Source: an optimization exercise on an open RTL-to-GDS flow (aim: small area). Production flows keep margins and buffers that such runs may drop.
RTL that was checked went through simulation tests only; none was proved equivalent to the original.
Some runs may be left out. An edit can pass the tests and still lose a function that they never use.
For run 13, only the layout was checked, not whether the RTL still works.

==> design/flow/design.v <==
module RandomNumberGenerator(clk, rst, load, key_x, seed_r, seed_g, seed_b, Rout, Gout, Bout, Key_ready);
    input wire clk;
    input wire rst;
    input wire load;                  
    input wire [15:0] key_x;          
    input wire [15:0] seed_r;         
    input wire [15:0] seed_g;
    input wire [15:0] seed_b;
    output reg [7:0] Rout;
    output reg [7:0] Gout;
    output reg [7:0] Bout;
    output reg Key_ready;
    wire Rout_bit;
    wire Gout_bit;
    wire Bout_bit;
    reg[15:0] Rlfsr;
    reg[15:0] Glfsr;
    reg[15:0] Blfsr;
    reg [2:0] bit_count;
    wire Rfeedback_lfsr;
    wire Gfeedback_lfsr;
    wire Bfeedback_lfsr;
    wire Rout_lfsr;
    wire Gout_lfsr;
    wire Bout_lfsr;
    reg signed [15:0] x; 
    reg signed [31:0] x_square; 
    reg signed [31:0] x_mult;  
    reg signed [15:0] x_next;
    wire out_chaotic;
    assign Rfeedback_lfsr = Rlfsr[15] ^ Rlfsr[13] ^ Rlfsr[12] ^ Rlfsr[10]; 
    assign Gfeedback_lfsr = Glfsr[15] ^ Glfsr[13] ^ Glfsr[12] ^ Glfsr[10]; 
    assign Bfeedback_lfsr = Blfsr[15] ^ Blfsr[13] ^ Blfsr[12] ^ Blfsr[10]; 
    assign Rout_lfsr = Rlfsr[15];
    assign Gout_lfsr = Glfsr[15];
    assign Bout_lfsr = Blfsr[15];
    assign out_chaotic = x_next[15];
    assign Rout_bit = Rout_lfsr ^ out_chaotic;
    assign Gout_bit = Gout_lfsr ^ out_chaotic;
    assign Bout_bit = Bout_lfsr ^ out_chaotic;
    always @(posedge clk or posedge rst) begin
        if (rst) begin
            Rlfsr <= 16'b0000000000000001;
            Glfsr <= 16'b0000000000000010;
            Blfsr <= 16'b0000000000000011;
            x <= 16'sh7EF0;                          
            Rout <= 8'b0;
            Gout <= 8'b0;
            Bout <= 8'b0;
            Key_ready <= 0;
            bit_count <=0;
            x_square <= 0;
            x_next <= 0;
            x_mult <= 0;
        end
        else if (load) begin
            Rlfsr <= seed_r;
            Glfsr <= seed_g;
            Blfsr <= seed_b;
            x <= key_x;
            Rout <= 8'b0;
            Gout <= 8'b0;
            Bout <= 8'b0;
            Key_ready <= 0;
            bit_count <=0;
            x_square <= 0;
            x_next <= 0;
            x_mult <= 0;
        end
        else begin
            Rlfsr <= {Rlfsr[14:0], Rfeedback_lfsr};
            Glfsr <= {Glfsr[14:0], Gfeedback_lfsr};
            Blfsr <= {Blfsr[14:0], Bfeedback_lfsr};
            Rout <= {Rout[6:0], Rout_bit};
            Gout <= {Gout[6:0], Gout_bit};
            Bout <= {Bout[6:0], Bout_bit};
            if (bit_count == 3'd7) begin
                Key_ready <= 1;   
                bit_count <= 0;
            end 
            else begin
                Key_ready <= 0;
                bit_count <= bit_count + 1;
            end
            x_square <= x * x;                        
            x_mult <= x_square <<< 1;                 
            x_next <= 16'sh7FFF - x_mult[30:15];      
            x <= x_next;
        end
    end
endmodule
==> design/flow/run.sh <==
#!/bin/bash
# synth_recipe.tcl (not shown) runs the flow's synth.tcl, then flattens the netlist and writes it again
# the make line also repeats each setting of config.mk as NAME=value (left out here)
make -C /OpenROAD-flow-scripts/flow DESIGN_CONFIG=/design/flow/config.mk WORK_HOME=/design/flow/orfs CLKGATE_MAP_FILE= SYNTH_SCRIPT=/design/flow/synth_recipe.tcl finish
==> design/flow/config.mk <==
export PLATFORM = sky130hd
export DESIGN_NAME = RandomNumberGenerator
export DESIGN_NICKNAME = RandomNumberGenerator
export VERILOG_FILES = /design/flow/design.v
export SDC_FILE = /design/flow/constraint.sdc
export NUM_CORES = 4
export LEC_CHECK = 0
export CAP_MARGIN = 20
export CORE_MARGIN = 2
export CORE_UTILIZATION = 40
export SLEW_MARGIN = 20
==> design/flow/constraint.sdc <==
create_clock -name core_clock -period 10.0 [get_ports {clk}]
set_input_delay 2.0000 -clock core_clock [delete_from_list [all_inputs] [get_ports {clk}]]
set_output_delay 2.0000 -clock core_clock [all_outputs]
set_load 0.01 [all_outputs]
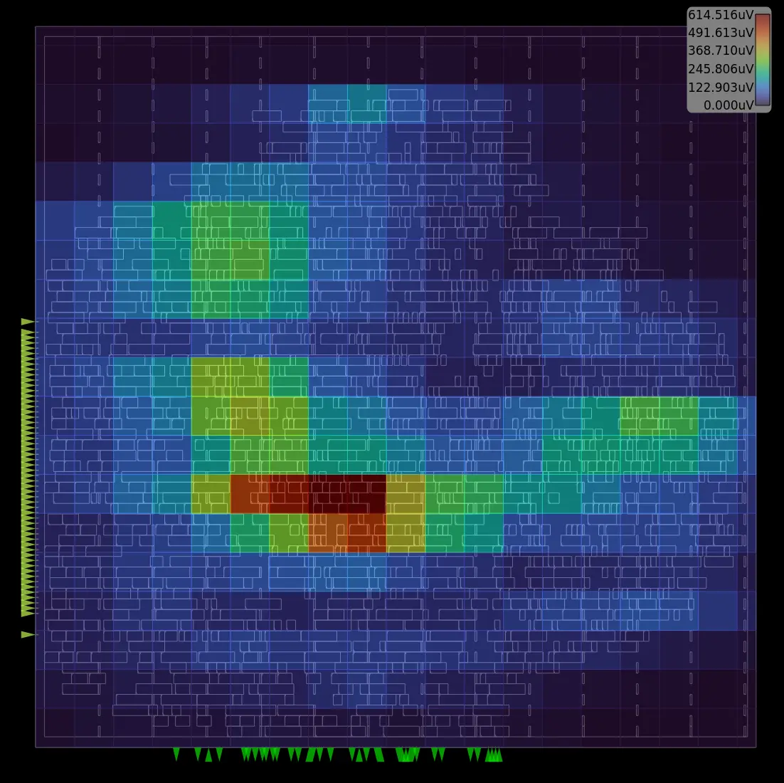
Run 1: IR drop map

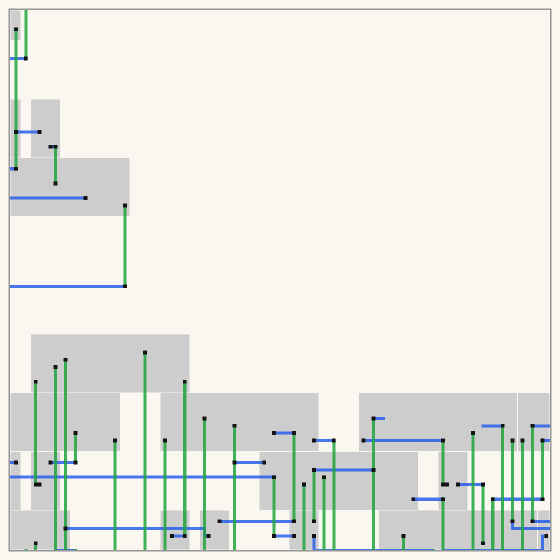
Run 1: zoomed window
Region (126, 126) to (151, 151) um. Cells in grey, sequential cells in the stronger grey; small squares are vias.
Key: met2 = green; met1 = blue
Most frequent: fa_1 (7), inv_1 (5), nand2_1 (1). 13 logic cells have their middle in the window. Sequential cells in the window: 0.

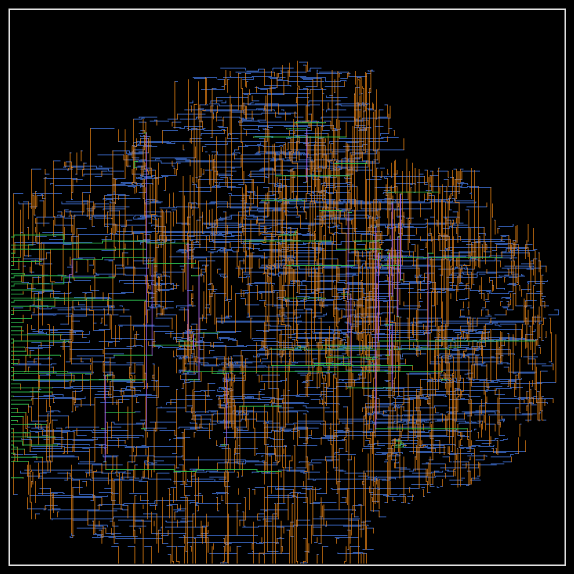
Run 1: routed metal, one colour a layer
Drawn at 3 px/um.
Key: met1 = blue [wire length 11,900 um]; met4 = purple [wire length 614 um]; met2 = orange [wire length 12,900 um]; met3 = green [wire length 1,450 um]

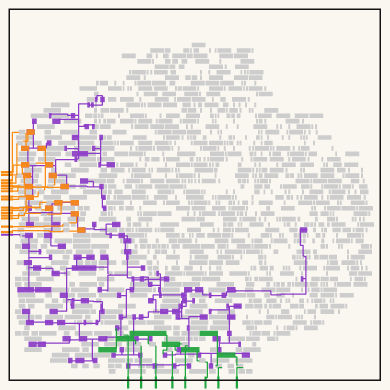
Run 1: wires at chosen ports, followed through buffers
Drawn at 2 px/um.
Key: Bout = green [bits 8, direction output, edge bottom, end cells 8, buffers 8, wire 182 um]; seed_b = orange [bits 16, direction input, edge left, end cells 16, buffers 16, wire 377 um]; load = purple [bits 1, direction input, edge left, end cells 151, buffers 2, wire 1,290 um]
# IOs: 92
PortBufs: 91

==> flow_metrics.tcl, run 1 <==
set metrics [dict create \
    status "finished clean" \
    layout-drive-gt1-share 0.0927 \
    slowest_delay_ps 760 \
    htreeDepth 4 \
    area_delta_synth_final_pct 14.7 \
    avgSynthCellArea_um2 10.7 \
    critical_path_arrival_ps 7100 \
    clk_share 0.0386 \
    multi_input_area_share 0.549 \
    grt_setup_unrepaired "no" \
    fillers 3057 \
    place_ws_ps 3200 \
    seq_cells 140 \
    die_area_um2 34100 \
    syn_inst 1217 \
    die_x_um 185 \
    root_buffer "clkbuf_16" \
    numCtsBuffers 17 \
    synth_common_cells "313 x inv_1, 223 x fa_1, 126 x dfrtp_1, 85 x ha_1, 79 x nand2_1" \
    nNonClkBuffers 93 \
    postCtsSetupBuffers 0 \
    period_share 0.681 \
    wire_per_inst_um 15.4 \
    first_iter_violations 480 \
    synth.area.top_cells "fa_1 34%, dfrtp_1 24%, inv_1 9.0%" \
    cts.sinks 140 \
    worst_slack_ps 3190 \
    cap_violations 0 \
    cts_tree "yes" \
    r2r-start "x[15]" \
    clkbuf_count 19 \
    cp-start-kind "flip-flop" \
    largestClassByArea "multi-input gates" \
]
run 1: worst max path at each step:
stage	startpoint	to	cells past startpoint
floorplan	x[15]	x_square[28]	18
global placement	x[15]	x_square[28]	17
detailed placement	x[15]	x_square[28]	17
CTS	x[15]	x_square[28]	17
global route	x[15]	x_square[27]	18
finish	x[15]	x_square[28]	17
run 1: worst register-to-register path: stages, from the launching register on:
cell	delay [ps]
dfrtp_1	570
inv_1	470
nor2_1	120
fa_1	700
inv_1	150
fa_1	760
inv_1	200
fa_1	500
fa_1	600
fa_1	440
fa_1	440
ha_1	360
and3_1	210
a22o_1	210
a21oi_2	250
a211oi_4	130
o41ai_2	230
mux2_1	350
run 1: metal layers:
layer  global-route usage  vias to the layer above  part of all wire
met3               0.0395                       43             0.054
met2                0.282                      171              0.48
met4               0.0524                        0             0.023
met1                0.233                     3995              0.44
li1                     -                     3731                 -
met5                    0                        -                 0
run 1: cells by family after synthesis:
logic type / after synthesis / synth area share
adders and majority gates: 308 / 0.423
and+or+nand+nor: 260 / 0.0961
DFF: 140 / 0.269
AOI/OAI and AO/OA: 53 / 0.0283
xor gates and xnor gates: 40 / 0.0268
muxes: 65 / 0.0560
buffers and inverters: 351 / 0.101
run 1: cells in the final DEF (no fill, tap or decap), drive strengths merged, types with 4 or more instances in the layout:
cell type	n
nand2	79
nor3	12
nor2b	45
o21ai	12
ha	85
and2	36
dfrtp	126
a21o	7
fa	223
clkinv	7
clkbuf	19
inv	317
mux2	65
nor2	66
xor2	6
nand2b	6
nand4	4
clkdlybuf4s50	90
xnor2	34
a21oi	16
dfstp	14
run 1: metrics by stage:
| step | instances | utilization | instance area (um^2) |
|---|---|---|---|
| after floorplan | 1217 | - | 13100 |
| after global placement | 1715 | 0.445 | 14400 |
| after detailed placement | 1715 | 0.445 | 14400 |
| after CTS | 1747 | 0.463 | 15000 |
| after global routing | 1747 | 0.463 | 15000 |
| final | 1748 | 0.463 | 15000 |
run 1: state kept, by name (all words and copies together), names as in the netlist, 3 cells and up:
signal,flops
Blfsr,16
x_square,16
Rout,8
x_mult,16
Glfsr,16
Rlfsr,16
x_next,16
bit_count,3
Gout,8
Bout,8
x,16
Run 1, M3 wires:
Drawn at 2 px/um.
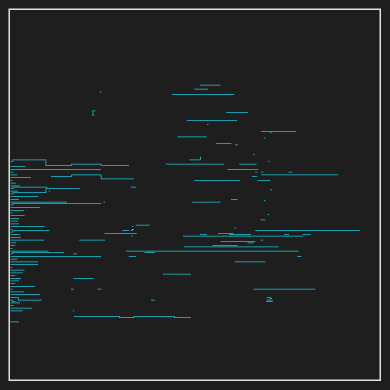

==> run 2: a larger rewrite; changed files in full <==
==> design/flow/design.v <==
module RandomNumberGenerator(clk, rst, load, key_x, seed_r, seed_g, seed_b, Rout, Gout, Bout, Key_ready);
    input wire clk;
    input wire rst;
    input wire load;                  
    input wire [15:0] key_x;          
    input wire [15:0] seed_r;         
    input wire [15:0] seed_g;
    input wire [15:0] seed_b;
    output reg [7:0] Rout;
    output reg [7:0] Gout;
    output reg [7:0] Bout;
    output reg Key_ready;
    reg [15:0] Rlfsr;
    reg [15:0] Glfsr;
    reg [15:0] Blfsr;
    reg [2:0] bit_count;
    reg [15:0] x;         
    reg [6:0] zc;         
    reg [15:0] acc;       
    wire [14:0] w = x[14:0] ^ {15{x[15]}};
    wire [1:0] ph = bit_count[1:0];
    wire [3:0] d = (ph == 2'd0) ? w[3:0] : (ph == 2'd1) ? w[7:4] :
                   (ph == 2'd2) ? w[11:8] : {1'b0, w[14:12]};
    wire [15:0] ain = (ph == 2'd0) ? ({w, 1'b1} & {16{x[15]}}) : acc;
    wire t0 = ~ain[0] | ~(w[0] & d[0]);
    wire [1:0] t1 = {1'b0, ~ain[1]} + {1'b0, ~(w[1] & d[0])} + {1'b0, ~(w[0] & d[1])};
    wire t2 = t0 | t1[0];
    wire [1:0] t3 = {1'b0, ~ain[2]} + {1'b0, ~(w[2] & d[0])} + {1'b0, ~(w[1] & d[1])};
    wire [1:0] t4 = {1'b0, ~(w[0] & d[2])} + {1'b0, t1[1]} + {1'b0, t3[0]};
    wire t5 = t2 | t4[0];
    wire t6 = ~(t2 ^ t4[0]);
    wire [1:0] t7 = {1'b0, ~ain[3]} + {1'b0, ~(w[3] & d[0])} + {1'b0, ~(w[2] & d[1])};
    wire [1:0] t8 = {1'b0, ~(w[1] & d[2])} + {1'b0, ~(w[0] & d[3])} + {1'b0, t3[1]};
    wire [1:0] t9 = {1'b0, t7[0]} + {1'b0, t4[1]} + {1'b0, t8[0]};
    wire t10 = t5 | t9[0];
    wire t11 = ~(t5 ^ t9[0]);
    wire [1:0] t12 = {1'b0, ~ain[4]} + {1'b0, ~(w[4] & d[0])} + {1'b0, ~(w[3] & d[1])};
    wire [1:0] t13 = {1'b0, ~(w[2] & d[2])} + {1'b0, ~(w[1] & d[3])} + {1'b0, t7[1]};
    wire [1:0] t14 = {1'b0, t12[0]} + {1'b0, t8[1]} + {1'b0, t13[0]};
    wire [1:0] t15 = {1'b0, t9[1]} + {1'b0, t14[0]} + {1'b0, t10};
    wire [1:0] t16 = {1'b0, ~ain[5]} + {1'b0, ~(w[5] & d[0])} + {1'b0, ~(w[4] & d[1])};
    wire [1:0] t17 = {1'b0, ~(w[3] & d[2])} + {1'b0, ~(w[2] & d[3])} + {1'b0, t12[1]};
    wire [1:0] t18 = {1'b0, t16[0]} + {1'b0, t13[1]} + {1'b0, t17[0]};
    wire [1:0] t19 = {1'b0, t14[1]} + {1'b0, t18[0]} + {1'b0, t15[1]};
    wire [1:0] t20 = {1'b0, ~ain[6]} + {1'b0, ~(w[6] & d[0])} + {1'b0, ~(w[5] & d[1])};
    wire [1:0] t21 = {1'b0, ~(w[4] & d[2])} + {1'b0, ~(w[3] & d[3])} + {1'b0, t16[1]};
    wire [1:0] t22 = {1'b0, t20[0]} + {1'b0, t17[1]} + {1'b0, t21[0]};
    wire [1:0] t23 = {1'b0, t18[1]} + {1'b0, t22[0]} + {1'b0, t19[1]};
    wire [1:0] t24 = {1'b0, ~ain[7]} + {1'b0, ~(w[7] & d[0])} + {1'b0, ~(w[6] & d[1])};
    wire [1:0] t25 = {1'b0, ~(w[5] & d[2])} + {1'b0, ~(w[4] & d[3])} + {1'b0, t20[1]};
    wire [1:0] t26 = {1'b0, t24[0]} + {1'b0, t21[1]} + {1'b0, t25[0]};
    wire [1:0] t27 = {1'b0, t22[1]} + {1'b0, t26[0]} + {1'b0, t23[1]};
    wire [1:0] t28 = {1'b0, ~ain[8]} + {1'b0, ~(w[8] & d[0])} + {1'b0, ~(w[7] & d[1])};
    wire [1:0] t29 = {1'b0, ~(w[6] & d[2])} + {1'b0, ~(w[5] & d[3])} + {1'b0, t24[1]};
    wire [1:0] t30 = {1'b0, t28[0]} + {1'b0, t25[1]} + {1'b0, t29[0]};
    wire [1:0] t31 = {1'b0, t26[1]} + {1'b0, t30[0]} + {1'b0, t27[1]};
    wire [1:0] t32 = {1'b0, ~ain[9]} + {1'b0, ~(w[9] & d[0])} + {1'b0, ~(w[8] & d[1])};
    wire [1:0] t33 = {1'b0, ~(w[7] & d[2])} + {1'b0, ~(w[6] & d[3])} + {1'b0, t28[1]};
    wire [1:0] t34 = {1'b0, t32[0]} + {1'b0, t29[1]} + {1'b0, t33[0]};
    wire [1:0] t35 = {1'b0, t30[1]} + {1'b0, t34[0]} + {1'b0, t31[1]};
    wire [1:0] t36 = {1'b0, ~ain[10]} + {1'b0, ~(w[10] & d[0])} + {1'b0, ~(w[9] & d[1])};
    wire [1:0] t37 = {1'b0, ~(w[8] & d[2])} + {1'b0, ~(w[7] & d[3])} + {1'b0, t32[1]};
    wire [1:0] t38 = {1'b0, t36[0]} + {1'b0, t33[1]} + {1'b0, t37[0]};
    wire [1:0] t39 = {1'b0, t34[1]} + {1'b0, t38[0]} + {1'b0, t35[1]};
    wire [1:0] t40 = {1'b0, ~ain[11]} + {1'b0, ~(w[11] & d[0])} + {1'b0, ~(w[10] & d[1])};
    wire [1:0] t41 = {1'b0, ~(w[9] & d[2])} + {1'b0, ~(w[8] & d[3])} + {1'b0, t36[1]};
    wire [1:0] t42 = {1'b0, t40[0]} + {1'b0, t37[1]} + {1'b0, t41[0]};
    wire [1:0] t43 = {1'b0, t38[1]} + {1'b0, t42[0]} + {1'b0, t39[1]};
    wire [1:0] t44 = {1'b0, ~ain[12]} + {1'b0, ~(w[12] & d[0])} + {1'b0, ~(w[11] & d[1])};
    wire [1:0] t45 = {1'b0, ~(w[10] & d[2])} + {1'b0, ~(w[9] & d[3])} + {1'b0, t40[1]};
    wire [1:0] t46 = {1'b0, t44[0]} + {1'b0, t41[1]} + {1'b0, t45[0]};
    wire [1:0] t47 = {1'b0, t42[1]} + {1'b0, t46[0]} + {1'b0, t43[1]};
    wire [1:0] t48 = {1'b0, ~ain[13]} + {1'b0, ~(w[13] & d[0])} + {1'b0, ~(w[12] & d[1])};
    wire [1:0] t49 = {1'b0, ~(w[11] & d[2])} + {1'b0, ~(w[10] & d[3])} + {1'b0, t44[1]};
    wire [1:0] t50 = {1'b0, t48[0]} + {1'b0, t45[1]} + {1'b0, t49[0]};
    wire [1:0] t51 = {1'b0, t46[1]} + {1'b0, t50[0]} + {1'b0, t47[1]};
    wire [1:0] t52 = {1'b0, ~ain[14]} + {1'b0, ~(w[14] & d[0])} + {1'b0, ~(w[13] & d[1])};
    wire [1:0] t53 = {1'b0, ~(w[12] & d[2])} + {1'b0, ~(w[11] & d[3])} + {1'b0, t48[1]};
    wire [1:0] t54 = {1'b0, t52[0]} + {1'b0, t49[1]} + {1'b0, t53[0]};
    wire [1:0] t55 = {1'b0, t50[1]} + {1'b0, t54[0]} + {1'b0, t51[1]};
    wire [1:0] t56 = {1'b0, ~ain[15]} + {1'b0, ~(w[14] & d[1])} + {1'b0, ~(w[13] & d[2])};
    wire [1:0] t57 = {1'b0, ~(w[12] & d[3])} + {1'b0, t52[1]} + {1'b0, t56[0]};
    wire [1:0] t58 = {1'b0, t53[1]} + {1'b0, t57[0]} + {1'b0, t54[1]};
    wire t59 = t58[0] | t55[1];
    wire t60 = ~(t58[0] ^ t55[1]);
    wire [1:0] t61 = {1'b0, ~(w[14] & d[2])} + {1'b0, ~(w[13] & d[3])} + {1'b0, t56[1]};
    wire [1:0] t62 = {1'b0, t57[1]} + {1'b0, t61[0]} + {1'b0, t58[1]};
    wire t63 = t62[0] | t59;
    wire t64 = ~(t62[0] ^ t59);
    wire [1:0] t65 = {1'b0, ~(w[14] & d[3])} + {1'b0, t61[1]} + {1'b0, t62[1]};
    wire t66 = t65[0] | t63;
    wire t67 = ~(t65[0] ^ t63);
    wire t68 = t65[1] | t66;
    wire t69 = ~(t65[1] ^ t66);
    wire [19:2] T;
    assign T[2] = ~t6;
    assign T[3] = ~t11;
    assign T[4] = ~t15[0];
    assign T[5] = ~t19[0];
    assign T[6] = ~t23[0];
    assign T[7] = ~t27[0];
    assign T[8] = ~t31[0];
    assign T[9] = ~t35[0];
    assign T[10] = ~t39[0];
    assign T[11] = ~t43[0];
    assign T[12] = ~t47[0];
    assign T[13] = ~t51[0];
    assign T[14] = ~t55[0];
    assign T[15] = ~t60;
    assign T[16] = ~t64;
    assign T[17] = ~t67;
    assign T[18] = ~t69;
    assign T[19] = ~t68;
    reg zbit;
    always @(*) begin
        case (zc)
            7'd50: zbit = 1'b1;
            7'd51: zbit = 1'b1;
            7'd52: zbit = 1'b1;
            7'd53: zbit = 1'b1;
            7'd54: zbit = 1'b1;
            7'd55: zbit = 1'b1;
            7'd56: zbit = 1'b1;
            7'd59: zbit = 1'b1;
            7'd60: zbit = 1'b1;
            7'd61: zbit = 1'b1;
            7'd66: zbit = 1'b1;
            7'd68: zbit = 1'b1;
            7'd69: zbit = 1'b1;
            7'd71: zbit = 1'b1;
            7'd72: zbit = 1'b1;
            7'd74: zbit = 1'b1;
            7'd79: zbit = 1'b1;
            7'd80: zbit = 1'b1;
            7'd82: zbit = 1'b1;
            7'd87: zbit = 1'b1;
            7'd92: zbit = 1'b1;
            7'd93: zbit = 1'b1;
            7'd94: zbit = 1'b1;
            7'd98: zbit = 1'b1;
            7'd100: zbit = 1'b1;
            7'd102: zbit = 1'b1;
            7'd105: zbit = 1'b1;
            7'd106: zbit = 1'b1;
            7'd107: zbit = 1'b1;
            7'd109: zbit = 1'b1;
            7'd110: zbit = 1'b1;
            7'd111: zbit = 1'b1;
            7'd112: zbit = 1'b1;
            7'd113: zbit = 1'b1;
            7'd115: zbit = 1'b1;
            7'd119: zbit = 1'b1;
            7'd126: zbit = 1'b1;
            7'd127: zbit = 1'b1;
            default: zbit = 1'b0;
        endcase
    end
    wire [15:0] x_new = {T[17], ~T[16:2]};
    wire phase3 = (bit_count[1:0] == 2'd3);
    wire c = phase3 ? T[17] : zbit;
    always @(posedge clk)
        acc <= T[19:4];
    wire Rfb = Rlfsr[15] ^ Rlfsr[13] ^ Rlfsr[12] ^ Rlfsr[10];
    wire Gfb = Glfsr[15] ^ Glfsr[13] ^ Glfsr[12] ^ Glfsr[10];
    wire Bfb = Blfsr[15] ^ Blfsr[13] ^ Blfsr[12] ^ Blfsr[10];
    always @(posedge clk or posedge rst) begin
        if (rst) begin
            Rlfsr <= 16'h0001;
            Glfsr <= 16'h0002;
            Blfsr <= 16'h0003;
            x <= 16'h7EF0;
            zc <= 7'd48;
            Rout <= 8'b0;
            Gout <= 8'b0;
            Bout <= 8'b0;
            Key_ready <= 1'b0;
            bit_count <= 3'd0;
        end else if (load) begin
            Rlfsr <= seed_r;
            Glfsr <= seed_g;
            Blfsr <= seed_b;
            x <= key_x;
            zc <= 7'd48;
            Rout <= 8'b0;
            Gout <= 8'b0;
            Bout <= 8'b0;
            Key_ready <= 1'b0;
            bit_count <= 3'd0;
        end else begin
            Rlfsr <= {Rlfsr[14:0], Rfb};
            Glfsr <= {Glfsr[14:0], Gfb};
            Blfsr <= {Blfsr[14:0], Bfb};
            Rout <= {Rout[6:0], Rlfsr[15] ^ c};
            Gout <= {Gout[6:0], Glfsr[15] ^ c};
            Bout <= {Bout[6:0], Blfsr[15] ^ c};
            Key_ready <= (bit_count == 3'd7);
            bit_count <= bit_count + 3'd1;
            if (bit_count[1:0] == 2'd0)
                zc <= (zc == 7'd127) ? 7'd49 : zc + 7'd1;
            if (phase3)
                x <= x_new;
        end
    end
endmodule
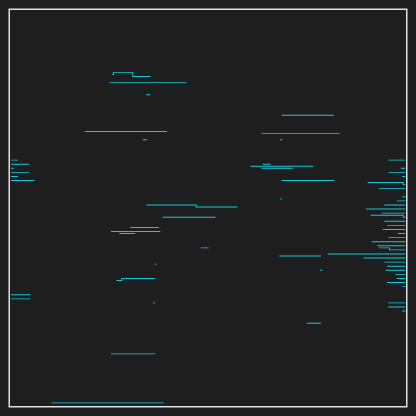
Run 2: M3 wires
Drawn at 3 px/um.
The layer carries 577 um of wire. The wires run mostly horizontal.
vias: 4,222
met3 global-route usage: 0.0392

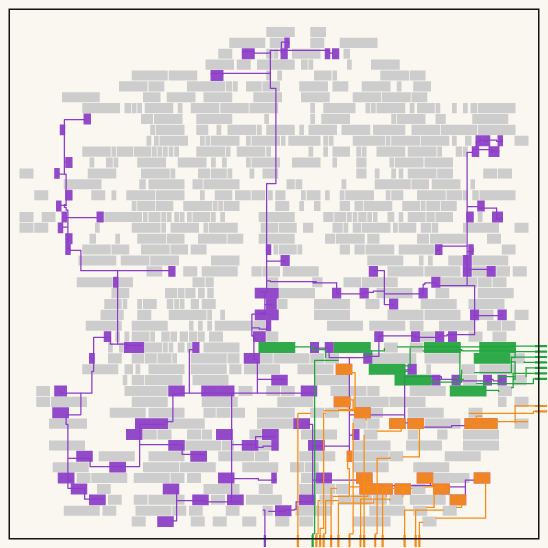
Run 2: wires at chosen ports, followed through buffers
Drawn at 4 px/um.
Key: Bout = green [bits 8, direction output, edge 7 right, 1 bottom, end cells 8, buffers 8, wire 235 um]; load = purple [bits 1, direction input, edge bottom, end cells 121, buffers 2, wire 974 um]; seed_b = orange [bits 16, direction input, edge 14 bottom, 2 right, end cells 16, buffers 16, wire 421 um]

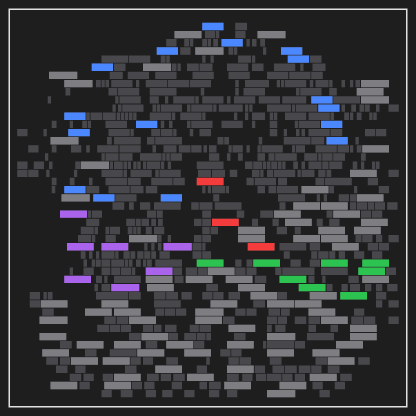
Run 2: register map, names as in the netlist
Drawn at 3 px/um.
Key: Bout = green [placed flops 8]; bit_count = red [placed flops 3]; zc = purple [placed flops 7, where left middle]; acc = blue [placed flops 16]
Another 81 sequential cells are not coloured.

==> flow_metrics.tcl, run 2 <==
set metrics [dict create \
    status "finished clean" \
    period_share 0.954 \
    final_util 0.521 \
    critical_path_arrival_ps 9800 \
    startpoint "x[13]" \
    cap_violations 0 \
    cts_tree "yes" \
    wire_per_inst_um 15.3 \
    pin_count 92 \
    area_delta_synth_final_pct 26.7 \
    ys_seq_area_frac 0.430 \
    cts.sinks 115 \
    cp-start-kind "flip-flop" \
    grt_pass1_vias 4545 \
    ys_seq_elements 115 \
    final_cell_mix "90 x clkdlybuf4s50_1, 82 x dfrtp_1, 72 x nor2_1" \
    port_buffers 91 \
    root_buffer "clkbuf_16" \
    die_x_um 132 \
    layout_commonest_cell "clkdlybuf4s50_1" \
    first_iter_violations 210 \
    r2r-start "x[13]" \
    die-height_um 132 \
    avgSynthCellArea_um2 11.7 \
    synth_common_cells "83 x dfrtp_1, 72 x nor2_1, 60 x mux2_2, 56 x fa_1, 40 x nand2_1" \
    numCtsBuffers 17 \
    synth.area.top_cells "dfrtp_1 32%, fa_1 17%, mux2_2 10%" \
    grt_setup_unrepaired "no" \
    htreeDepth 4 \
    rows 46 \
    die_area_um2 17400 \
    min-delay-start "Glfsr[14]" \
    layout-drive-gt1-share 0.192 \
]
[run 2: cell types whose count changed after synthesis, sizes merged, moves of 10 or more]
cell,change
a21oi,-13
inv,-279
dfrtp,-43
fa,-167
clkbuf,-10
mux2i,+11
nand2,-39
o21ai,+24
nor2b,-19
ha,-54
dfxtp,+16
and2,-34
xnor2,-22
[run 2: worst paths after layout]
path | slack, ps | cells past startpoint | endpoint
max | 460 | 34 | Rout[0]
min | 470 | 1 | Glfsr[15]
min in group asynchronous | 1940 | 2 | Bout[5]
min reg2reg | 470 | 1 | Glfsr[15]
max in group asynchronous | 6790 | 3 | x[15]
max reg2reg | 460 | 34 | Rout[0]
[run 2: logic make-up (layout without fill, tap and decap cells)]
kind of cell / count (synthesis) / count (layout) / share of synthesized area
AOI/OAI and AO/OA: 55 / 55 / 0.0502
xor gates and xnor gates: 12 / 12 / 0.0160
adders and majority gates: 87 / 87 / 0.230
buffers and inverters: 62 / 168 / 0.0420
DFF: 115 / 115 / 0.430
muxes: 73 / 73 / 0.123
and+or+nand+nor: 158 / 158 / 0.108
[run 2: routing by layer]
layer / vias to the layer above / routed length [um] / global-route usage
li1: 2042 / - / -
met1: 2083 / 6270 / 0.222
met2: 80 / 6510 / 0.268
met3: 17 / 576 / 0.0392
met4: 0 / 198 / 0.0658
met5: - / 0 / 0
[run 2: stage by stage]
stage	setup slack, ps	std cells	cell area (um^2)	hold WS (ps)
floorplan	454	562	6550	455
global placement	350	851	7660	459
detailed placement	177	851	7660	464
CTS	140	883	8260	479
global route	14.3	884	8300	489
finish	459	884	8300	471
[run 2: critical path, delay by kind of cell (launching register included)]
family,cells,cell delay (ps)
simple gates,4,490
mux,2,450
flops,1,530
compound gates,4,810
buf+inv,5,360
fa+ha+maj,19,6730
[run 2: layout make-up]
cell class,instances,area (um^2)
clock buffer,19,443
clock inverter,13,153
fill,1403,7640
inverter,34,130
multi-input combinational,385,3500
sequential,115,2820
tap,216,270
timing repair buffer,102,991
[run 2: repair_timing]
action                                  4_1_cts  5_1_grt
endpoints found under the setup margin        0        3
resized for setup                             0        8
hold buffers                                  0        0
setup buffers                                 0        1
Run 2, zoomed window:
Region (86, 86) to (111, 111) um. Cells in grey, sequential cells in the stronger grey; small squares are vias.
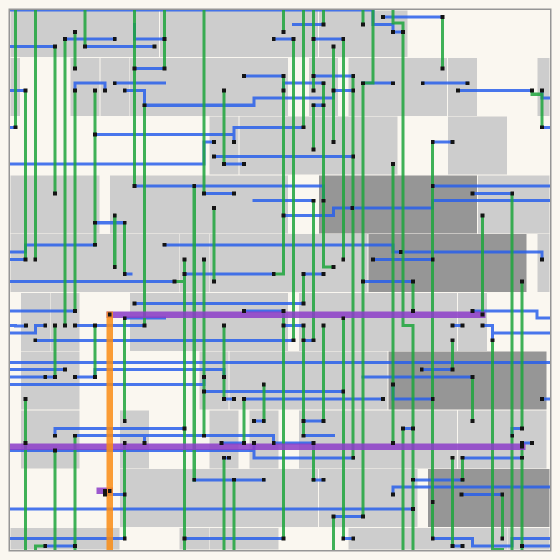

==> run 3, diff against run 2 <==
==> design/flow/flow/run.sh (new file) <==
#!/bin/bash
# Standard layout (standard.sh, unchanged synthesis) with two settings changed:
# the port buffers are the smallest buffer, buf_1, instead of
# clkdlybuf4s50_1, and the clock tree uses clkbuf_8 without dummy loads.
set -euo pipefail
export BUFFER_PORTS_ARGS="-buffer_cell sky130_fd_sc_hd__buf_1"
export CTS_ARGS="-sink_clustering_enable -repair_clock_nets -dont_use_dummy_load -buf_list sky130_fd_sc_hd__clkbuf_8 -root_buf sky130_fd_sc_hd__clkbuf_8"
bash standard.sh > standard.log 2>&1
==> design/flow/standard.sh (new file) <==
#!/bin/bash
# synth_recipe.tcl (not shown) runs the flow's synth.tcl, then flattens the netlist and writes it again
# the make line also repeats each setting of config.mk as NAME=value (left out here)
make -C /OpenROAD-flow-scripts/flow DESIGN_CONFIG=/design/flow/config.mk WORK_HOME=/design/flow/orfs CLKGATE_MAP_FILE= SYNTH_SCRIPT=/design/flow/synth_recipe.tcl "${@:-finish}"
removed: design/flow/run.sh
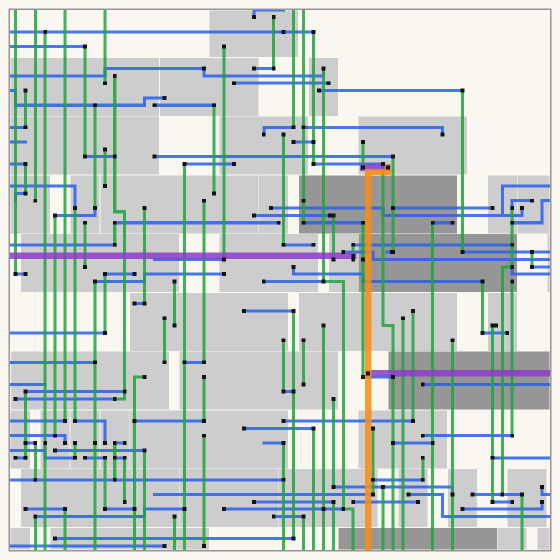
Run 3: zoomed window
Region (86, 86) to (111, 111) um. Cells in grey, sequential cells in the stronger grey; small squares are vias.
Key: met2 = green; met3 = purple; met1 = blue; met4 = orange
Netlist names of flops here include acc (2), x (1). Sequential cells in the window: 3. 35 logic cells have their middle in the window. Most frequent: fa_1 (10), nor2_1 (5).

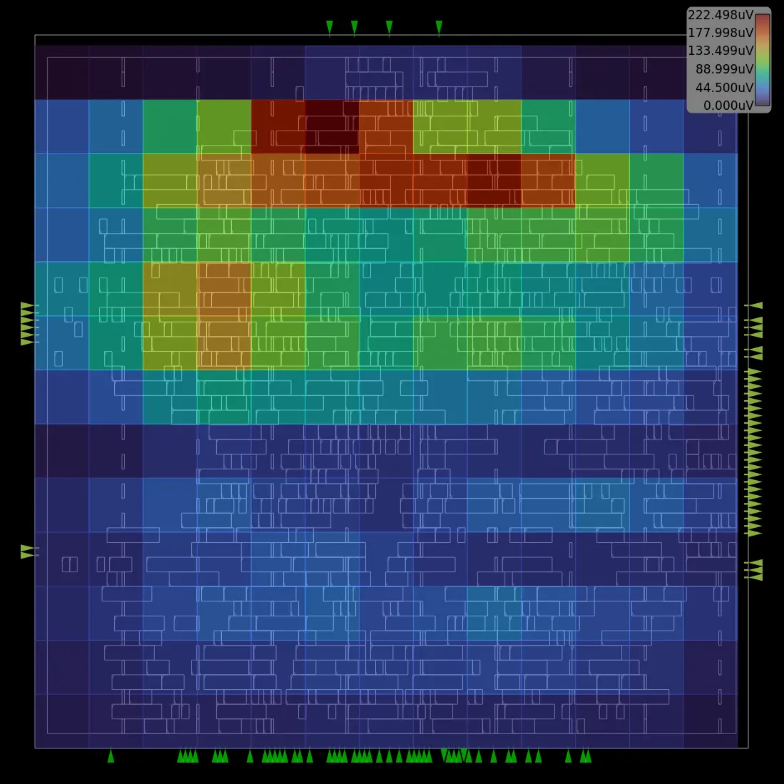
Run 3: IR drop map

==> flow_metrics.tcl, run 3 <==
set metrics [dict create \
    status "finished clean" \
    rows 46 \
    hold_end "Blfsr[9]" \
    layout.area.seq_um2 2820 \
    ys_seq_elements 115 \
    final_util 0.465 \
    htreeDepth 4 \
    place_ws_ps 203 \
    final_area_um2 7420 \
    min-delay-start "Blfsr[8]" \
    reg2reg_depth 34 \
    first_iter_violations 202 \
    ys_seq_area_frac 0.430 \
    avgSynthCellArea_um2 11.7 \
    r2r_end "Gout[0]" \
    die_area_um2 17400 \
    port_buffers 91 \
    syn_inst 562 \
    cts_resized 0 \
    critical_path_arrival_ps 9760 \
    cts_hold_buf 0 \
    synth_common_cells "83 x dfrtp_1, 72 x nor2_1, 60 x mux2_2, 56 x fa_1, 40 x nand2_1" \
    cp-start-kind "flip-flop" \
    area_delta_synth_final_pct 13.2 \
    die_x_um 132 \
    layout-drive-gt1-share 0.180 \
    period_share 0.948 \
    grt_pass1_vias 4558 \
    cts.sinks 115 \
    vias 4229 \
    numCtsBuffers 17 \
    synth.area.top_cells "dfrtp_1 32%, fa_1 17%, mux2_2 10%" \
    fillers 1476 \
]
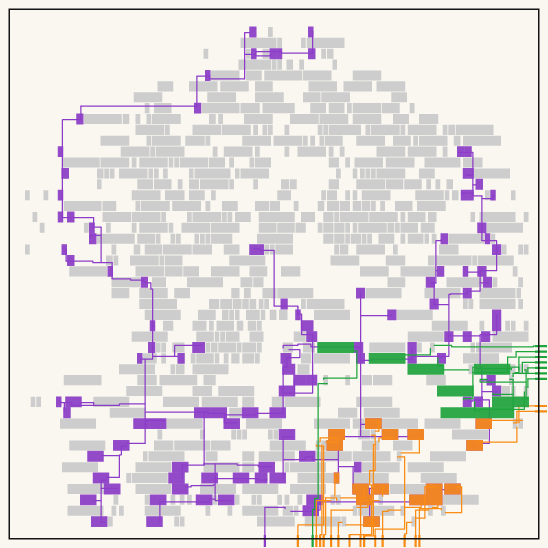
Run 3: wires at chosen ports, followed through buffers
Drawn at 4 px/um.
Key: seed_b = orange [bits 16, direction input, edge 14 bottom, 2 right, end cells 16, buffers 16, wire 364 um]; load = purple [bits 1, direction input, edge bottom, end cells 121, buffers 2, wire 950 um]; Bout = green [bits 8, direction output, edge 7 right, 1 bottom, end cells 8, buffers 8, wire 233 um]

run 3: cell counts after synthesis:
Identical to the previous run, type by type.
run 3: area by class of cell:
| class | instances | area share |
|---|---|---|
| Tap cell | 216 | 0.0364 |
| Inverter | 34 | 0.0175 |
| Multi-Input combinational cell | 385 | 0.473 |
| Timing Repair Buffer | 105 | 0.0612 |
| Clock buffer | 17 | 0.0315 |
| Sequential cell | 115 | 0.380 |
run 3: metrics by stage:
step / setup TNS (ps) / cells / hold WS [ps]
2_1_floorplan: 0 / 562 / 455
3_3_place_gp: 0 / 851 / 458
3_5_place_dp: 0 / 851 / 467
4_1_cts: 0 / 868 / 479
5_1_grt: -35.2 / 872 / 485
6_report: 0 / 872 / 465
run 3: cell families (layout without fill, tap and decap cells):
kind of cell | Yosys count | after routing | synth area share
simple gates | 158 | 158 | 0.108
buf+inv | 62 | 156 | 0.0420
mux | 73 | 73 | 0.123
fa+ha+maj | 87 | 87 | 0.230
xor+xnor | 12 | 12 | 0.0160
flops | 115 | 115 | 0.430
compound gates | 55 | 55 | 0.0502
run 3: layer usage:
layer	share of wire	wire (um)	GRT usage	vias up
met3	0.041	525	0.0388	14
met1	0.46	5980	0.212	2108
met5	0	0	0	-
met2	0.48	6240	0.263	76
li1	-	-	-	2031
met4	0.015	199	0.0598	0
run 3: critical path: cells and delay by family, from the launching register on:
kind | cells | cell delay, ps
DFF | 1 | 530
muxes | 2 | 450
adders and majority gates | 19 | 6680
buffers and inverters | 5 | 390
AOI/OAI and AO/OA | 4 | 800
and+or+nand+nor | 4 | 490
run 3: worst max path at each step:
| stage | cells past startpoint | to | start | slack, ps |
|---|---|---|---|---|
| 2_1_floorplan | 34 | Bout[0] | x[15] | 450 |
| 3_3_place_gp | 33 | Rout[0] | x[9] | 320 |
| 3_5_place_dp | 33 | Bout[0] | x[13] | 200 |
| 4_1_cts | 33 | Bout[0] | x[9] | 180 |
| 5_1_grt | 35 | Gout[0] | x[15] | -20 |
| 6_report | 34 | Gout[0] | x[9] | 520 |
Run 3, register map, names as in the netlist:
Drawn at 3 px/um.
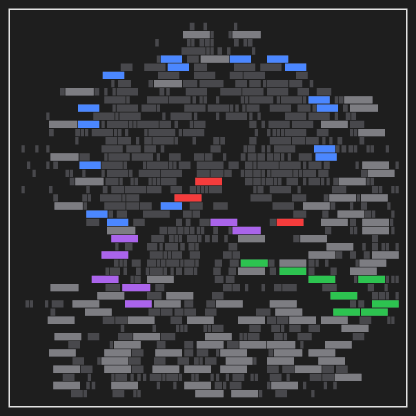

==> run 4, diff against run 3 <==
==> design/flow/flow/run.sh (replaced) <==
#!/bin/bash
# Standard layout (standard.sh, unchanged synthesis) with two settings changed:
# the port buffers are the smallest buffer, buf_1, instead of
# clkdlybuf4s50_1, and the clock tree uses clkbuf_4 without dummy loads.
set -euo pipefail
export BUFFER_PORTS_ARGS="-buffer_cell sky130_fd_sc_hd__buf_1"
export CTS_ARGS="-sink_clustering_enable -repair_clock_nets -dont_use_dummy_load -buf_list sky130_fd_sc_hd__clkbuf_4 -root_buf sky130_fd_sc_hd__clkbuf_4"
bash standard.sh > standard.log 2>&1
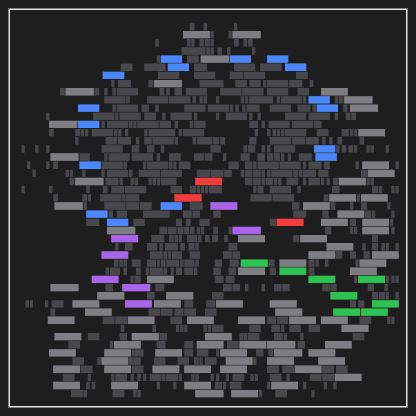
Run 4: register map, names as in the netlist
Drawn at 3 px/um.
Key: acc = blue [placed flops 16]; bit_count = red [placed flops 3]; zc = purple [placed flops 7]; Bout = green [placed flops 8]

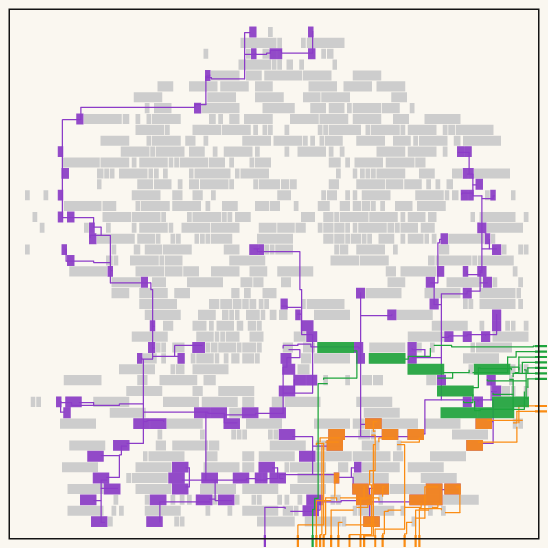
Run 4: wires at chosen ports, followed through buffers
Drawn at 4 px/um.
Key: load = purple [bits 1, direction input, edge bottom, end cells 121, buffers 2, wire 951 um]; seed_b = orange [bits 16, direction input, edge 14 bottom, 2 right, end cells 16, buffers 16, wire 366 um]; Bout = green [bits 8, direction output, edge 7 right, 1 bottom, end cells 8, buffers 8, wire 231 um]

==> flow_metrics.tcl, run 4 <==
set metrics [dict create \
    met2_length_mm 6.18 \
    synth_edf_count 0 \
    syn_inst 562 \
    cp-start-kind "flip-flop" \
    wire_per_inst_um 14.9 \
    period_share 0.946 \
    dp_cells 851 \
    root_buffer "clkbuf_4" \
    met2_usage 0.262 \
    hold_slack_ps 460 \
    cts.sinks 115 \
    cts_tree "yes" \
    final_cell_mix "90 x buf_1, 82 x dfrtp_1, 72 x nor2_1" \
    clk_latency_ps 510 \
    synth_area_leader_cell "dfrtp_1" \
    stdcell_count 872 \
    numCtsBuffers 17 \
    synth_common_cells "83 x dfrtp_1, 72 x nor2_1, 60 x mux2_2, 56 x fa_1, 40 x nand2_1" \
    pin_count 92 \
    grt_pass1_vias 4536 \
    die_area_um2 17400 \
    port_buffers 91 \
    track_usage 0.162 \
    ys.flop_type "dfrtp_1" \
    synth_most_common_cell "dfrtp_1" \
    fillers 1482 \
    dr_wl_met3_um 526 \
    die_x_um 132 \
    clock_skew_ps 28.8 \
    netlist-cell-type-count 43 \
    area_delta_synth_final_pct 11.4 \
    ys_seq_area_frac 0.430 \
    top_layer "met4" \
    layout_commonest_cell "buf_1" \
    first_iter_violations 212 \
    crit_path_max_fanout 13 \
    path_class "reg -> reg" \
    clk_pin_slew_ps 110 \
    htreeDepth 4 \
    nNetsFinal 811 \
    synth.area.top_cells "dfrtp_1 32%, fa_1 17%, mux2_2 10%" \
    status "finished clean" \
    rows 46 \
    die-height_um 132 \
    gr-usage-met1 0.213 \
    tns_ps 0 \
    critical_path_arrival_ps 9830 \
    layout-drive-gt1-share 0.180 \
    cap_violations 0 \
    ys_seq_elements 115 \
    vias 4255 \
    met1_length_mm 6.09 \
    top_usage_layer "met2" \
    avgSynthCellArea_um2 11.7 \
    met3_usage 0.0388 \
    slowest_delay_ps 550 \
]
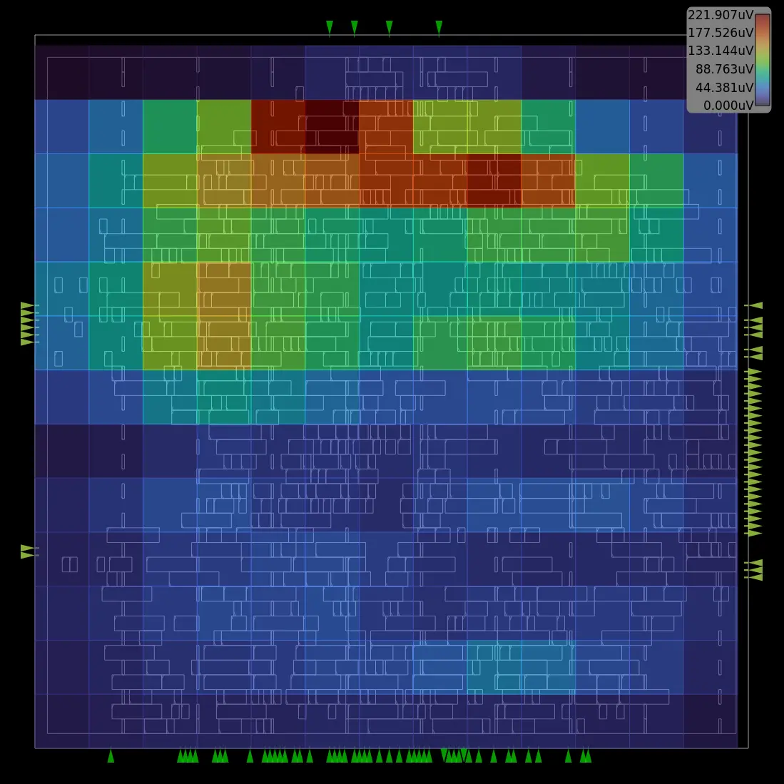
Run 4: IR drop map

## run 4: cell counts after synthesis
Identical to the previous run, type by type.
## run 4: repair_timing
item                       in CTS  in global routing
setup endpoints to repair       0                  3
resized for setup               0                 11
hold buffers                    0                  0
setup buffers                   0                  3
## run 4: critical path, delay by kind of cell (launching register included)
| kind | cells | cell delay, ps |
|---|---|---|
| fa+ha+maj | 19 | 6930 |
| compound gates | 5 | 880 |
| buf+inv | 6 | 560 |
| flops | 1 | 450 |
| simple gates | 4 | 390 |
| mux | 1 | 90 |
## run 4: cell type report
class                   instances  area, um^2  area share
clock buffers                  17         128      0.0175
diodes                          1        2.50    0.000343
repair buffers                104         447      0.0612
multi-input cells             385        3500       0.480
flip-flops and latches        115        2820       0.386
well taps                     216         270      0.0370
inverters                      34         130      0.0178
## run 4: final timing paths
kind                       endpoint  cells after the start     start  slack [ps]
min in group asynchronous   Bout[6]                      2       rst        1530
min reg2reg                Blfsr[9]                      1  Blfsr[8]         460
min                        Blfsr[9]                      1  Blfsr[8]         460
max                         Gout[0]                     35     x[15]         540
max reg2reg                 Gout[0]                     35     x[15]         540
max in group asynchronous  Blfsr[4]                      3       rst        7340
## run 4: kinds of logic (layout without fill, tap and decap cells)
group | count (synthesis) | in the layout | share of synthesized area
mux | 73 | 73 | 0.123
fa+ha+maj | 87 | 87 | 0.230
simple gates | 158 | 158 | 0.108
xor+xnor | 12 | 12 | 0.0160
other cells | 0 | 1 | 0
flops | 115 | 115 | 0.430
compound gates | 55 | 55 | 0.0502
buf+inv | 62 | 155 | 0.0420
## run 4: metrics by stage
stage	cell area, um^2	util	worst slack (ps)
2_1_floorplan	6550	-	454
4_1_cts	7220	0.453	175
5_1_grt	7300	0.458	-0.0977
3_5_place_dp	7100	0.445	203
6_report	7300	0.458	541
3_3_place_gp	7100	0.445	323
Run 4, zoomed window:
Region (86, 86) to (111, 111) um. Cells in grey, sequential cells in the stronger grey; small squares are vias.
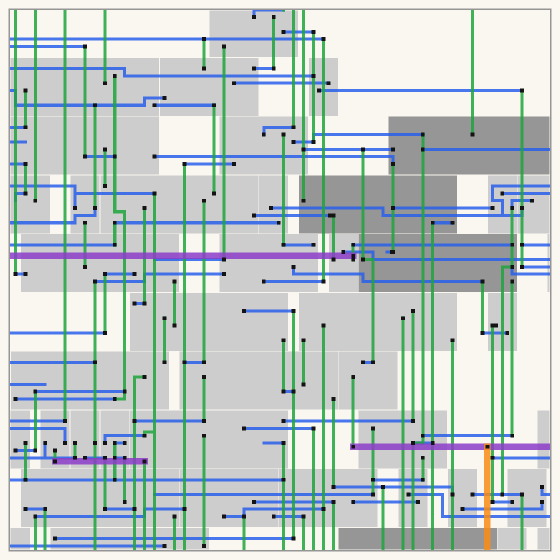

==> run 5, diff against run 4 <==
--- a/design/flow/design.v
+++ b/design/flow/design.v
@@ -13,15 +13,19 @@
     reg [15:0] Rlfsr;
     reg [15:0] Glfsr;
     reg [15:0] Blfsr;
-    reg [2:0] bit_count;
+    reg [1:0] g;
+    reg h;
     reg [15:0] x;         
     reg [6:0] zc;         
+    wire ph0 = ~g[1] & ~g[0];
+    wire ph1 = ~g[1] &  g[0];
+    wire ph2 =  g[1] &  g[0];
+    wire ph3 =  g[1] & ~g[0];
     reg [15:0] acc;       
     wire [14:0] w = x[14:0] ^ {15{x[15]}};
-    wire [1:0] ph = bit_count[1:0];
-    wire [3:0] d = (ph == 2'd0) ? w[3:0] : (ph == 2'd1) ? w[7:4] :
-                   (ph == 2'd2) ? w[11:8] : {1'b0, w[14:12]};
-    wire [15:0] ain = (ph == 2'd0) ? ({w, 1'b1} & {16{x[15]}}) : acc;
+    wire [3:0] d = ({4{ph0}} & w[3:0]) | ({4{ph1}} & w[7:4]) |
+                   ({4{ph2}} & w[11:8]) | ({4{ph3}} & {1'b0, w[14:12]});
+    wire [15:0] ain = ph0 ? ({w, 1'b1} & {16{x[15]}}) : acc;
     wire t0 = ~ain[0] | ~(w[0] & d[0]);
     wire [1:0] t1 = {1'b0, ~ain[1]} + {1'b0, ~(w[1] & d[0])} + {1'b0, ~(w[0] & d[1])};
     wire t2 = t0 | t1[0];
@@ -156,8 +160,7 @@
         endcase
     end
     wire [15:0] x_new = {T[17], ~T[16:2]};
-    wire phase3 = (bit_count[1:0] == 2'd3);
-    wire c = phase3 ? T[17] : zbit;
+    wire c = ph3 ? T[17] : zbit;
     always @(posedge clk)
         acc <= T[19:4];
     wire Rfb = Rlfsr[15] ^ Rlfsr[13] ^ Rlfsr[12] ^ Rlfsr[10];
@@ -174,7 +177,8 @@
             Gout <= 8'b0;
             Bout <= 8'b0;
             Key_ready <= 1'b0;
-            bit_count <= 3'd0;
+            g <= 2'b00;
+            h <= 1'b0;
         end else if (load) begin
             Rlfsr <= seed_r;
             Glfsr <= seed_g;
@@ -185,7 +189,8 @@
             Gout <= 8'b0;
             Bout <= 8'b0;
             Key_ready <= 1'b0;
-            bit_count <= 3'd0;
+            g <= 2'b00;
+            h <= 1'b0;
         end else begin
             Rlfsr <= {Rlfsr[14:0], Rfb};
             Glfsr <= {Glfsr[14:0], Gfb};
@@ -193,11 +198,13 @@
             Rout <= {Rout[6:0], Rlfsr[15] ^ c};
             Gout <= {Gout[6:0], Glfsr[15] ^ c};
             Bout <= {Bout[6:0], Blfsr[15] ^ c};
-            Key_ready <= (bit_count == 3'd7);
-            bit_count <= bit_count + 3'd1;
-            if (bit_count[1:0] == 2'd0)
+            Key_ready <= h & ph3;
+            g <= {g[0], ~g[1]};
+            if (ph3)
+                h <= ~h;
+            if (ph0)
                 zc <= (zc == 7'd127) ? 7'd49 : zc + 7'd1;
-            if (phase3)
+            if (ph3)
                 x <= x_new;
         end
     end
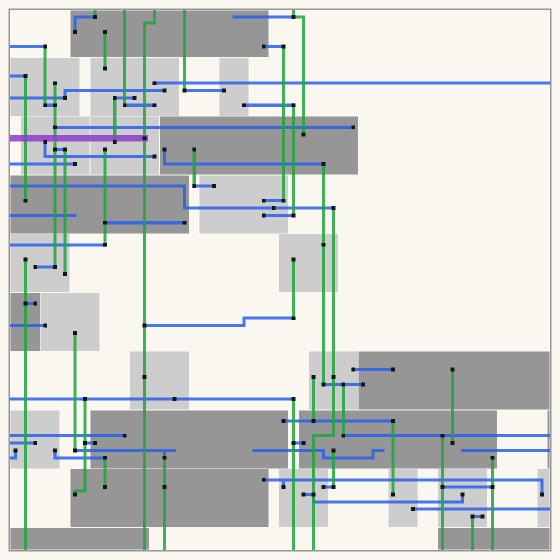
Run 5: zoomed window
Region (86, 86) to (111, 111) um. Cells in grey, sequential cells in the stronger grey; small squares are vias.
Key: met1 = blue; met2 = green; met3 = purple
Sequential cells in the window: 7. Netlist names of flops here include Rlfsr (3), Gout (2), Rout (2). Most frequent: dfrtp_1 (7), nor2b_1 (4). 22 logic cells have their middle in the window.

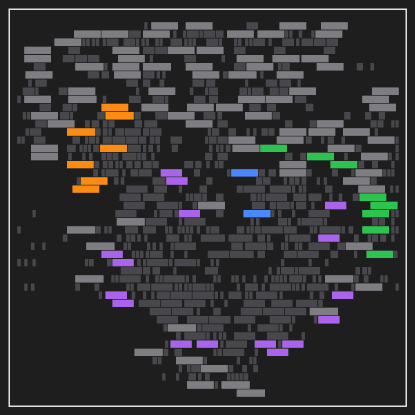
Run 5: register map, names as in the netlist
Drawn at 3 px/um.
Seq area share: 0.390
fin util: 0.453
Seq. cell area: 2820 um^2

==> flow_metrics.tcl, run 5 <==
set metrics [dict create \
    wire_per_inst_um 14.8 \
    clk_latency_ps 520 \
    vias 4418 \
    top_layer "met4" \
    avgSynthCellArea_um2 11.0 \
    hold_slack_ps 469 \
    postCtsSetupBuffers 0 \
    die-height_um 132 \
    cts_hold_buf 0 \
    cts_tree "yes" \
    status "finished clean" \
    numCtsBuffers 17 \
    period_share 0.947 \
    layout-drive-gt1-share 0.145 \
    syn_inst 595 \
    htreeDepth 4 \
    final_cell_mix "90 x buf_1, 85 x nor2_1, 83 x dfrtp_1" \
    crit_path_max_fanout 14 \
    layout_commonest_cell "buf_1" \
    area_delta_synth_final_pct 10.6 \
    gr-usage-met1 0.220 \
    slowest_delay_ps 560 \
    synth.area.top_cells "dfrtp_1 32%, fa_1 17%, mux2_2 7.8%" \
    met1_length_mm 6.06 \
    grt_setup_unrepaired "no" \
    ys.flop_type "dfrtp_1" \
    critical_path.endpoint "Bout[0]" \
    netlist-cell-type-count 45 \
    nNetsFinal 834 \
    reg2reg_depth 31 \
    met2_usage 0.278 \
    multi_input_comb_area_um2 3450 \
    die_x_um 132 \
    synth_most_common_cell "nor2_1" \
    rrSetupSlack_ps 530 \
]
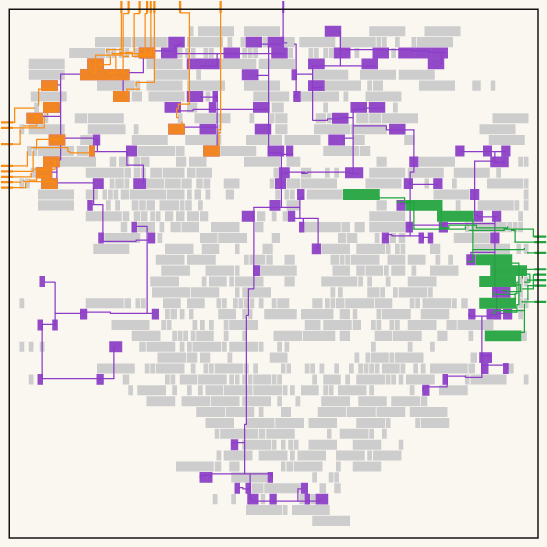
Run 5: wires at chosen ports, followed through buffers
Drawn at 4 px/um.

[run 5: cell count changes after synthesis, sizes merged, moves of 5 or more]
cell   delta
nand2    +32
a21oi    +19
mux2     -16
nor2     +14
o21ai    -12
mux2i    -10
buf       +6
ha        -5
[run 5: how the worst min path moves through the flow]
stage,startpoint,end,slack (ps),depth (start not counted)
5_1_grt,Glfsr[14],Glfsr[15],490,1
2_1_floorplan,Blfsr[9],Blfsr[10],460,1
3_5_place_dp,Blfsr[9],Blfsr[10],470,1
6_report,Blfsr[3],Blfsr[4],470,1
4_1_cts,Gout[1],Gout[2],470,1
3_3_place_gp,Glfsr[5],Glfsr[6],460,1
[run 5: critical path: cells and delay by family (launching register included)]
kind	cells	cell delay, ps
compound gates	3	650
fa+ha+maj	19	7180
buf+inv	6	610
flops	1	380
mux	1	270
simple gates	2	250
[run 5: cells by family (layout without fill, tap and decap cells)]
logic type	count (synthesis)	count (layout)	synth area share
adders and majority gates	82	82	0.221
xor gates and xnor gates	11	11	0.0147
other	0	1	0
and+or+nand+nor	206	206	0.138
DFF	115	115	0.431
muxes	50	50	0.0912
buffers and inverters	64	152	0.0402
AOI/OAI and AO/OA	67	67	0.0632
[run 5: area by class of cell]
class | instances | area share
clock buffers | 17 | 0.0177
inverters | 34 | 0.0180
diodes | 1 | 0.000346
flip-flops and latches | 115 | 0.390
multi-input cells | 416 | 0.478
repair buffers | 101 | 0.0582
well taps | 216 | 0.0374
[run 5: metrics by stage]
| step | instances | util | cell area [um^2] | worst slack, ps |
|---|---|---|---|---|
| 2_1_floorplan | 595 | - | 6530 | 819 |
| 3_3_place_gp | 882 | 0.445 | 7090 | 672 |
| 3_5_place_dp | 882 | 0.445 | 7090 | 451 |
| 4_1_cts | 899 | 0.453 | 7220 | 451 |
| 5_1_grt | 900 | 0.453 | 7220 | 34.4 |
| 6_report | 900 | 0.453 | 7220 | 533 |
Run 5, M3 wires:
Drawn at 3 px/um.
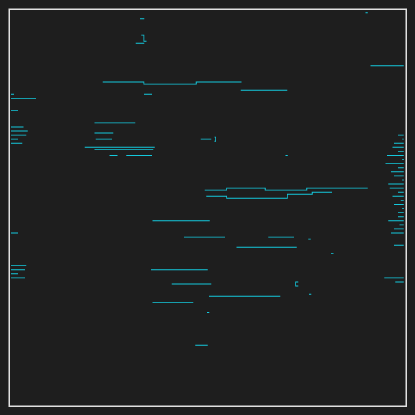

==> run 6, diff against run 5 <==
==> design/flow/flow/run.sh (replaced) <==
#!/bin/bash
set -euo pipefail
here=$(pwd)
rm -rf "$here/scripts_mod"
cp -r "$FLOW_HOME/scripts" "$here/scripts_mod"
printf '%s\n' '&get -n' '&st' '&dch' '&nf -a' '&put' > "$here/scripts_mod/abc_speed.script"
export SCRIPTS_DIR="$here/scripts_mod"
export BUFFER_PORTS_ARGS="-buffer_cell sky130_fd_sc_hd__buf_1"
export CTS_ARGS="-sink_clustering_enable -repair_clock_nets -dont_use_dummy_load -buf_list sky130_fd_sc_hd__clkbuf_4 -root_buf sky130_fd_sc_hd__clkbuf_4"
bash standard.sh > standard.log 2>&1
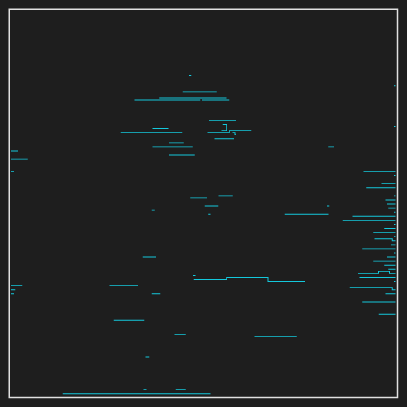
Run 6: M3 wires
Drawn at 3 px/um.
The longest straight run is 49.0 um. The layer carries 501 um of wire. The wires run mostly horizontal. 58 nets have wire on it. The layer holds 3.9% of the routed length.

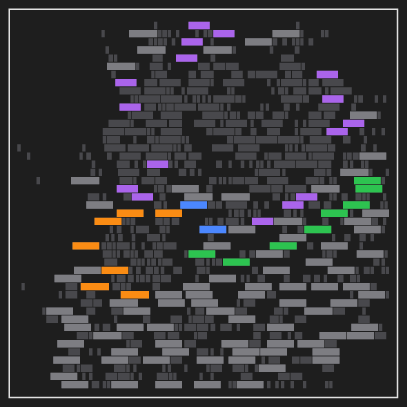
Run 6: register map, names as in the netlist
Drawn at 3 px/um.
fin util: 0.462
Seq area share: 0.401

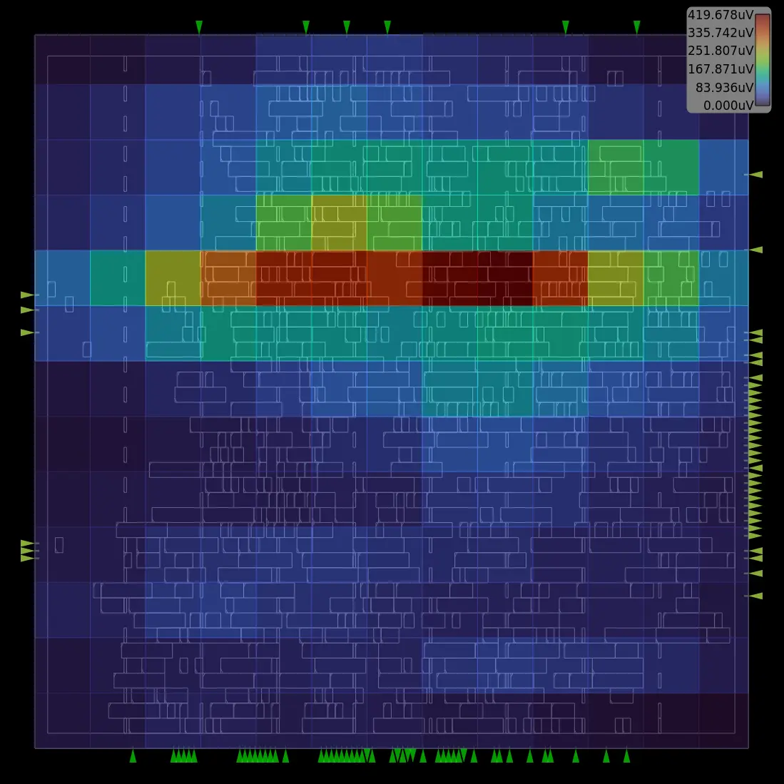
Run 6: IR drop map

==> flow_metrics.tcl, run 6 <==
set metrics [dict create \
    die_x_um 129 \
    cts_resized 0 \
    clk_pin_slew_ps 110 \
    clk_latency_ps 510 \
    hold_slack_ps 451 \
    nNetsFinal 793 \
    status "finished clean" \
    avgSynthCellArea_um2 11.9 \
    r2r-start "x[15]" \
    first_iter_violations 254 \
    die_area_um2 16600 \
    netlist-cell-type-count 30 \
    die-height_um 129 \
    cap_violations 0 \
    cts_tree "yes" \
    layout_commonest_cell "buf_1" \
    period_share 0.952 \
    track_usage 0.173 \
    crit_path_max_fanout 17 \
    reg2reg_depth 30 \
    ys_seq_elements 115 \
    ys_seq_area_frac 0.451 \
    final_cell_mix "90 x buf_1, 83 x dfrtp_1, 79 x nor2_1" \
    critical_path.endpoint "Bout[0]" \
    final_area_um2 7020 \
    synth_edf_count 0 \
    root_buffer "clkbuf_4" \
    stdcell_count 831 \
    vias 4162 \
    wire_per_inst_um 15.6 \
    synth_most_common_cell "dfrtp_1" \
    path_buf_inv 4 \
    htreeDepth 4 \
    rrSetupSlack_ps 480 \
    r2r_end "Bout[0]" \
    slowest_delay_ps 800 \
    path_depth 30 \
]
[run 6: changes by cell type after synthesis, moves of 6 or more]
| cell | previous run | this run |
|---|---|---|
| a21oi_1 | 22 | 7 |
| buf_2 | 9 | 0 |
| clkbuf_1 | 16 | 0 |
| clkinv_1 | 0 | 33 |
| inv_1 | 34 | 0 |
| mux2_1 | 1 | 60 |
| mux2_2 | 45 | 0 |
| nand2_1 | 72 | 43 |
| nor2_1 | 86 | 79 |
| o21ai_0 | 10 | 37 |
| o21ai_1 | 14 | 0 |
| o22ai_1 | 0 | 9 |
| xor2_1 | 0 | 6 |
[run 6: per-stage QoR]
stage / utilization / worst slack, ps
final: 0.462 / 482
after global routing: 0.462 / 62.5
after CTS: 0.461 / 400
after detailed placement: 0.453 / 413
after global placement: 0.453 / 589
after floorplan: - / 438
[run 6: layer usage]
layer  GRT usage  wire [um]
met5           0          0
met4      0.0703        276
met3      0.0374        500
met2       0.284       6310
met1       0.225       5900
[run 6: cell type report]
class	count	area (um^2)	share of cell area
Timing Repair Buffer	99	405	0.0578
Multi-Input combinational cell	378	3300	0.471
Inverter	33	126	0.0180
Antenna cell	1	2.50	0.000357
Tap cell	188	235	0.0335
Clock buffer	17	128	0.0182
Sequential cell	115	2820	0.401
[run 6: cells by family after synthesis]
logic type / after synthesis / share of synthesized area
xor gates and xnor gates: 14 / 0.0196
and+or+nand+nor: 157 / 0.108
buffers and inverters: 33 / 0.0198
muxes: 63 / 0.113
AOI/OAI and AO/OA: 62 / 0.0561
adders and majority gates: 82 / 0.232
DFF: 115 / 0.451
[run 6: how the worst min path moves through the flow]
stage,depth (start not counted),slack (ps),endpoint,start
final,1,450,Blfsr[4],Blfsr[3]
after floorplan,1,430,Blfsr[10],Blfsr[9]
after CTS,1,460,Blfsr[4],Blfsr[3]
after global placement,1,440,Glfsr[3],Glfsr[2]
after global routing,1,480,Blfsr[4],Blfsr[3]
after detailed placement,1,440,Blfsr[10],Blfsr[9]
Run 6, wires at chosen ports, followed through buffers:
Drawn at 4 px/um.
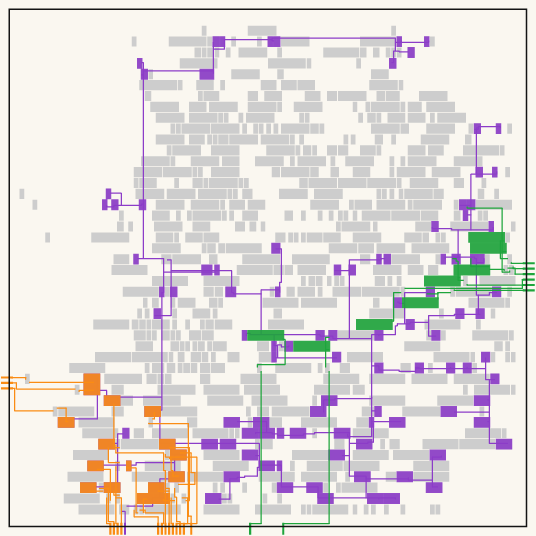

==> run 7, diff against run 6 <==
==> design/flow/flow/run.sh (replaced) <==
#!/bin/bash
set -euo pipefail
here=$(pwd)
rm -rf "$here/scripts_mod"
cp -r "$FLOW_HOME/scripts" "$here/scripts_mod"
printf '%s\n' '&get -n' '&st' '&dch' '&nf -a' '&put' > "$here/scripts_mod/abc_speed.script"
export SCRIPTS_DIR="$here/scripts_mod"
export BUFFER_PORTS_ARGS="-buffer_cell sky130_fd_sc_hd__buf_1"
export CTS_ARGS="-sink_clustering_enable -repair_clock_nets -dont_use_dummy_load -sink_clustering_size 40 -sink_clustering_max_diameter 200 -buf_list sky130_fd_sc_hd__clkbuf_8 -root_buf sky130_fd_sc_hd__clkbuf_8"
bash standard.sh > standard.log 2>&1
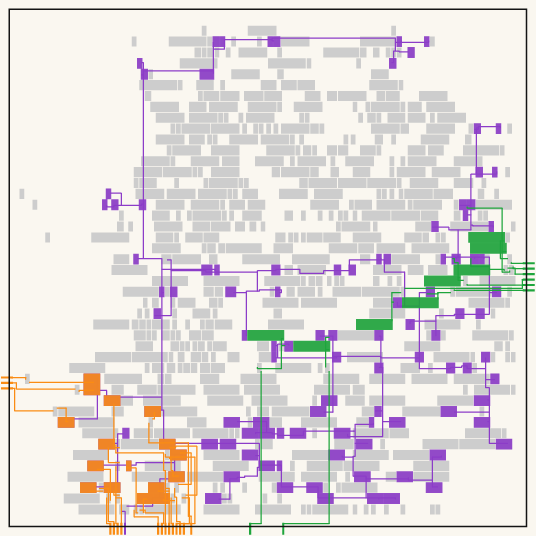
Run 7: wires at chosen ports, followed through buffers
Drawn at 4 px/um.
Key: load = purple [bits 1, direction input, edge bottom, end cells 113, buffers 2, wire 978 um]; Bout = green [bits 8, direction output, edge 6 right, 2 bottom, end cells 8, buffers 8, wire 263 um]; seed_b = orange [bits 16, direction input, edge 13 bottom, 3 left, end cells 16, buffers 16, wire 366 um]

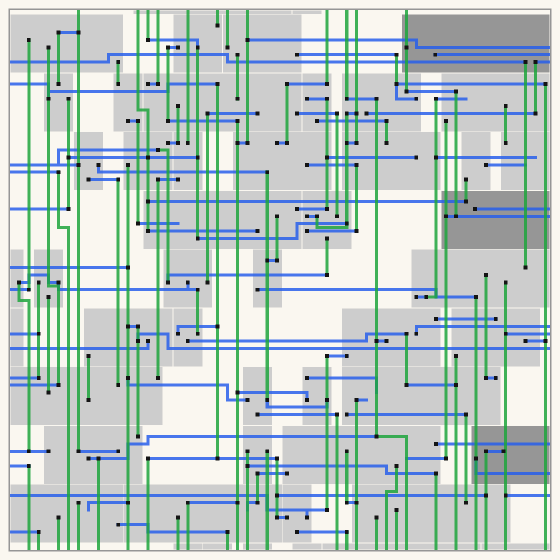
Run 7: zoomed window
Region (84, 84) to (109, 109) um. Cells in grey, sequential cells in the stronger grey; small squares are vias.
Key: met2 = green; met1 = blue
Sequential cells in the window: 2. Netlist names of flops here include acc (2). 38 logic cells have their middle in the window. Most frequent: fa_1 (11), nor2_1 (8), clkinv_1 (5).

==> flow_metrics.tcl, run 7 <==
set metrics [dict create \
    clk_pin_slew_ps 70 \
    period_share 0.955 \
    synth.area.top_cells "dfrtp_1 33%, fa_1 18%, mux2_1 11%" \
    nNetsFinal 793 \
    status "finished clean" \
    clock_skew_ps 18.8 \
    grt_pass1_vias 4498 \
    path_class "reg -> reg" \
    die-height_um 129 \
    postCtsSetupBuffers 0 \
    numCtsBuffers 17 \
    min_path_cells 1 \
    cts_hold_buf 0 \
    synth_most_common_cell "dfrtp_1" \
    netlist-cell-type-count 30 \
    critical_path_arrival_ps 9840 \
    die_x_um 129 \
    final_cell_mix "90 x buf_1, 83 x dfrtp_1, 79 x nor2_1" \
    antenna_cells 0 \
    clk_latency_ps 420 \
    synth_area_leader_cell "dfrtp_1" \
    track_usage 0.174 \
    reg2reg_depth 30 \
    cts.sinks 115 \
    crit_path_max_fanout 17 \
    cts_resized 0 \
    stdcell_count 830 \
    layout_commonest_cell "buf_1" \
    vias 4103 \
    avgSynthCellArea_um2 11.9 \
    wire_per_inst_um 15.6 \
    tns_ps 0 \
    die_area_um2 16600 \
    cts_tree "yes" \
]
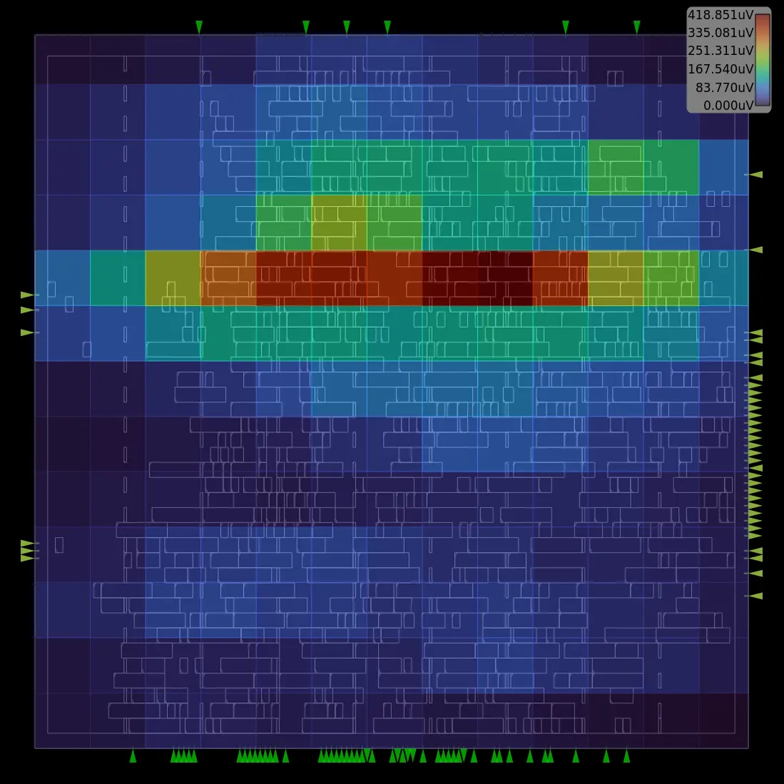
Run 7: IR drop map

run 7: logic make-up (layout without fill, tap and decap cells):
group / count (synthesis) / in the layout / share of synthesized area
adders and majority gates: 82 / 82 / 0.232
xor gates and xnor gates: 14 / 14 / 0.0196
muxes: 63 / 63 / 0.113
buffers and inverters: 33 / 149 / 0.0198
and+or+nand+nor: 157 / 157 / 0.108
DFF: 115 / 115 / 0.451
AOI/OAI and AO/OA: 62 / 62 / 0.0561
run 7: final timing paths:
check	start	to	slack, ps
setup / recovery	x[15]	Bout[0]	450
hold / removal	Blfsr[3]	Blfsr[4]	450
setup reg to reg	x[15]	Bout[0]	450
hold reg to reg	Blfsr[3]	Blfsr[4]	450
max in group asynchronous	rst	x[3]	7220
min in group asynchronous	rst	Gout[7]	1560
run 7: cell type report:
cell class | instances | area (um^2)
tap | 188 | 235
inverter | 33 | 126
clock buffer | 17 | 234
sequential | 115 | 2820
fill | 1443 | 8080
timing repair buffer | 99 | 405
multi-input combinational | 378 | 3300
run 7: per-stage QoR:
step	util	setup slack [ps]	cell area (um^2)	hold slack, ps
2_1_floorplan	-	438	6240	433
3_3_place_gp	0.453	589	6890	439
3_5_place_dp	0.453	413	6890	442
4_1_cts	0.468	403	7120	460
5_1_grt	0.469	53.0	7120	478
6_report	0.469	445	7120	455
run 7: routing by layer:
| metal | global-route usage | up-vias | share of wire |
|---|---|---|---|
| li1 | - | 1962 | - |
| met1 | 0.225 | 2042 | 0.46 |
| met2 | 0.284 | 81 | 0.48 |
| met3 | 0.0399 | 18 | 0.040 |
| met4 | 0.0665 | 0 | 0.018 |
| met5 | 0 | - | 0 |
run 7: worst max-delay path, delay by kind of cell (launching register included):
family | cells | cell delay [ps]
AOI/OAI and AO/OA | 2 | 600
xor gates and xnor gates | 1 | 170
adders and majority gates | 19 | 6990
buffers and inverters | 4 | 390
DFF | 1 | 820
and+or+nand+nor | 4 | 440
==> run 8, diff against run 7 <==
==> design/flow/flow/run.sh (replaced) <==
#!/bin/bash
set -euo pipefail
here=$(pwd)
rm -rf "$here/scripts_mod"
cp -r "$FLOW_HOME/scripts" "$here/scripts_mod"
printf '%s\n' '&get -n' '&st' '&dch' '&nf -a' '&put' > "$here/scripts_mod/abc_speed.script"
export SCRIPTS_DIR="$here/scripts_mod"
export BUFFER_PORTS_ARGS="-buffer_cell sky130_fd_sc_hd__buf_1"
export CTS_ARGS="-sink_clustering_enable -repair_clock_nets -dont_use_dummy_load -sink_clustering_size 30 -sink_clustering_max_diameter 150 -buf_list sky130_fd_sc_hd__clkbuf_4 -root_buf sky130_fd_sc_hd__clkbuf_4"
bash standard.sh > standard.log 2>&1
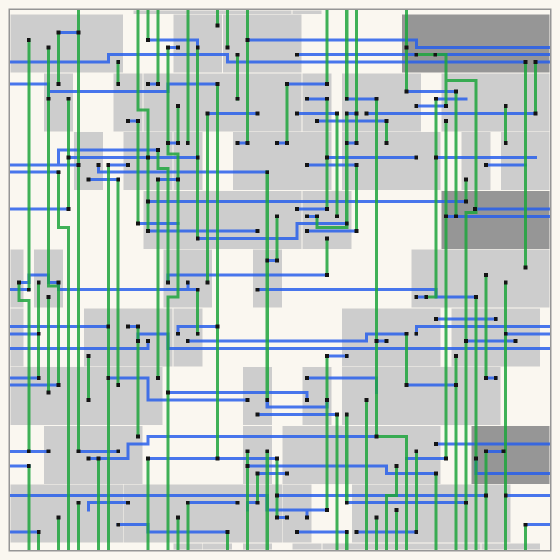
Run 8: zoomed window
Region (84, 84) to (109, 109) um. Cells in grey, sequential cells in the stronger grey; small squares are vias.
Key: met1 = blue; met2 = green
38 logic cells have their middle in the window. Most frequent: fa_1 (11), nor2_1 (8), clkinv_1 (5). Netlist names of flops here include acc (2). Sequential cells in the window: 2.

==> flow_metrics.tcl, run 8 <==
set metrics [dict create \
    postCtsSetupBuffers 0 \
    min-delay-start "Blfsr[3]" \
    root_buffer "clkbuf_4" \
    path_class "reg -> reg" \
    port_buffers 91 \
    area_delta_synth_final_pct 12.4 \
    tns_ps 0 \
    layout-drive-gt1-share 0.0685 \
    die_x_um 129 \
    status "finished clean" \
    cap_violations 0 \
    rows 45 \
    multi_input_comb_area_um2 3300 \
    synth_common_cells "83 x dfrtp_1, 79 x nor2_1, 60 x mux2_1, 56 x fa_1, 43 x nand2_1" \
    r2r_end "Bout[0]" \
    pin_count 92 \
    slowest_delay_ps 800 \
    first_iter_violations 254 \
    wire_per_inst_um 15.6 \
    final_cell_mix "90 x buf_1, 83 x dfrtp_1, 79 x nor2_1" \
    cts_tree "yes" \
    clk_pin_slew_ps 110 \
    rrSetupSlack_ps 480 \
    die-height_um 129 \
    synth_area_leader_cell "dfrtp_1" \
    netlist-cell-type-count 30 \
    cts_resized 0 \
    syn_inst 526 \
    cp-start-kind "flip-flop" \
    cts_hold_buf 0 \
    r2r-start "x[15]" \
    reg2reg_depth 30 \
    layout_commonest_cell "buf_1" \
    ys_seq_area_frac 0.451 \
    final_util 0.462 \
    synth.area.top_cells "dfrtp_1 33%, fa_1 18%, mux2_1 11%" \
    track_usage 0.173 \
    nNetsFinal 793 \
]
[run 8: cell counts after synthesis]
No cell type changed its count.
[run 8: how the worst max path moves through the flow]
stage | startpoint | endpoint | depth (start not counted)
final | x[15] | Bout[0] | 30
after global routing | x[15] | Bout[0] | 30
after CTS | x[15] | Bout[0] | 30
after detailed placement | x[15] | Gout[0] | 30
after global placement | x[15] | Gout[0] | 30
after floorplan | g[1] | Bout[0] | 30
[run 8: layout make-up]
type                       instances  area share
multi-input combinational        378       0.471
sequential                       115       0.401
timing repair buffer              99      0.0578
tap                              188      0.0335
clock buffer                      17      0.0182
inverter                          33      0.0180
antenna                            1    0.000357
[run 8: layer usage]
metal,global-route usage,share of wire
met1,0.225,0.45
met2,0.284,0.49
met3,0.0374,0.039
met4,0.0703,0.021
met5,0,0
[run 8: logic make-up after synthesis]
| kind of cell | count (synthesis) | synth area share |
|---|---|---|
| flops | 115 | 0.451 |
| buf+inv | 33 | 0.0198 |
| simple gates | 157 | 0.108 |
| mux | 63 | 0.113 |
| xor+xnor | 14 | 0.0196 |
| compound gates | 62 | 0.0561 |
| fa+ha+maj | 82 | 0.232 |
[run 8: per-stage QoR]
stage / hold WS [ps] / setup slack [ps]
2_1_floorplan: 433 / 438
3_3_place_gp: 439 / 589
3_5_place_dp: 442 / 413
4_1_cts: 456 / 400
5_1_grt: 478 / 62.5
6_report: 451 / 482
[run 8: worst reg2reg max path, delay by kind of cell (launching register included)]
kind,cells,cell delay [ps]
fa+ha+maj,19,7000
flops,1,800
compound gates,2,590
simple gates,4,450
buf+inv,4,390
xor+xnor,1,170
==> run 9, diff against run 8 <==
==> design/flow/flow/run.sh (replaced) <==
#!/bin/bash
set -euo pipefail
here=$(pwd)
rm -rf "$here/scripts_mod"
cp -r "$FLOW_HOME/scripts" "$here/scripts_mod"
printf '%s\n' '&get -n' '&st' '&dch' '&nf -a' '&put' > "$here/scripts_mod/abc_speed.script"
export SCRIPTS_DIR="$here/scripts_mod"
export BUFFER_PORTS_ARGS="-buffer_cell sky130_fd_sc_hd__buf_1"
export CTS_ARGS="-sink_clustering_enable -repair_clock_nets -dont_use_dummy_load -buf_list sky130_fd_sc_hd__clkbuf_4 -root_buf sky130_fd_sc_hd__clkbuf_4"
res="$here/orfs/results/$FLOW_PLATFORM/RandomNumberGenerator/base"
bash standard.sh synth > standard_synth.log 2>&1
python3 "$here/flow/netopt.py" "$res/1_2_yosys.v" > netopt.log 2>&1
rm -f "$res/1_synth.odb" "$res/1_synth.sdc"
bash standard.sh > standard.log 2>&1
==> design/flow/flow/netopt.py (new file) <==
#!/usr/bin/env python3
"""Area clean-up of the Yosys netlist (in place), keeping every register and
the function: each rewrite replaces cells by cells of the same function.

  * ha_1 whose SUM is unused -> and2_1; whose COUT is unused -> xor2_1;
  * mux2_N / mux2i_N -> a22o_1 / a22oi_1 fed by the select and its
    complement (an existing inverter's input when the select is an inverter's
    output, otherwise one shared inv_1 per select net).

usage: netopt.py netlist.v
"""
import re, sys, collections

path = sys.argv[1]
text = open(path).read()
P = "sky130_fd_sc_hd__"
OUTPINS = {"X", "Y", "Q", "Q_N", "SUM", "COUT"}

m = re.search(r"\bmodule\s+(\w+)\s*\((.*?)\);", text, re.S)
body_start = m.end()
end = text.rindex("endmodule")
body = text[body_start:end]

inst_re = re.compile(r"(\s*)(" + P + r"\w+)\s+(\S+)\s*\((.*?)\);", re.S)
pin_re = re.compile(r"\.(\w+)\(\s*(.*?)\s*\)\s*(?:,|$)", re.S)

items = []          # list of [kind, payload]; kind 'text' or 'inst'
pos = 0
for im in inst_re.finditer(body):
    items.append(["text", body[pos:im.start()]])
    pins = collections.OrderedDict((p, n.strip()) for p, n in pin_re.findall(im.group(4)))
    items.append(["inst", {"type": im.group(2), "name": im.group(3), "pins": pins}])
    pos = im.end()
items.append(["text", body[pos:]])
insts = [it[1] for it in items if it[0] == "inst"]

# uses of each net: instance inputs, plus output ports and assigns
uses = collections.Counter()
drv = {}
for c in insts:
    for p, n in c["pins"].items():
        if p in OUTPINS:
            drv[n] = c
        else:
            uses[n] += 1
ports_out = set()
for om in re.finditer(r"^\s*output\s+(\[[^\]]*\]\s*)?(\w+)\s*;", text, re.M):
    ports_out.add(om.group(2))
def used(n):
    if n == "":
        return False
    base = re.sub(r"\s*\[.*$", "", n).lstrip("\\").strip()
    return uses[n] > 0 or base in ports_out or re.search(r"\bassign\b[^;]*" + re.escape(n), text) is not None

stats = collections.Counter()
new_wires = []
inv_of = {}          # select net -> its complement net

def comp(net):
    """a net carrying ~net: an inverter's input if net is an inverter's
    output, else a new shared inverter."""
    if net in inv_of:
        return inv_of[net]
    d = drv.get(net)
    if d is not None and re.match(P + r"(clk)?inv_\d+$", d["type"]):
        inv_of[net] = d["pins"]["A"]
        return inv_of[net]
    w = "_netopt_n%d_" % len(new_wires)
    new_wires.append(w)
    insts_new.append({"type": P + "inv_1", "name": "_netopt_i%d_" % len(new_wires),
                      "pins": collections.OrderedDict([("A", net), ("Y", w)])})
    inv_of[net] = w
    stats["inv_added"] += 1
    return w

selcount = collections.Counter(c["pins"]["S"] for c in insts
                               if re.match(P + r"mux2i?_\d+$", c["type"]))
insts_new = []
for c in insts:
    t = c["type"]; pn = c["pins"]
    if t == P + "ha_1":
        su, co = used(pn["SUM"]), used(pn["COUT"])
        if not su and co:
            c["type"] = P + "and2_1"
            c["pins"] = collections.OrderedDict([("A", pn["A"]), ("B", pn["B"]), ("X", pn["COUT"])])
            stats["ha->and2"] += 1
        elif su and not co:
            c["type"] = P + "xor2_1"
            c["pins"] = collections.OrderedDict([("A", pn["A"]), ("B", pn["B"]), ("X", pn["SUM"])])
            stats["ha->xor2"] += 1
    elif re.match(P + r"mux2i?_\d+$", t):
        s = pn["S"]
        d = drv.get(s)
        has_inv = d is not None and re.match(P + r"(clk)?inv_\d+$", d["type"])
        if selcount[s] < 2 and not has_inv and s not in inv_of:
            continue
        sb = comp(s)
        inverting = "mux2i" in t
        out = pn["Y"] if inverting else pn["X"]
        c["type"] = P + ("a22oi_1" if inverting else "a22o_1")
        c["pins"] = collections.OrderedDict([("A1", s), ("A2", pn["A1"]), ("B1", sb),
                                             ("B2", pn["A0"]), ("Y" if inverting else "X", out)])
        stats["mux2i->a22oi" if inverting else "mux2->a22o"] += 1

def fmt(c):
    pins = ",\n".join("    .%s(%s%s)" % (p, n, " " if n.startswith("\\") else "")
                      for p, n in c["pins"].items())
    return "  %s %s (\n%s\n  );" % (c["type"], c["name"], pins)

out = [text[:body_start]]
out.append("\n" + "".join("  wire %s;\n" % w for w in new_wires))
for kind, x in items:
    if kind == "text":
        out.append(x)
    else:
        out.append("\n" + fmt(x))
for c in insts_new:
    out.append("\n" + fmt(c) + "\n")
out.append(text[end:])
open(path, "w").write("".join(out))
sys.stderr.write("netopt: %s\n" % dict(stats))
--- a/design/flow/config.mk
+++ b/design/flow/config.mk
@@ -5,7 +5,7 @@
 export SDC_FILE = /design/flow/constraint.sdc
 export NUM_CORES = 4
 export LEC_CHECK = 0
-export CAP_MARGIN = 20
+export CAP_MARGIN = 0
 export CORE_MARGIN = 2
-export CORE_UTILIZATION = 40
-export SLEW_MARGIN = 20
+export CORE_UTILIZATION = 60
+export SLEW_MARGIN = 0
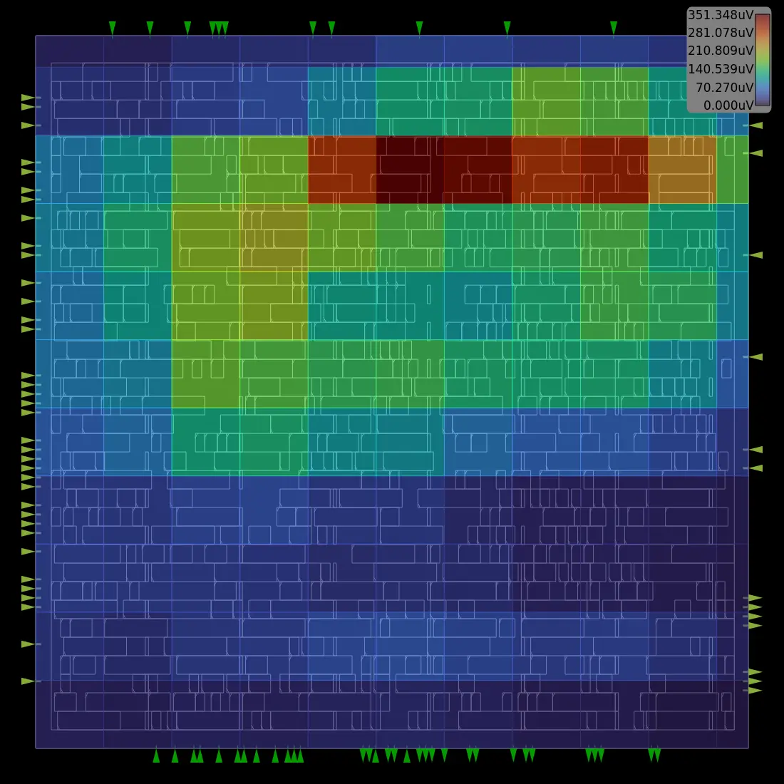
Run 9: IR drop map

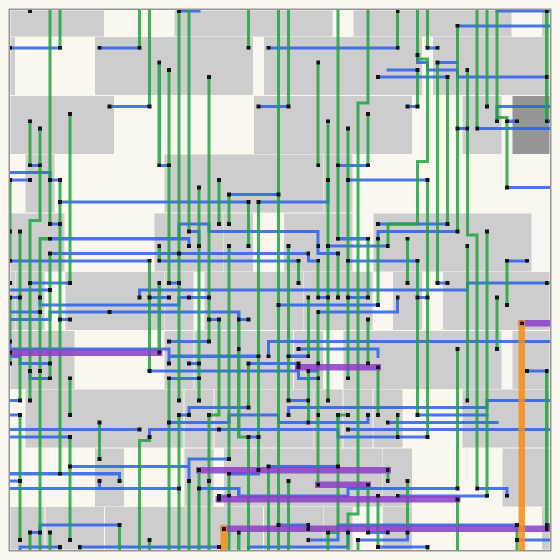
Run 9: zoomed window
Region (66, 66) to (91, 91) um. Cells in grey, sequential cells in the stronger grey; small squares are vias.

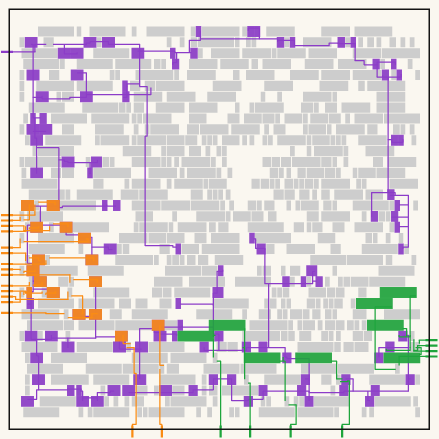
Run 9: wires at chosen ports, followed through buffers
Drawn at 4 px/um.

==> flow_metrics.tcl, run 9 <==
set metrics [dict create \
    status "finished clean" \
    stdcell_count 778 \
    final_cell_mix "90 x buf_1, 83 x dfrtp_1, 79 x nor2_1" \
    cp-start-kind "flip-flop" \
    r2r-start "x[15]" \
    tns_ps 0 \
    htreeDepth 4 \
    numCtsBuffers 17 \
    critical_path_arrival_ps 9840 \
    wire_per_inst_um 15.5 \
    cts_tree "yes" \
    rows 36 \
    postCtsSetupBuffers 0 \
    cts_hold_buf 0 \
    slowest_delay_ps 770 \
    clock_skew_ps 41.5 \
    dp_cells 761 \
    track_usage 0.247 \
    antenna_cells 0 \
    syn_inst 528 \
    area_delta_synth_final_pct 11.7 \
    layout_commonest_cell "buf_1" \
    period_share 0.949 \
    final_util 0.691 \
    nNetsFinal 793 \
    cts_resized 0 \
]
[run 9: layout make-up]
class	count	area, um^2	share of cell area
clock buffers	17	128	0.0188
inverters	35	134	0.0197
multi-input cells	378	3130	0.461
flip-flops and latches	115	2820	0.415
well taps	133	166	0.0245
repair buffers	100	413	0.0608
[run 9: worst reg2reg max path: cells and delay by family, from the launching register on]
family                     cells  cell delay (ps)
adders and majority gates     19             7040
xor gates and xnor gates       1              190
AOI/OAI and AO/OA              2              550
buffers and inverters          4              380
and+or+nand+nor                4              440
DFF                            1              770
[run 9: final timing paths]
kind | end | cells past startpoint
max | Rout[0] | 30
min in group asynchronous | Gout[0] | 2
max reg2reg | Rout[0] | 30
min | Glfsr[5] | 1
max in group asynchronous | Glfsr[4] | 3
min reg2reg | Glfsr[5] | 1
[run 9: per-stage QoR]
stage	setup WS (ps)	area (um^2)	hold WS, ps
detailed placement	547	6660	448
global route	102	6790	451
global placement	674	6660	449
floorplan	628	6080	442
finish	505	6790	447
CTS	529	6790	454
[run 9: layer usage]
| metal | track usage | vias up | wire length, um |
|---|---|---|---|
| met3 | 0.0611 | 18 | 615 |
| met1 | 0.341 | 2025 | 5480 |
| met4 | 0.0990 | 0 | 234 |
| li1 | - | 2035 | - |
| met5 | 0 | - | 0 |
| met2 | 0.380 | 126 | 5740 |
Run 9, register map, names as in the netlist:
Drawn at 4 px/um.
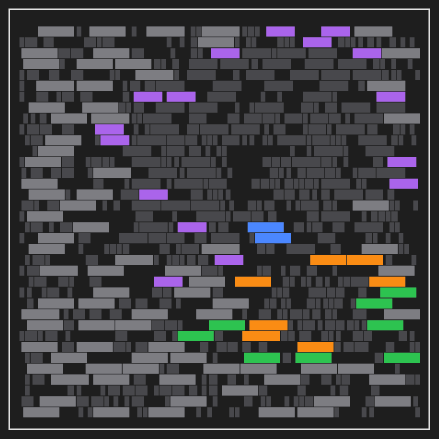

==> run 10, diff against run 9 <==
--- a/design/flow/config.mk
+++ b/design/flow/config.mk
@@ -5,7 +5,7 @@
 export SDC_FILE = /design/flow/constraint.sdc
 export NUM_CORES = 4
 export LEC_CHECK = 0
-export CAP_MARGIN = 0
+export CAP_MARGIN = 20
 export CORE_MARGIN = 2
-export CORE_UTILIZATION = 60
-export SLEW_MARGIN = 0
+export CORE_UTILIZATION = 40
+export SLEW_MARGIN = 20
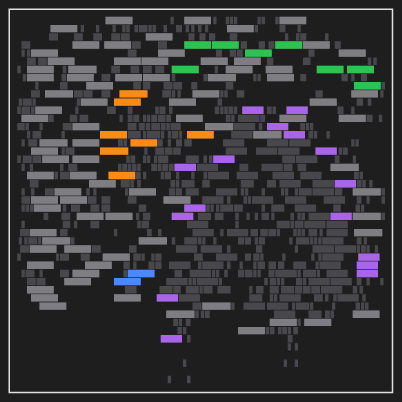
Run 10: register map, names as in the netlist
Drawn at 3 px/um.
Key: zc = orange [placed flops 7]; Bout = green [placed flops 8]; g = blue [placed flops 2]; acc = purple [placed flops 16]
Another 82 sequential cells are not coloured.

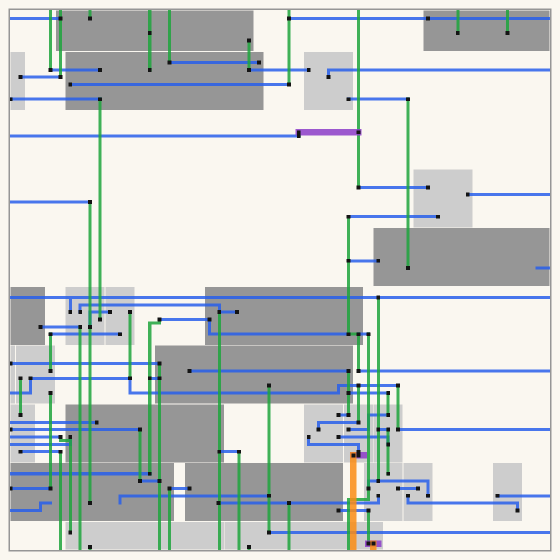
Run 10: zoomed window
Region (83, 83) to (108, 108) um. Cells in grey, sequential cells in the stronger grey; small squares are vias.
Key: met4 = orange; met3 = purple; met1 = blue; met2 = green
Most frequent: dfrtp_1 (5), nand2_1 (4), o21ai_0 (4). 22 logic cells have their middle in the window. Netlist names of flops here include acc (3), Rout (2), x (2). Sequential cells in the window: 9.

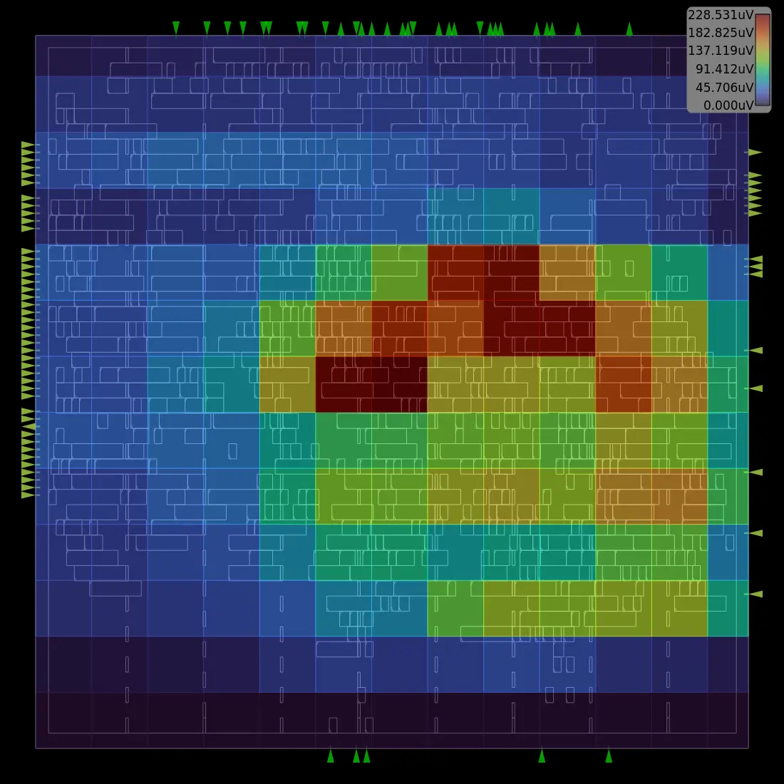
Run 10: IR drop map

==> flow_metrics.tcl, run 10 <==
set metrics [dict create \
    crit_path_max_fanout 17 \
    fillers 1434 \
    port_buffers 91 \
    antenna_cells 0 \
    grt_pass1_vias 4569 \
    first_iter_violations 293 \
    rows 45 \
    final_cell_mix "90 x buf_1, 83 x dfrtp_1, 79 x nor2_1" \
    grt_setup_unrepaired "no" \
    area_delta_synth_final_pct 13.0 \
    slowest_stage "dfrtp_1" \
    pin_count 92 \
    start_util 0.404 \
    die_x_um 127 \
    htreeDepth 4 \
    clk_pin_slew_ps 110 \
    period_share 0.949 \
    clock_skew_ps 49.5 \
    cts.sinks 115 \
    wire_per_inst_um 15.9 \
    cp-start-kind "flip-flop" \
    root_buffer "clkbuf_4" \
    slowest_delay_ps 790 \
    layout_commonest_cell "buf_1" \
    cap_violations 0 \
    path_class "reg -> reg" \
    avgSynthCellArea_um2 11.5 \
    critical_path_arrival_ps 9860 \
    dp_cells 817 \
    cts_tree "yes" \
    final_area_um2 6870 \
    numCtsBuffers 17 \
    track_usage 0.180 \
    antenna_found_initial 0 \
    tns_ps 0 \
    grt_pass1_wl_mm 22.6 \
    placed_area_um2 6740 \
    die-height_um 127 \
    via_per_inst 5.21 \
    clk_latency_ps 530 \
    status "finished clean" \
    layout-drive-gt1-share 0.0712 \
    syn_inst 528 \
    die_area_um2 16200 \
    stdcell_count 834 \
    postCtsSetupBuffers 0 \
    cts_hold_buf 0 \
    cts_resized 0 \
    vias 4349 \
    nNetsFinal 794 \
]
==> run 10: cell types whose count changed in the layout (fill, tap and decap cells not counted), sizes merged <==
cell,previous run,this run
buf,99,100
==> run 10: through the flow <==
step | util | worst slack (ps) | hold WS, ps
finish | 0.457 | 508 | 458
detailed placement | 0.448 | 467 | 454
global route | 0.457 | 29.2 | 497
CTS | 0.457 | 465 | 463
floorplan | - | 628 | 442
global placement | 0.448 | 632 | 449
==> run 10: critical path: cells and delay by family, from the launching register on <==
kind            cells  cell delay (ps)
fa+ha+maj          19             7000
xor+xnor            1              170
buf+inv             4              380
flops               1              790
simple gates        4              420
compound gates      2              570
==> run 10: worst paths after layout <==
check / depth (start not counted) / slack [ps] / endpoint / start
worst max-delay path: 30 / 510 / Gout[0] / x[15]
worst min-delay path: 1 / 460 / Glfsr[10] / Glfsr[9]
worst max register to register: 30 / 510 / Gout[0] / x[15]
worst min register to register: 1 / 460 / Glfsr[10] / Glfsr[9]
max in group asynchronous: 3 / 7310 / zc[6] / rst
min in group asynchronous: 2 / 1450 / Glfsr[14] / rst
==> run 10: area by class of cell <==
class	instances	area, um^2	area share
inverter	35	134	0.0195
sequential	115	2820	0.410
timing repair buffer	101	420	0.0612
tap	188	235	0.0343
clock buffer	17	128	0.0186
multi-input combinational	378	3130	0.456
==> run 10: per-layer routing <==
metal	wire length (um)	up-vias	GRT usage
li1	-	2039	-
met1	5670	2139	0.236
met2	6290	148	0.278
met3	975	23	0.0582
met4	355	0	0.0769
met5	0	-	0
==> run 11, diff against run 10 <==
==> design/flow/flow/run.sh (replaced) <==
#!/bin/bash
set -euo pipefail
here=$(pwd)
rm -rf "$here/scripts_mod"
cp -r "$FLOW_HOME/scripts" "$here/scripts_mod"
printf '%s\n' '&get -n' '&st' '&dch' '&nf -a' '&put' > "$here/scripts_mod/abc_speed.script"
export SCRIPTS_DIR="$here/scripts_mod"
export BUFFER_PORTS_ARGS="-buffer_cell sky130_fd_sc_hd__buf_1"
export CTS_ARGS="-repair_clock_nets -dont_use_dummy_load -buf_list sky130_fd_sc_hd__clkbuf_4 -root_buf sky130_fd_sc_hd__clkbuf_4"
res="$here/orfs/results/$FLOW_PLATFORM/RandomNumberGenerator/base"
bash standard.sh synth > standard_synth.log 2>&1
python3 "$here/flow/netopt.py" "$res/1_2_yosys.v" > netopt.log 2>&1
rm -f "$res/1_synth.odb" "$res/1_synth.sdc"
bash standard.sh > standard.log 2>&1
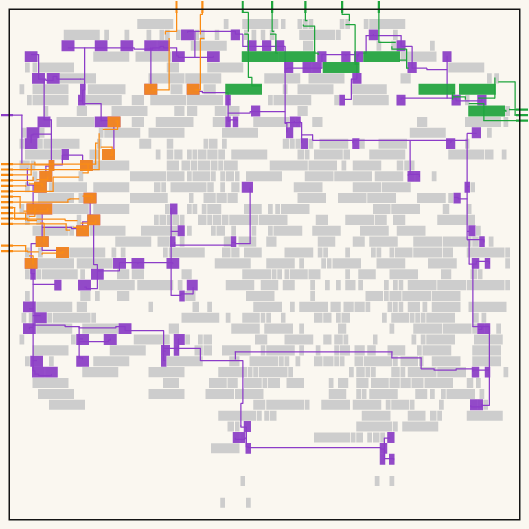
Run 11: wires at chosen ports, followed through buffers
Drawn at 4 px/um.
Key: Bout = green [bits 8, direction output, edge 5 top, 3 right, end cells 8, buffers 8, wire 136 um]; seed_b = orange [bits 16, direction input, edge 14 left, 2 top, end cells 16, buffers 16, wire 286 um]; load = purple [bits 1, direction input, edge left, end cells 114, buffers 2, wire 979 um]

==> flow_metrics.tcl, run 11 <==
set metrics [dict create \
    status "finished clean" \
    path_buf_inv 4 \
    cts.sinks 115 \
    layout_commonest_cell "buf_1" \
    top_usage_layer "met2" \
    fillers 1434 \
    numCtsBuffers 17 \
    cts_hold_buf 0 \
    clk_latency_ps 530 \
    clock_skew_ps 49.5 \
    layout-drive-gt1-share 0.0712 \
    via_per_inst 5.21 \
    antenna_cells 0 \
    antenna_found_initial 0 \
    final_cell_mix "90 x buf_1, 83 x dfrtp_1, 79 x nor2_1" \
    hold_slack_ps 458 \
    met2_usage 0.278 \
    rows 45 \
    path_class "reg -> reg" \
    die-height_um 127 \
    die_area_um2 16200 \
    critical_path_arrival_ps 9860 \
    syn_inst 528 \
    postCtsSetupBuffers 0 \
    first_iter_violations 293 \
    slowest_stage "dfrtp_1" \
    pin_count 92 \
    gr-usage-met1 0.236 \
    period_share 0.949 \
    root_buffer "clkbuf_4" \
    avgSynthCellArea_um2 11.5 \
]
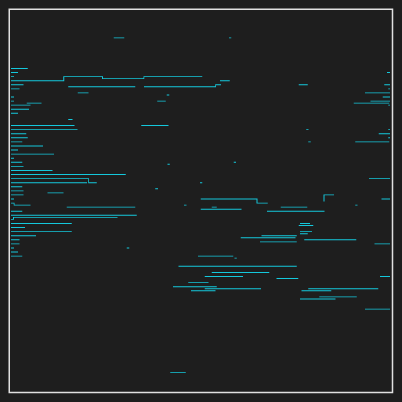
Run 11: M3 wires
Drawn at 3 px/um.
Routed WL: 13.3 mm
met3 global-route usage: 0.0582
vias: 4,349

[run 11: area by class of cell]
cell class,count,area (um^2),share of cell area
clock buffers,17,128,0.0186
well taps,188,235,0.0343
multi-input cells,378,3130,0.456
repair buffers,101,420,0.0612
flip-flops and latches,115,2820,0.410
inverters,35,134,0.0195
[run 11: per-layer routing]
layer  share of wire  wire length, um
met1            0.43             5670
met2            0.47             6290
met3           0.073              975
met4           0.027              355
met5               0                0
[run 11: metrics by stage]
stage               cell area [um^2]  std cells   util  worst slack [ps]
detailed placement              6740        817  0.448               467
global route                    6870        834  0.457              29.2
global placement                6740        817  0.448               632
floorplan                       6080        528      -               628
CTS                             6860        834  0.457               465
finish                          6870        834  0.457               508
[run 11: final timing paths]
kind,startpoint,end,slack (ps),cells past startpoint
max,x[15],Gout[0],510,30
min,Glfsr[9],Glfsr[10],460,1
max reg2reg,x[15],Gout[0],510,30
min reg2reg,Glfsr[9],Glfsr[10],460,1
max in group asynchronous,rst,zc[6],7310,3
min in group asynchronous,rst,Glfsr[14],1450,2
==> run 12, diff against run 11 <==
==> design/flow/flow/run.sh (replaced) <==
#!/bin/bash
set -euo pipefail
here=$(pwd)
rm -rf "$here/scripts_mod"
cp -r "$FLOW_HOME/scripts" "$here/scripts_mod"
printf '%s\n' '&get -n' '&st' '&dch' '&nf -a' '&put' > "$here/scripts_mod/abc_speed.script"
export SCRIPTS_DIR="$here/scripts_mod"
export BUFFER_PORTS_ARGS="-buffer_cell sky130_fd_sc_hd__buf_1"
export CTS_ARGS="-sink_clustering_enable -repair_clock_nets -dont_use_dummy_load -sink_buffer_max_cap_derate 1.0 -sink_clustering_size 30 -sink_clustering_max_diameter 300 -buf_list sky130_fd_sc_hd__clkbuf_4 -root_buf sky130_fd_sc_hd__clkbuf_4"
res="$here/orfs/results/$FLOW_PLATFORM/RandomNumberGenerator/base"
bash standard.sh synth > standard_synth.log 2>&1
python3 "$here/flow/netopt.py" "$res/1_2_yosys.v" > netopt.log 2>&1
rm -f "$res/1_synth.odb" "$res/1_synth.sdc"
bash standard.sh > standard.log 2>&1
==> flow_metrics.tcl, run 12 <==
set metrics [dict create \
    path_buf_inv 4 \
    tns_ps 0 \
    numCtsBuffers 17 \
    rrSetupSlack_ps 510 \
    status "finished clean" \
    cts_tree "yes" \
    cts_resized 0 \
    fillers 1434 \
    postCtsSetupBuffers 0 \
    nNetsFinal 794 \
    layout.area.seq_um2 2820 \
    min_path_cells 1 \
    clock_skew_ps 49.5 \
    stdcell_count 834 \
    reg2reg_depth 30 \
    cap_violations 0 \
    layout_commonest_cell "buf_1" \
    crit_path_max_fanout 17 \
    place_ws_ps 467 \
    antenna_found_initial 0 \
    cp-start-kind "flip-flop" \
    period_share 0.949 \
    grt_setup_unrepaired "no" \
    htreeDepth 4 \
    worst_slack_ps 508 \
    vias 4349 \
]
## run 12: worst max-delay path by stage
stage          start       to  slack, ps  depth (start not counted)
2_1_floorplan   g[1]  Bout[0]        630                         30
3_3_place_gp   x[15]  Gout[0]        630                         31
3_5_place_dp   x[15]  Gout[0]        470                         30
4_1_cts        x[15]  Gout[0]        470                         30
5_1_grt        x[15]  Rout[0]         30                         31
6_report       x[15]  Gout[0]        510                         30
## run 12: routing by layer
| layer | vias up | global-route usage | wire length, um |
|---|---|---|---|
| li1 | 2039 | - | - |
| met1 | 2139 | 0.236 | 5670 |
| met2 | 148 | 0.278 | 6290 |
| met3 | 23 | 0.0582 | 975 |
| met4 | 0 | 0.0769 | 355 |
| met5 | - | 0 | 0 |
## run 12: cell type report
class | count | share of cell area
repair buffers | 101 | 0.0612
well taps | 188 | 0.0343
multi-input cells | 378 | 0.456
clock buffers | 17 | 0.0186
flip-flops and latches | 115 | 0.410
inverters | 35 | 0.0195
## run 12: per-stage QoR
| step | utilization |
|---|---|
| global placement | 0.448 |
| finish | 0.457 |
| floorplan | - |
| detailed placement | 0.448 |
| CTS | 0.457 |
| global route | 0.457 |
## run 12: worst register-to-register path: cells and delay by family, from the launching register on
kind                       cells  cell delay (ps)
AOI/OAI and AO/OA              2              570
buffers and inverters          4              380
and+or+nand+nor                4              420
DFF                            1              790
adders and majority gates     19             7020
xor gates and xnor gates       1              170
==> run 13, diff against run 12 <==
--- a/design/flow/design.v
+++ b/design/flow/design.v
@@ -115,50 +115,22 @@
     assign T[17] = ~t67;
     assign T[18] = ~t69;
     assign T[19] = ~t68;
-    reg zbit;
-    always @(*) begin
-        case (zc)
-            7'd50: zbit = 1'b1;
-            7'd51: zbit = 1'b1;
-            7'd52: zbit = 1'b1;
-            7'd53: zbit = 1'b1;
-            7'd54: zbit = 1'b1;
-            7'd55: zbit = 1'b1;
-            7'd56: zbit = 1'b1;
-            7'd59: zbit = 1'b1;
-            7'd60: zbit = 1'b1;
-            7'd61: zbit = 1'b1;
-            7'd66: zbit = 1'b1;
-            7'd68: zbit = 1'b1;
-            7'd69: zbit = 1'b1;
-            7'd71: zbit = 1'b1;
-            7'd72: zbit = 1'b1;
-            7'd74: zbit = 1'b1;
-            7'd79: zbit = 1'b1;
-            7'd80: zbit = 1'b1;
-            7'd82: zbit = 1'b1;
-            7'd87: zbit = 1'b1;
-            7'd92: zbit = 1'b1;
-            7'd93: zbit = 1'b1;
-            7'd94: zbit = 1'b1;
-            7'd98: zbit = 1'b1;
-            7'd100: zbit = 1'b1;
-            7'd102: zbit = 1'b1;
-            7'd105: zbit = 1'b1;
-            7'd106: zbit = 1'b1;
-            7'd107: zbit = 1'b1;
-            7'd109: zbit = 1'b1;
-            7'd110: zbit = 1'b1;
-            7'd111: zbit = 1'b1;
-            7'd112: zbit = 1'b1;
-            7'd113: zbit = 1'b1;
-            7'd115: zbit = 1'b1;
-            7'd119: zbit = 1'b1;
-            7'd126: zbit = 1'b1;
-            7'd127: zbit = 1'b1;
-            default: zbit = 1'b0;
-        endcase
-    end
+    wire zbit =
+        (~zc[6] & zc[2] & ~zc[1]) |
+        (zc[5] & ~zc[4] & zc[1] & zc[0]) |
+        (~zc[5] & ~zc[4] & ~zc[2] & ~zc[0]) |
+        (~zc[5] & zc[4] & zc[2] & ~zc[0]) |
+        (zc[6] & zc[5] & ~zc[3] & zc[2] & zc[1]) |
+        (~zc[6] & ~zc[4] & zc[1]) |
+        (~zc[4] & zc[2] & zc[1] & zc[0]) |
+        (zc[5] & ~zc[4] & ~zc[3] & zc[0]) |
+        (zc[4] & zc[3] & ~zc[2] & zc[1] & ~zc[0]) |
+        (zc[6] & zc[5] & zc[3] & ~zc[2] & ~zc[1]) |
+        (~zc[6] & ~zc[3] & ~zc[1] & ~zc[0]) |
+        (~zc[6] & zc[3] & zc[2] & zc[0]) |
+        (zc[5] & ~zc[4] & ~zc[3] & zc[1]) |
+        (~zc[6] & ~zc[3] & ~zc[2] & zc[1] & zc[0]) |
+        (~zc[5] & zc[4] & ~zc[3] & zc[2] & ~zc[1]);
     wire [15:0] x_new = {T[17], ~T[16:2]};
     wire c = ph3 ? T[17] : zbit;
     always @(posedge clk)
@@ -172,7 +144,7 @@
             Glfsr <= 16'h0002;
             Blfsr <= 16'h0003;
             x <= 16'h7EF0;
-            zc <= 7'd48;
+            zc <= 7'd40;
             Rout <= 8'b0;
             Gout <= 8'b0;
             Bout <= 8'b0;
@@ -184,7 +156,7 @@
             Glfsr <= seed_g;
             Blfsr <= seed_b;
             x <= key_x;
-            zc <= 7'd48;
+            zc <= 7'd40;
             Rout <= 8'b0;
             Gout <= 8'b0;
             Bout <= 8'b0;
@@ -203,7 +175,7 @@
             if (ph3)
                 h <= ~h;
             if (ph0)
-                zc <= (zc == 7'd127) ? 7'd49 : zc + 7'd1;
+                zc <= (zc == 7'd119) ? 7'd41 : zc + 7'd1;
             if (ph3)
                 x <= x_new;
         end
==> design/flow/flow/run.sh (replaced) <==
#!/bin/bash
set -euo pipefail
here=$(pwd)
rm -rf "$here/scripts_mod"
cp -r "$FLOW_HOME/scripts" "$here/scripts_mod"
printf '%s\n' '&get -n' '&st' '&dch' '&nf -a' '&put' > "$here/scripts_mod/abc_speed.script"
export SCRIPTS_DIR="$here/scripts_mod"
export BUFFER_PORTS_ARGS="-buffer_cell sky130_fd_sc_hd__buf_1"
export CTS_ARGS="-sink_clustering_enable -repair_clock_nets -dont_use_dummy_load -buf_list sky130_fd_sc_hd__clkbuf_4 -root_buf sky130_fd_sc_hd__clkbuf_4"
res="$here/orfs/results/$FLOW_PLATFORM/RandomNumberGenerator/base"
bash standard.sh synth > standard_synth.log 2>&1
python3 "$here/flow/netopt.py" "$res/1_2_yosys.v" > netopt.log 2>&1
rm -f "$res/1_synth.odb" "$res/1_synth.sdc"
bash standard.sh > standard.log 2>&1
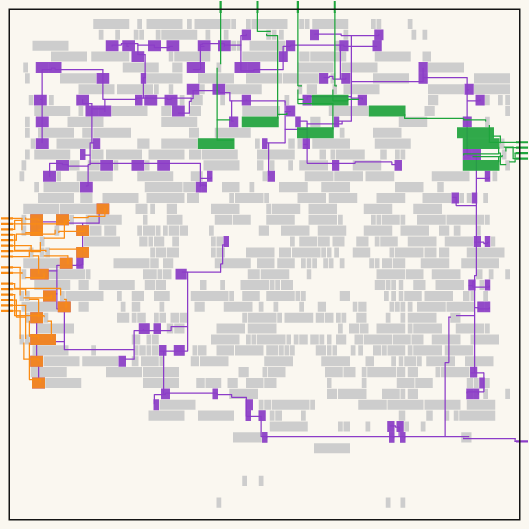
Run 13: wires at chosen ports, followed through buffers
Drawn at 4 px/um.
Key: load = purple [bits 1, direction input, edge right, end cells 114, buffers 2, wire 943 um]; seed_b = orange [bits 16, direction input, edge left, end cells 16, buffers 16, wire 264 um]; Bout = green [bits 8, direction output, edge 4 top, 4 right, end cells 8, buffers 8, wire 215 um]

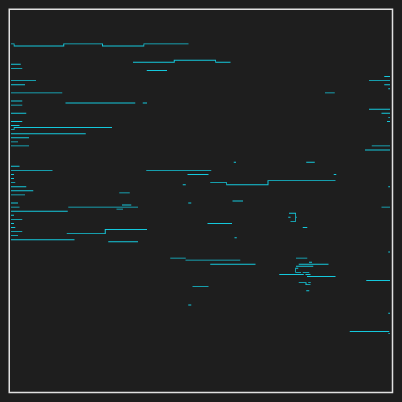
Run 13: M3 wires
Drawn at 3 px/um.
The layer carries 658 um of wire. The layer holds 5.0% of the routed length.
Routed WL: 13.1 mm
vias: 4,327
met3 global-route usage: 0.0486

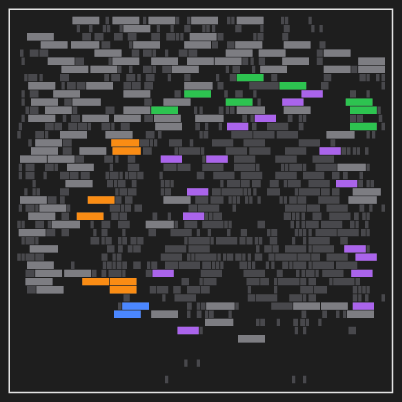
Run 13: register map, names as in the netlist
Drawn at 3 px/um.
Key: acc = purple [placed flops 16]; zc = orange [placed flops 7]; g = blue [placed flops 2]; Bout = green [placed flops 8]
Another 82 sequential cells are not coloured.

==> flow_metrics.tcl, run 13 <==
set metrics [dict create \
    status "finished clean" \
    crit_path_max_fanout 14 \
    via_per_inst 5.21 \
    rrSetupSlack_ps 690 \
    reg2reg_depth 31 \
    cap_violations 0 \
    cts_tree "yes" \
    pin_count 92 \
    grt_pass1_vias 4599 \
    min-delay-start "Glfsr[2]" \
    track_usage 0.176 \
    tns_ps 0 \
    area_delta_synth_final_pct 13.5 \
    layout.area.seq_um2 2820 \
    slowest_stage "dfrtp_1" \
    die-height_um 127 \
    cp-start-kind "flip-flop" \
    min_path_cells 1 \
    r2r_end "Bout[0]" \
    grt_setup_unrepaired "no" \
    antenna_cells 0 \
    hold_slack_ps 448 \
    postCtsSetupBuffers 0 \
    rows 45 \
    cts_resized 0 \
    clk_latency_ps 520 \
    slew_viol_final 0 \
    layout-drive-gt1-share 0.0731 \
    placed_area_um2 6740 \
    cts_hold_buf 0 \
    r2r-start "x[15]" \
    clk_pin_slew_ps 120 \
    nNetsFinal 790 \
    period_share 0.931 \
    grt_pass1_wl_mm 22.2 \
    slew_headroom 0.336 \
    avgSynthCellArea_um2 11.6 \
    root_buffer "clkbuf_4" \
    die_x_um 127 \
    wire_per_inst_um 15.8 \
    clock_skew_ps 33.4 \
    antenna_found_initial 0 \
    critical_path_arrival_ps 9700 \
    final_cell_mix "90 x buf_1, 83 x dfrtp_1, 75 x nor2_1" \
    path_class "reg -> reg" \
    fillers 1433 \
    start_util 0.404 \
    multi_input_comb_area_um2 3140 \
    port_buffers 91 \
    layout_commonest_cell "buf_1" \
    die_area_um2 16200 \
]
run 13: area by class of cell:
cell class	instances	share of cell area
Timing Repair Buffer	103	0.0660
Clock buffer	17	0.0185
Multi-Input combinational cell	376	0.455
Inverter	32	0.0178
Tap cell	188	0.0341
Sequential cell	115	0.409
run 13: per-layer routing:
metal,GRT usage,vias to the layer above,share of wire
li1,-,2035,-
met4,0.0672,0,0.020
met1,0.228,2149,0.44
met3,0.0486,22,0.050
met2,0.284,121,0.49
met5,0,-,0
run 13: through the flow:
| stage | utilization | std cells | setup slack (ps) |
|---|---|---|---|
| after CTS | 0.457 | 830 | 626 |
| after floorplan | - | 523 | 654 |
| after detailed placement | 0.448 | 813 | 589 |
| final | 0.459 | 831 | 688 |
| after global placement | 0.448 | 813 | 748 |
| after global routing | 0.459 | 831 | 195 |
run 13: worst max-delay path by stage:
stage | to | depth (start not counted) | startpoint
after floorplan | Bout[0] | 30 | g[1]
after global placement | Gout[0] | 31 | x[15]
after detailed placement | Bout[0] | 31 | x[15]
after CTS | Bout[0] | 31 | x[15]
after global routing | Rout[0] | 30 | x[15]
final | Bout[0] | 31 | x[15]
run 13: worst max-delay path: cells and delay by family, from the launching register on:
family                   cells  cell delay, ps
AND/OR/NAND/NOR              4             380
buffers and inverters        5             550
adder cells (fa/ha/maj)     19            7100
flip-flops                   1             600
XOR/XNOR                     1             170
AO/OA/AOI/OAI                2             430
Run 13, zoomed window:
Region (83, 83) to (108, 108) um. Cells in grey, sequential cells in the stronger grey; small squares are vias.
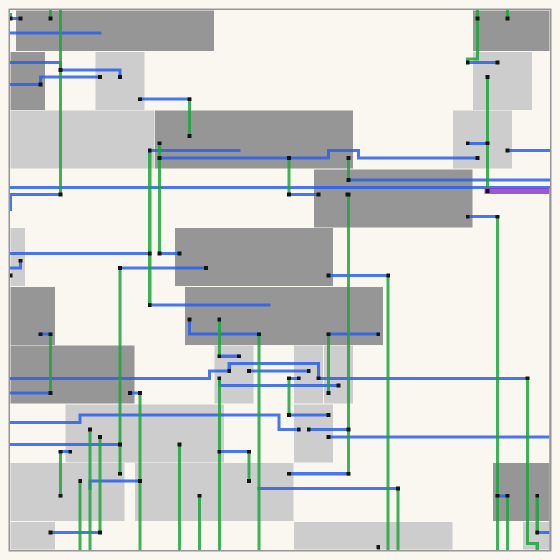

==> run 14, diff against run 13 <==
--- a/design/flow/design.v
+++ b/design/flow/design.v
@@ -25,7 +25,7 @@
     wire [14:0] w = x[14:0] ^ {15{x[15]}};
     wire [3:0] d = ({4{ph0}} & w[3:0]) | ({4{ph1}} & w[7:4]) |
                    ({4{ph2}} & w[11:8]) | ({4{ph3}} & {1'b0, w[14:12]});
-    wire [15:0] ain = ph0 ? ({w, 1'b1} & {16{x[15]}}) : acc;
+    wire [15:0] ain = ({16{ph0 & x[15]}} & {w, 1'b1}) | ({16{~ph0}} & acc);
     wire t0 = ~ain[0] | ~(w[0] & d[0]);
     wire [1:0] t1 = {1'b0, ~ain[1]} + {1'b0, ~(w[1] & d[0])} + {1'b0, ~(w[0] & d[1])};
     wire t2 = t0 | t1[0];
@@ -132,12 +132,27 @@
         (~zc[6] & ~zc[3] & ~zc[2] & zc[1] & zc[0]) |
         (~zc[5] & zc[4] & ~zc[3] & zc[2] & ~zc[1]);
     wire [15:0] x_new = {T[17], ~T[16:2]};
-    wire c = ph3 ? T[17] : zbit;
+    wire c = (ph3 & T[17]) | (~ph3 & zbit);
     always @(posedge clk)
         acc <= T[19:4];
-    wire Rfb = Rlfsr[15] ^ Rlfsr[13] ^ Rlfsr[12] ^ Rlfsr[10];
-    wire Gfb = Glfsr[15] ^ Glfsr[13] ^ Glfsr[12] ^ Glfsr[10];
-    wire Bfb = Blfsr[15] ^ Blfsr[13] ^ Blfsr[12] ^ Blfsr[10];
+    wire nl = ~load;
+    wire [15:0] Rl_d = ({16{load}} & seed_r) |
+        ({16{nl}} & {Rlfsr[14:0], Rlfsr[15] ^ Rlfsr[13] ^ Rlfsr[12] ^ Rlfsr[10]});
+    wire [15:0] Gl_d = ({16{load}} & seed_g) |
+        ({16{nl}} & {Glfsr[14:0], Glfsr[15] ^ Glfsr[13] ^ Glfsr[12] ^ Glfsr[10]});
+    wire [15:0] Bl_d = ({16{load}} & seed_b) |
+        ({16{nl}} & {Blfsr[14:0], Blfsr[15] ^ Blfsr[13] ^ Blfsr[12] ^ Blfsr[10]});
+    wire [7:0] Ro_d = {8{nl}} & {Rout[6:0], Rlfsr[15] ^ c};
+    wire [7:0] Go_d = {8{nl}} & {Gout[6:0], Glfsr[15] ^ c};
+    wire [7:0] Bo_d = {8{nl}} & {Bout[6:0], Blfsr[15] ^ c};
+    wire sel_n = nl & ph3;
+    wire sel_h = nl & ~ph3;
+    wire [15:0] x_d = ({16{load}} & key_x) | ({16{sel_n}} & x_new) | ({16{sel_h}} & x);
+    wire [6:0] zc_inc = (zc == 7'd119) ? 7'd41 : zc + 7'd1;
+    wire [6:0] zc_d = ({7{load}} & 7'd40) | ({7{nl & ph0}} & zc_inc) | ({7{nl & ~ph0}} & zc);
+    wire [1:0] g_d = {2{nl}} & {g[0], ~g[1]};
+    wire h_d = nl & (h ^ ph3);
+    wire kr_d = nl & h & ph3;
     always @(posedge clk or posedge rst) begin
         if (rst) begin
             Rlfsr <= 16'h0001;
@@ -151,33 +166,18 @@
             Key_ready <= 1'b0;
             g <= 2'b00;
             h <= 1'b0;
-        end else if (load) begin
-            Rlfsr <= seed_r;
-            Glfsr <= seed_g;
-            Blfsr <= seed_b;
-            x <= key_x;
-            zc <= 7'd40;
-            Rout <= 8'b0;
-            Gout <= 8'b0;
-            Bout <= 8'b0;
-            Key_ready <= 1'b0;
-            g <= 2'b00;
-            h <= 1'b0;
         end else begin
-            Rlfsr <= {Rlfsr[14:0], Rfb};
-            Glfsr <= {Glfsr[14:0], Gfb};
-            Blfsr <= {Blfsr[14:0], Bfb};
-            Rout <= {Rout[6:0], Rlfsr[15] ^ c};
-            Gout <= {Gout[6:0], Glfsr[15] ^ c};
-            Bout <= {Bout[6:0], Blfsr[15] ^ c};
-            Key_ready <= h & ph3;
-            g <= {g[0], ~g[1]};
-            if (ph3)
-                h <= ~h;
-            if (ph0)
-                zc <= (zc == 7'd119) ? 7'd41 : zc + 7'd1;
-            if (ph3)
-                x <= x_new;
+            Rlfsr <= Rl_d;
+            Glfsr <= Gl_d;
+            Blfsr <= Bl_d;
+            x <= x_d;
+            zc <= zc_d;
+            Rout <= Ro_d;
+            Gout <= Go_d;
+            Bout <= Bo_d;
+            Key_ready <= kr_d;
+            g <= g_d;
+            h <= h_d;
         end
     end
 endmodule
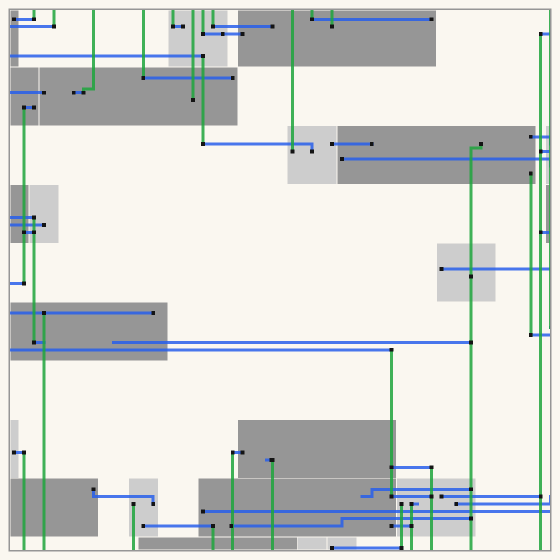
Run 14: zoomed window
Region (81, 81) to (106, 106) um. Cells in grey, sequential cells in the stronger grey; small squares are vias.

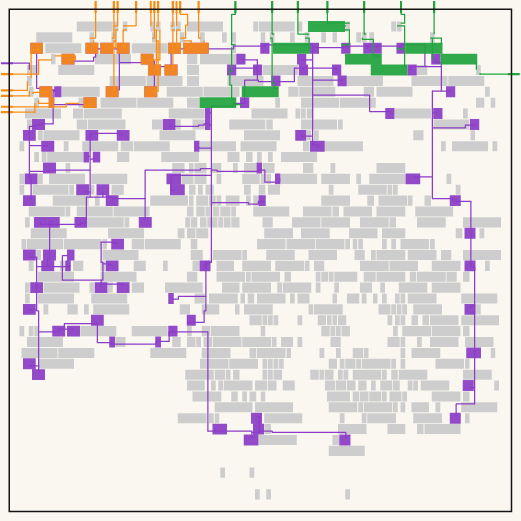
Run 14: wires at chosen ports, followed through buffers
Drawn at 4 px/um.
Key: Bout = green [bits 8, direction output, edge 7 top, 1 right, end cells 8, buffers 8, wire 136 um]; load = purple [bits 1, direction input, edge left, end cells 101, buffers 2, wire 933 um]; seed_b = orange [bits 16, direction input, edge 11 top, 5 left, end cells 16, buffers 16, wire 228 um]

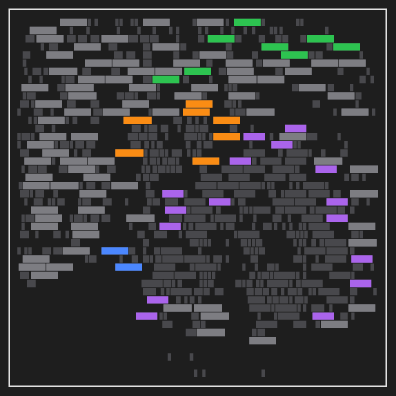
Run 14: register map, names as in the netlist
Drawn at 3 px/um.
Key: acc = purple [placed flops 16]; zc = orange [placed flops 7]; Bout = green [placed flops 8]; g = blue [placed flops 2]
Seq area share: 0.422
fin util: 0.463
Seq. cell area: 2820 um^2

==> flow_metrics.tcl, run 14 <==
set metrics [dict create \
    status "finished clean" \
    die_x_um 125 \
    final_cell_mix "90 x buf_1, 82 x dfrtp_1, 81 x nor2_1" \
    multi_input_comb_area_um2 3030 \
    grt_pass1_wl_mm 22.2 \
    top_usage_layer "met2" \
    root_buffer "clkbuf_4" \
    clkbuf_count 17 \
    critical_path.top_delay_family "adder cells" \
    dr_wl_met3_um 811 \
    track_usage 0.180 \
    slowest_stage "dfrtp_2" \
    gr-usage-met1 0.237 \
    port_buffers 91 \
    period_share 0.947 \
    rows 44 \
    numCtsBuffers 17 \
    cp-start-kind "flip-flop" \
    first_iter_violations 265 \
    wire_per_inst_um 16.5 \
    clock_skew_ps 46.1 \
    antenna_found_initial 0 \
    avgSynthCellArea_um2 12.0 \
    start_util 0.407 \
    grt_setup_unrepaired "no" \
    cap_violations 0 \
    met2_usage 0.285 \
    met3_usage 0.0638 \
    cts_hold_buf 0 \
    htreeDepth 4 \
    path_depth 27 \
    buf_share 0.0630 \
    critical_path.endpoint "Rout[0]" \
    layout_commonest_cell "buf_1" \
    taps 184 \
    grt_pass1_vias 4445 \
    largestClassByArea "multi-input gates" \
]
[run 14: cell types whose count changed in the layout (fill, tap and decap cells not counted), moves of 4 or more]
cell / change
a221o_1: +5
a22o_1: -12
a22oi_1: +8
clkinv_1: -19
ha_1: -15
nand2_1: -12
nor2_1: +6
o21ai_0: -4
xnor2_1: +12
[run 14: worst min path at each step]
| stage | startpoint | to | cells past startpoint |
|---|---|---|---|
| 2_1_floorplan | Blfsr[9] | Blfsr[10] | 1 |
| 3_3_place_gp | Rlfsr[14] | Rlfsr[15] | 1 |
| 3_5_place_dp | Rlfsr[6] | Rlfsr[7] | 1 |
| 4_1_cts | Blfsr[8] | Blfsr[9] | 1 |
| 5_1_grt | Blfsr[8] | Blfsr[9] | 1 |
| 6_report | Blfsr[8] | Blfsr[9] | 1 |
[run 14: per-stage QoR]
stage | setup slack [ps] | cells | cell area (um^2)
2_1_floorplan | 587 | 491 | 5870
3_3_place_gp | 509 | 776 | 6530
3_5_place_dp | 294 | 776 | 6530
4_1_cts | 290 | 793 | 6650
5_1_grt | 29.2 | 793 | 6680
6_report | 528 | 793 | 6680

==> separate check: timing with driven ports <==
The results above use ideal ports. As a check the final layouts listed here were re-extracted and re-timed, cells and wires unchanged.
Step 1, drivers: a clkbuf_16 drives clk and a buf_2 each remaining input, both assumed.
Step 2 moves the port delays by t, midway between the first and last clock arrival at a register: inputs arrive t later, outputs are due t later. That takes back most of the time a late clock gives input paths.
Three values: ideal ports, drivers, drivers and shift; two values: the first two.
run | t (ns) | setup WS [ns] | worst hold slack (ns) | latest minus earliest clock arrival (ns)
run 1 | 0.455 | 3.192 / 3.192 / 3.192 | 0.386 / 0.386 / 0.386 | 0.014 / 0.014
run 2 | 0.456 | 0.459 / 0.459 / 0.459 | 0.471 / 0.471 / 0.471 | 0.010 / 0.009
run 3 | 0.462 | 0.518 / 0.518 / 0.518 | 0.465 / 0.465 / 0.465 | 0.026 / 0.025
run 4 | 0.536 | 0.541 / 0.541 / 0.541 | 0.460 / 0.460 / 0.460 | 0.040 / 0.040
run 5 | 0.535 | 0.533 / 0.533 / 0.533 | 0.469 / 0.469 / 0.469 | 0.054 / 0.054
run 6 | 0.534 | 0.482 / 0.482 / 0.482 | 0.451 / 0.451 / 0.451 | 0.039 / 0.039
run 7 | 0.456 | 0.445 / 0.445 / 0.445 | 0.455 / 0.455 / 0.455 | 0.029 / 0.029
run 8 | 0.534 | 0.482 / 0.482 / 0.482 | 0.451 / 0.451 / 0.451 | 0.039 / 0.039
run 9 | 0.530 | 0.505 / 0.505 / 0.505 | 0.447 / 0.447 / 0.447 | 0.042 / 0.041
run 10 | 0.538 | 0.508 / 0.508 / 0.508 | 0.458 / 0.458 / 0.458 | 0.050 / 0.049
run 11 | 0.538 | 0.508 / 0.508 / 0.508 | 0.458 / 0.458 / 0.458 | 0.050 / 0.049
run 12 | 0.538 | 0.508 / 0.508 / 0.508 | 0.458 / 0.458 / 0.458 | 0.050 / 0.049
run 13 | 0.549 | 0.688 / 0.688 / 0.688 | 0.448 / 0.448 / 0.448 | 0.049 / 0.049
run 14 | 0.542 | 0.528 / 0.528 / 0.528 | 0.456 / 0.456 / 0.456 | 0.048 / 0.048
After both steps setup and hold are still met in every run listed.
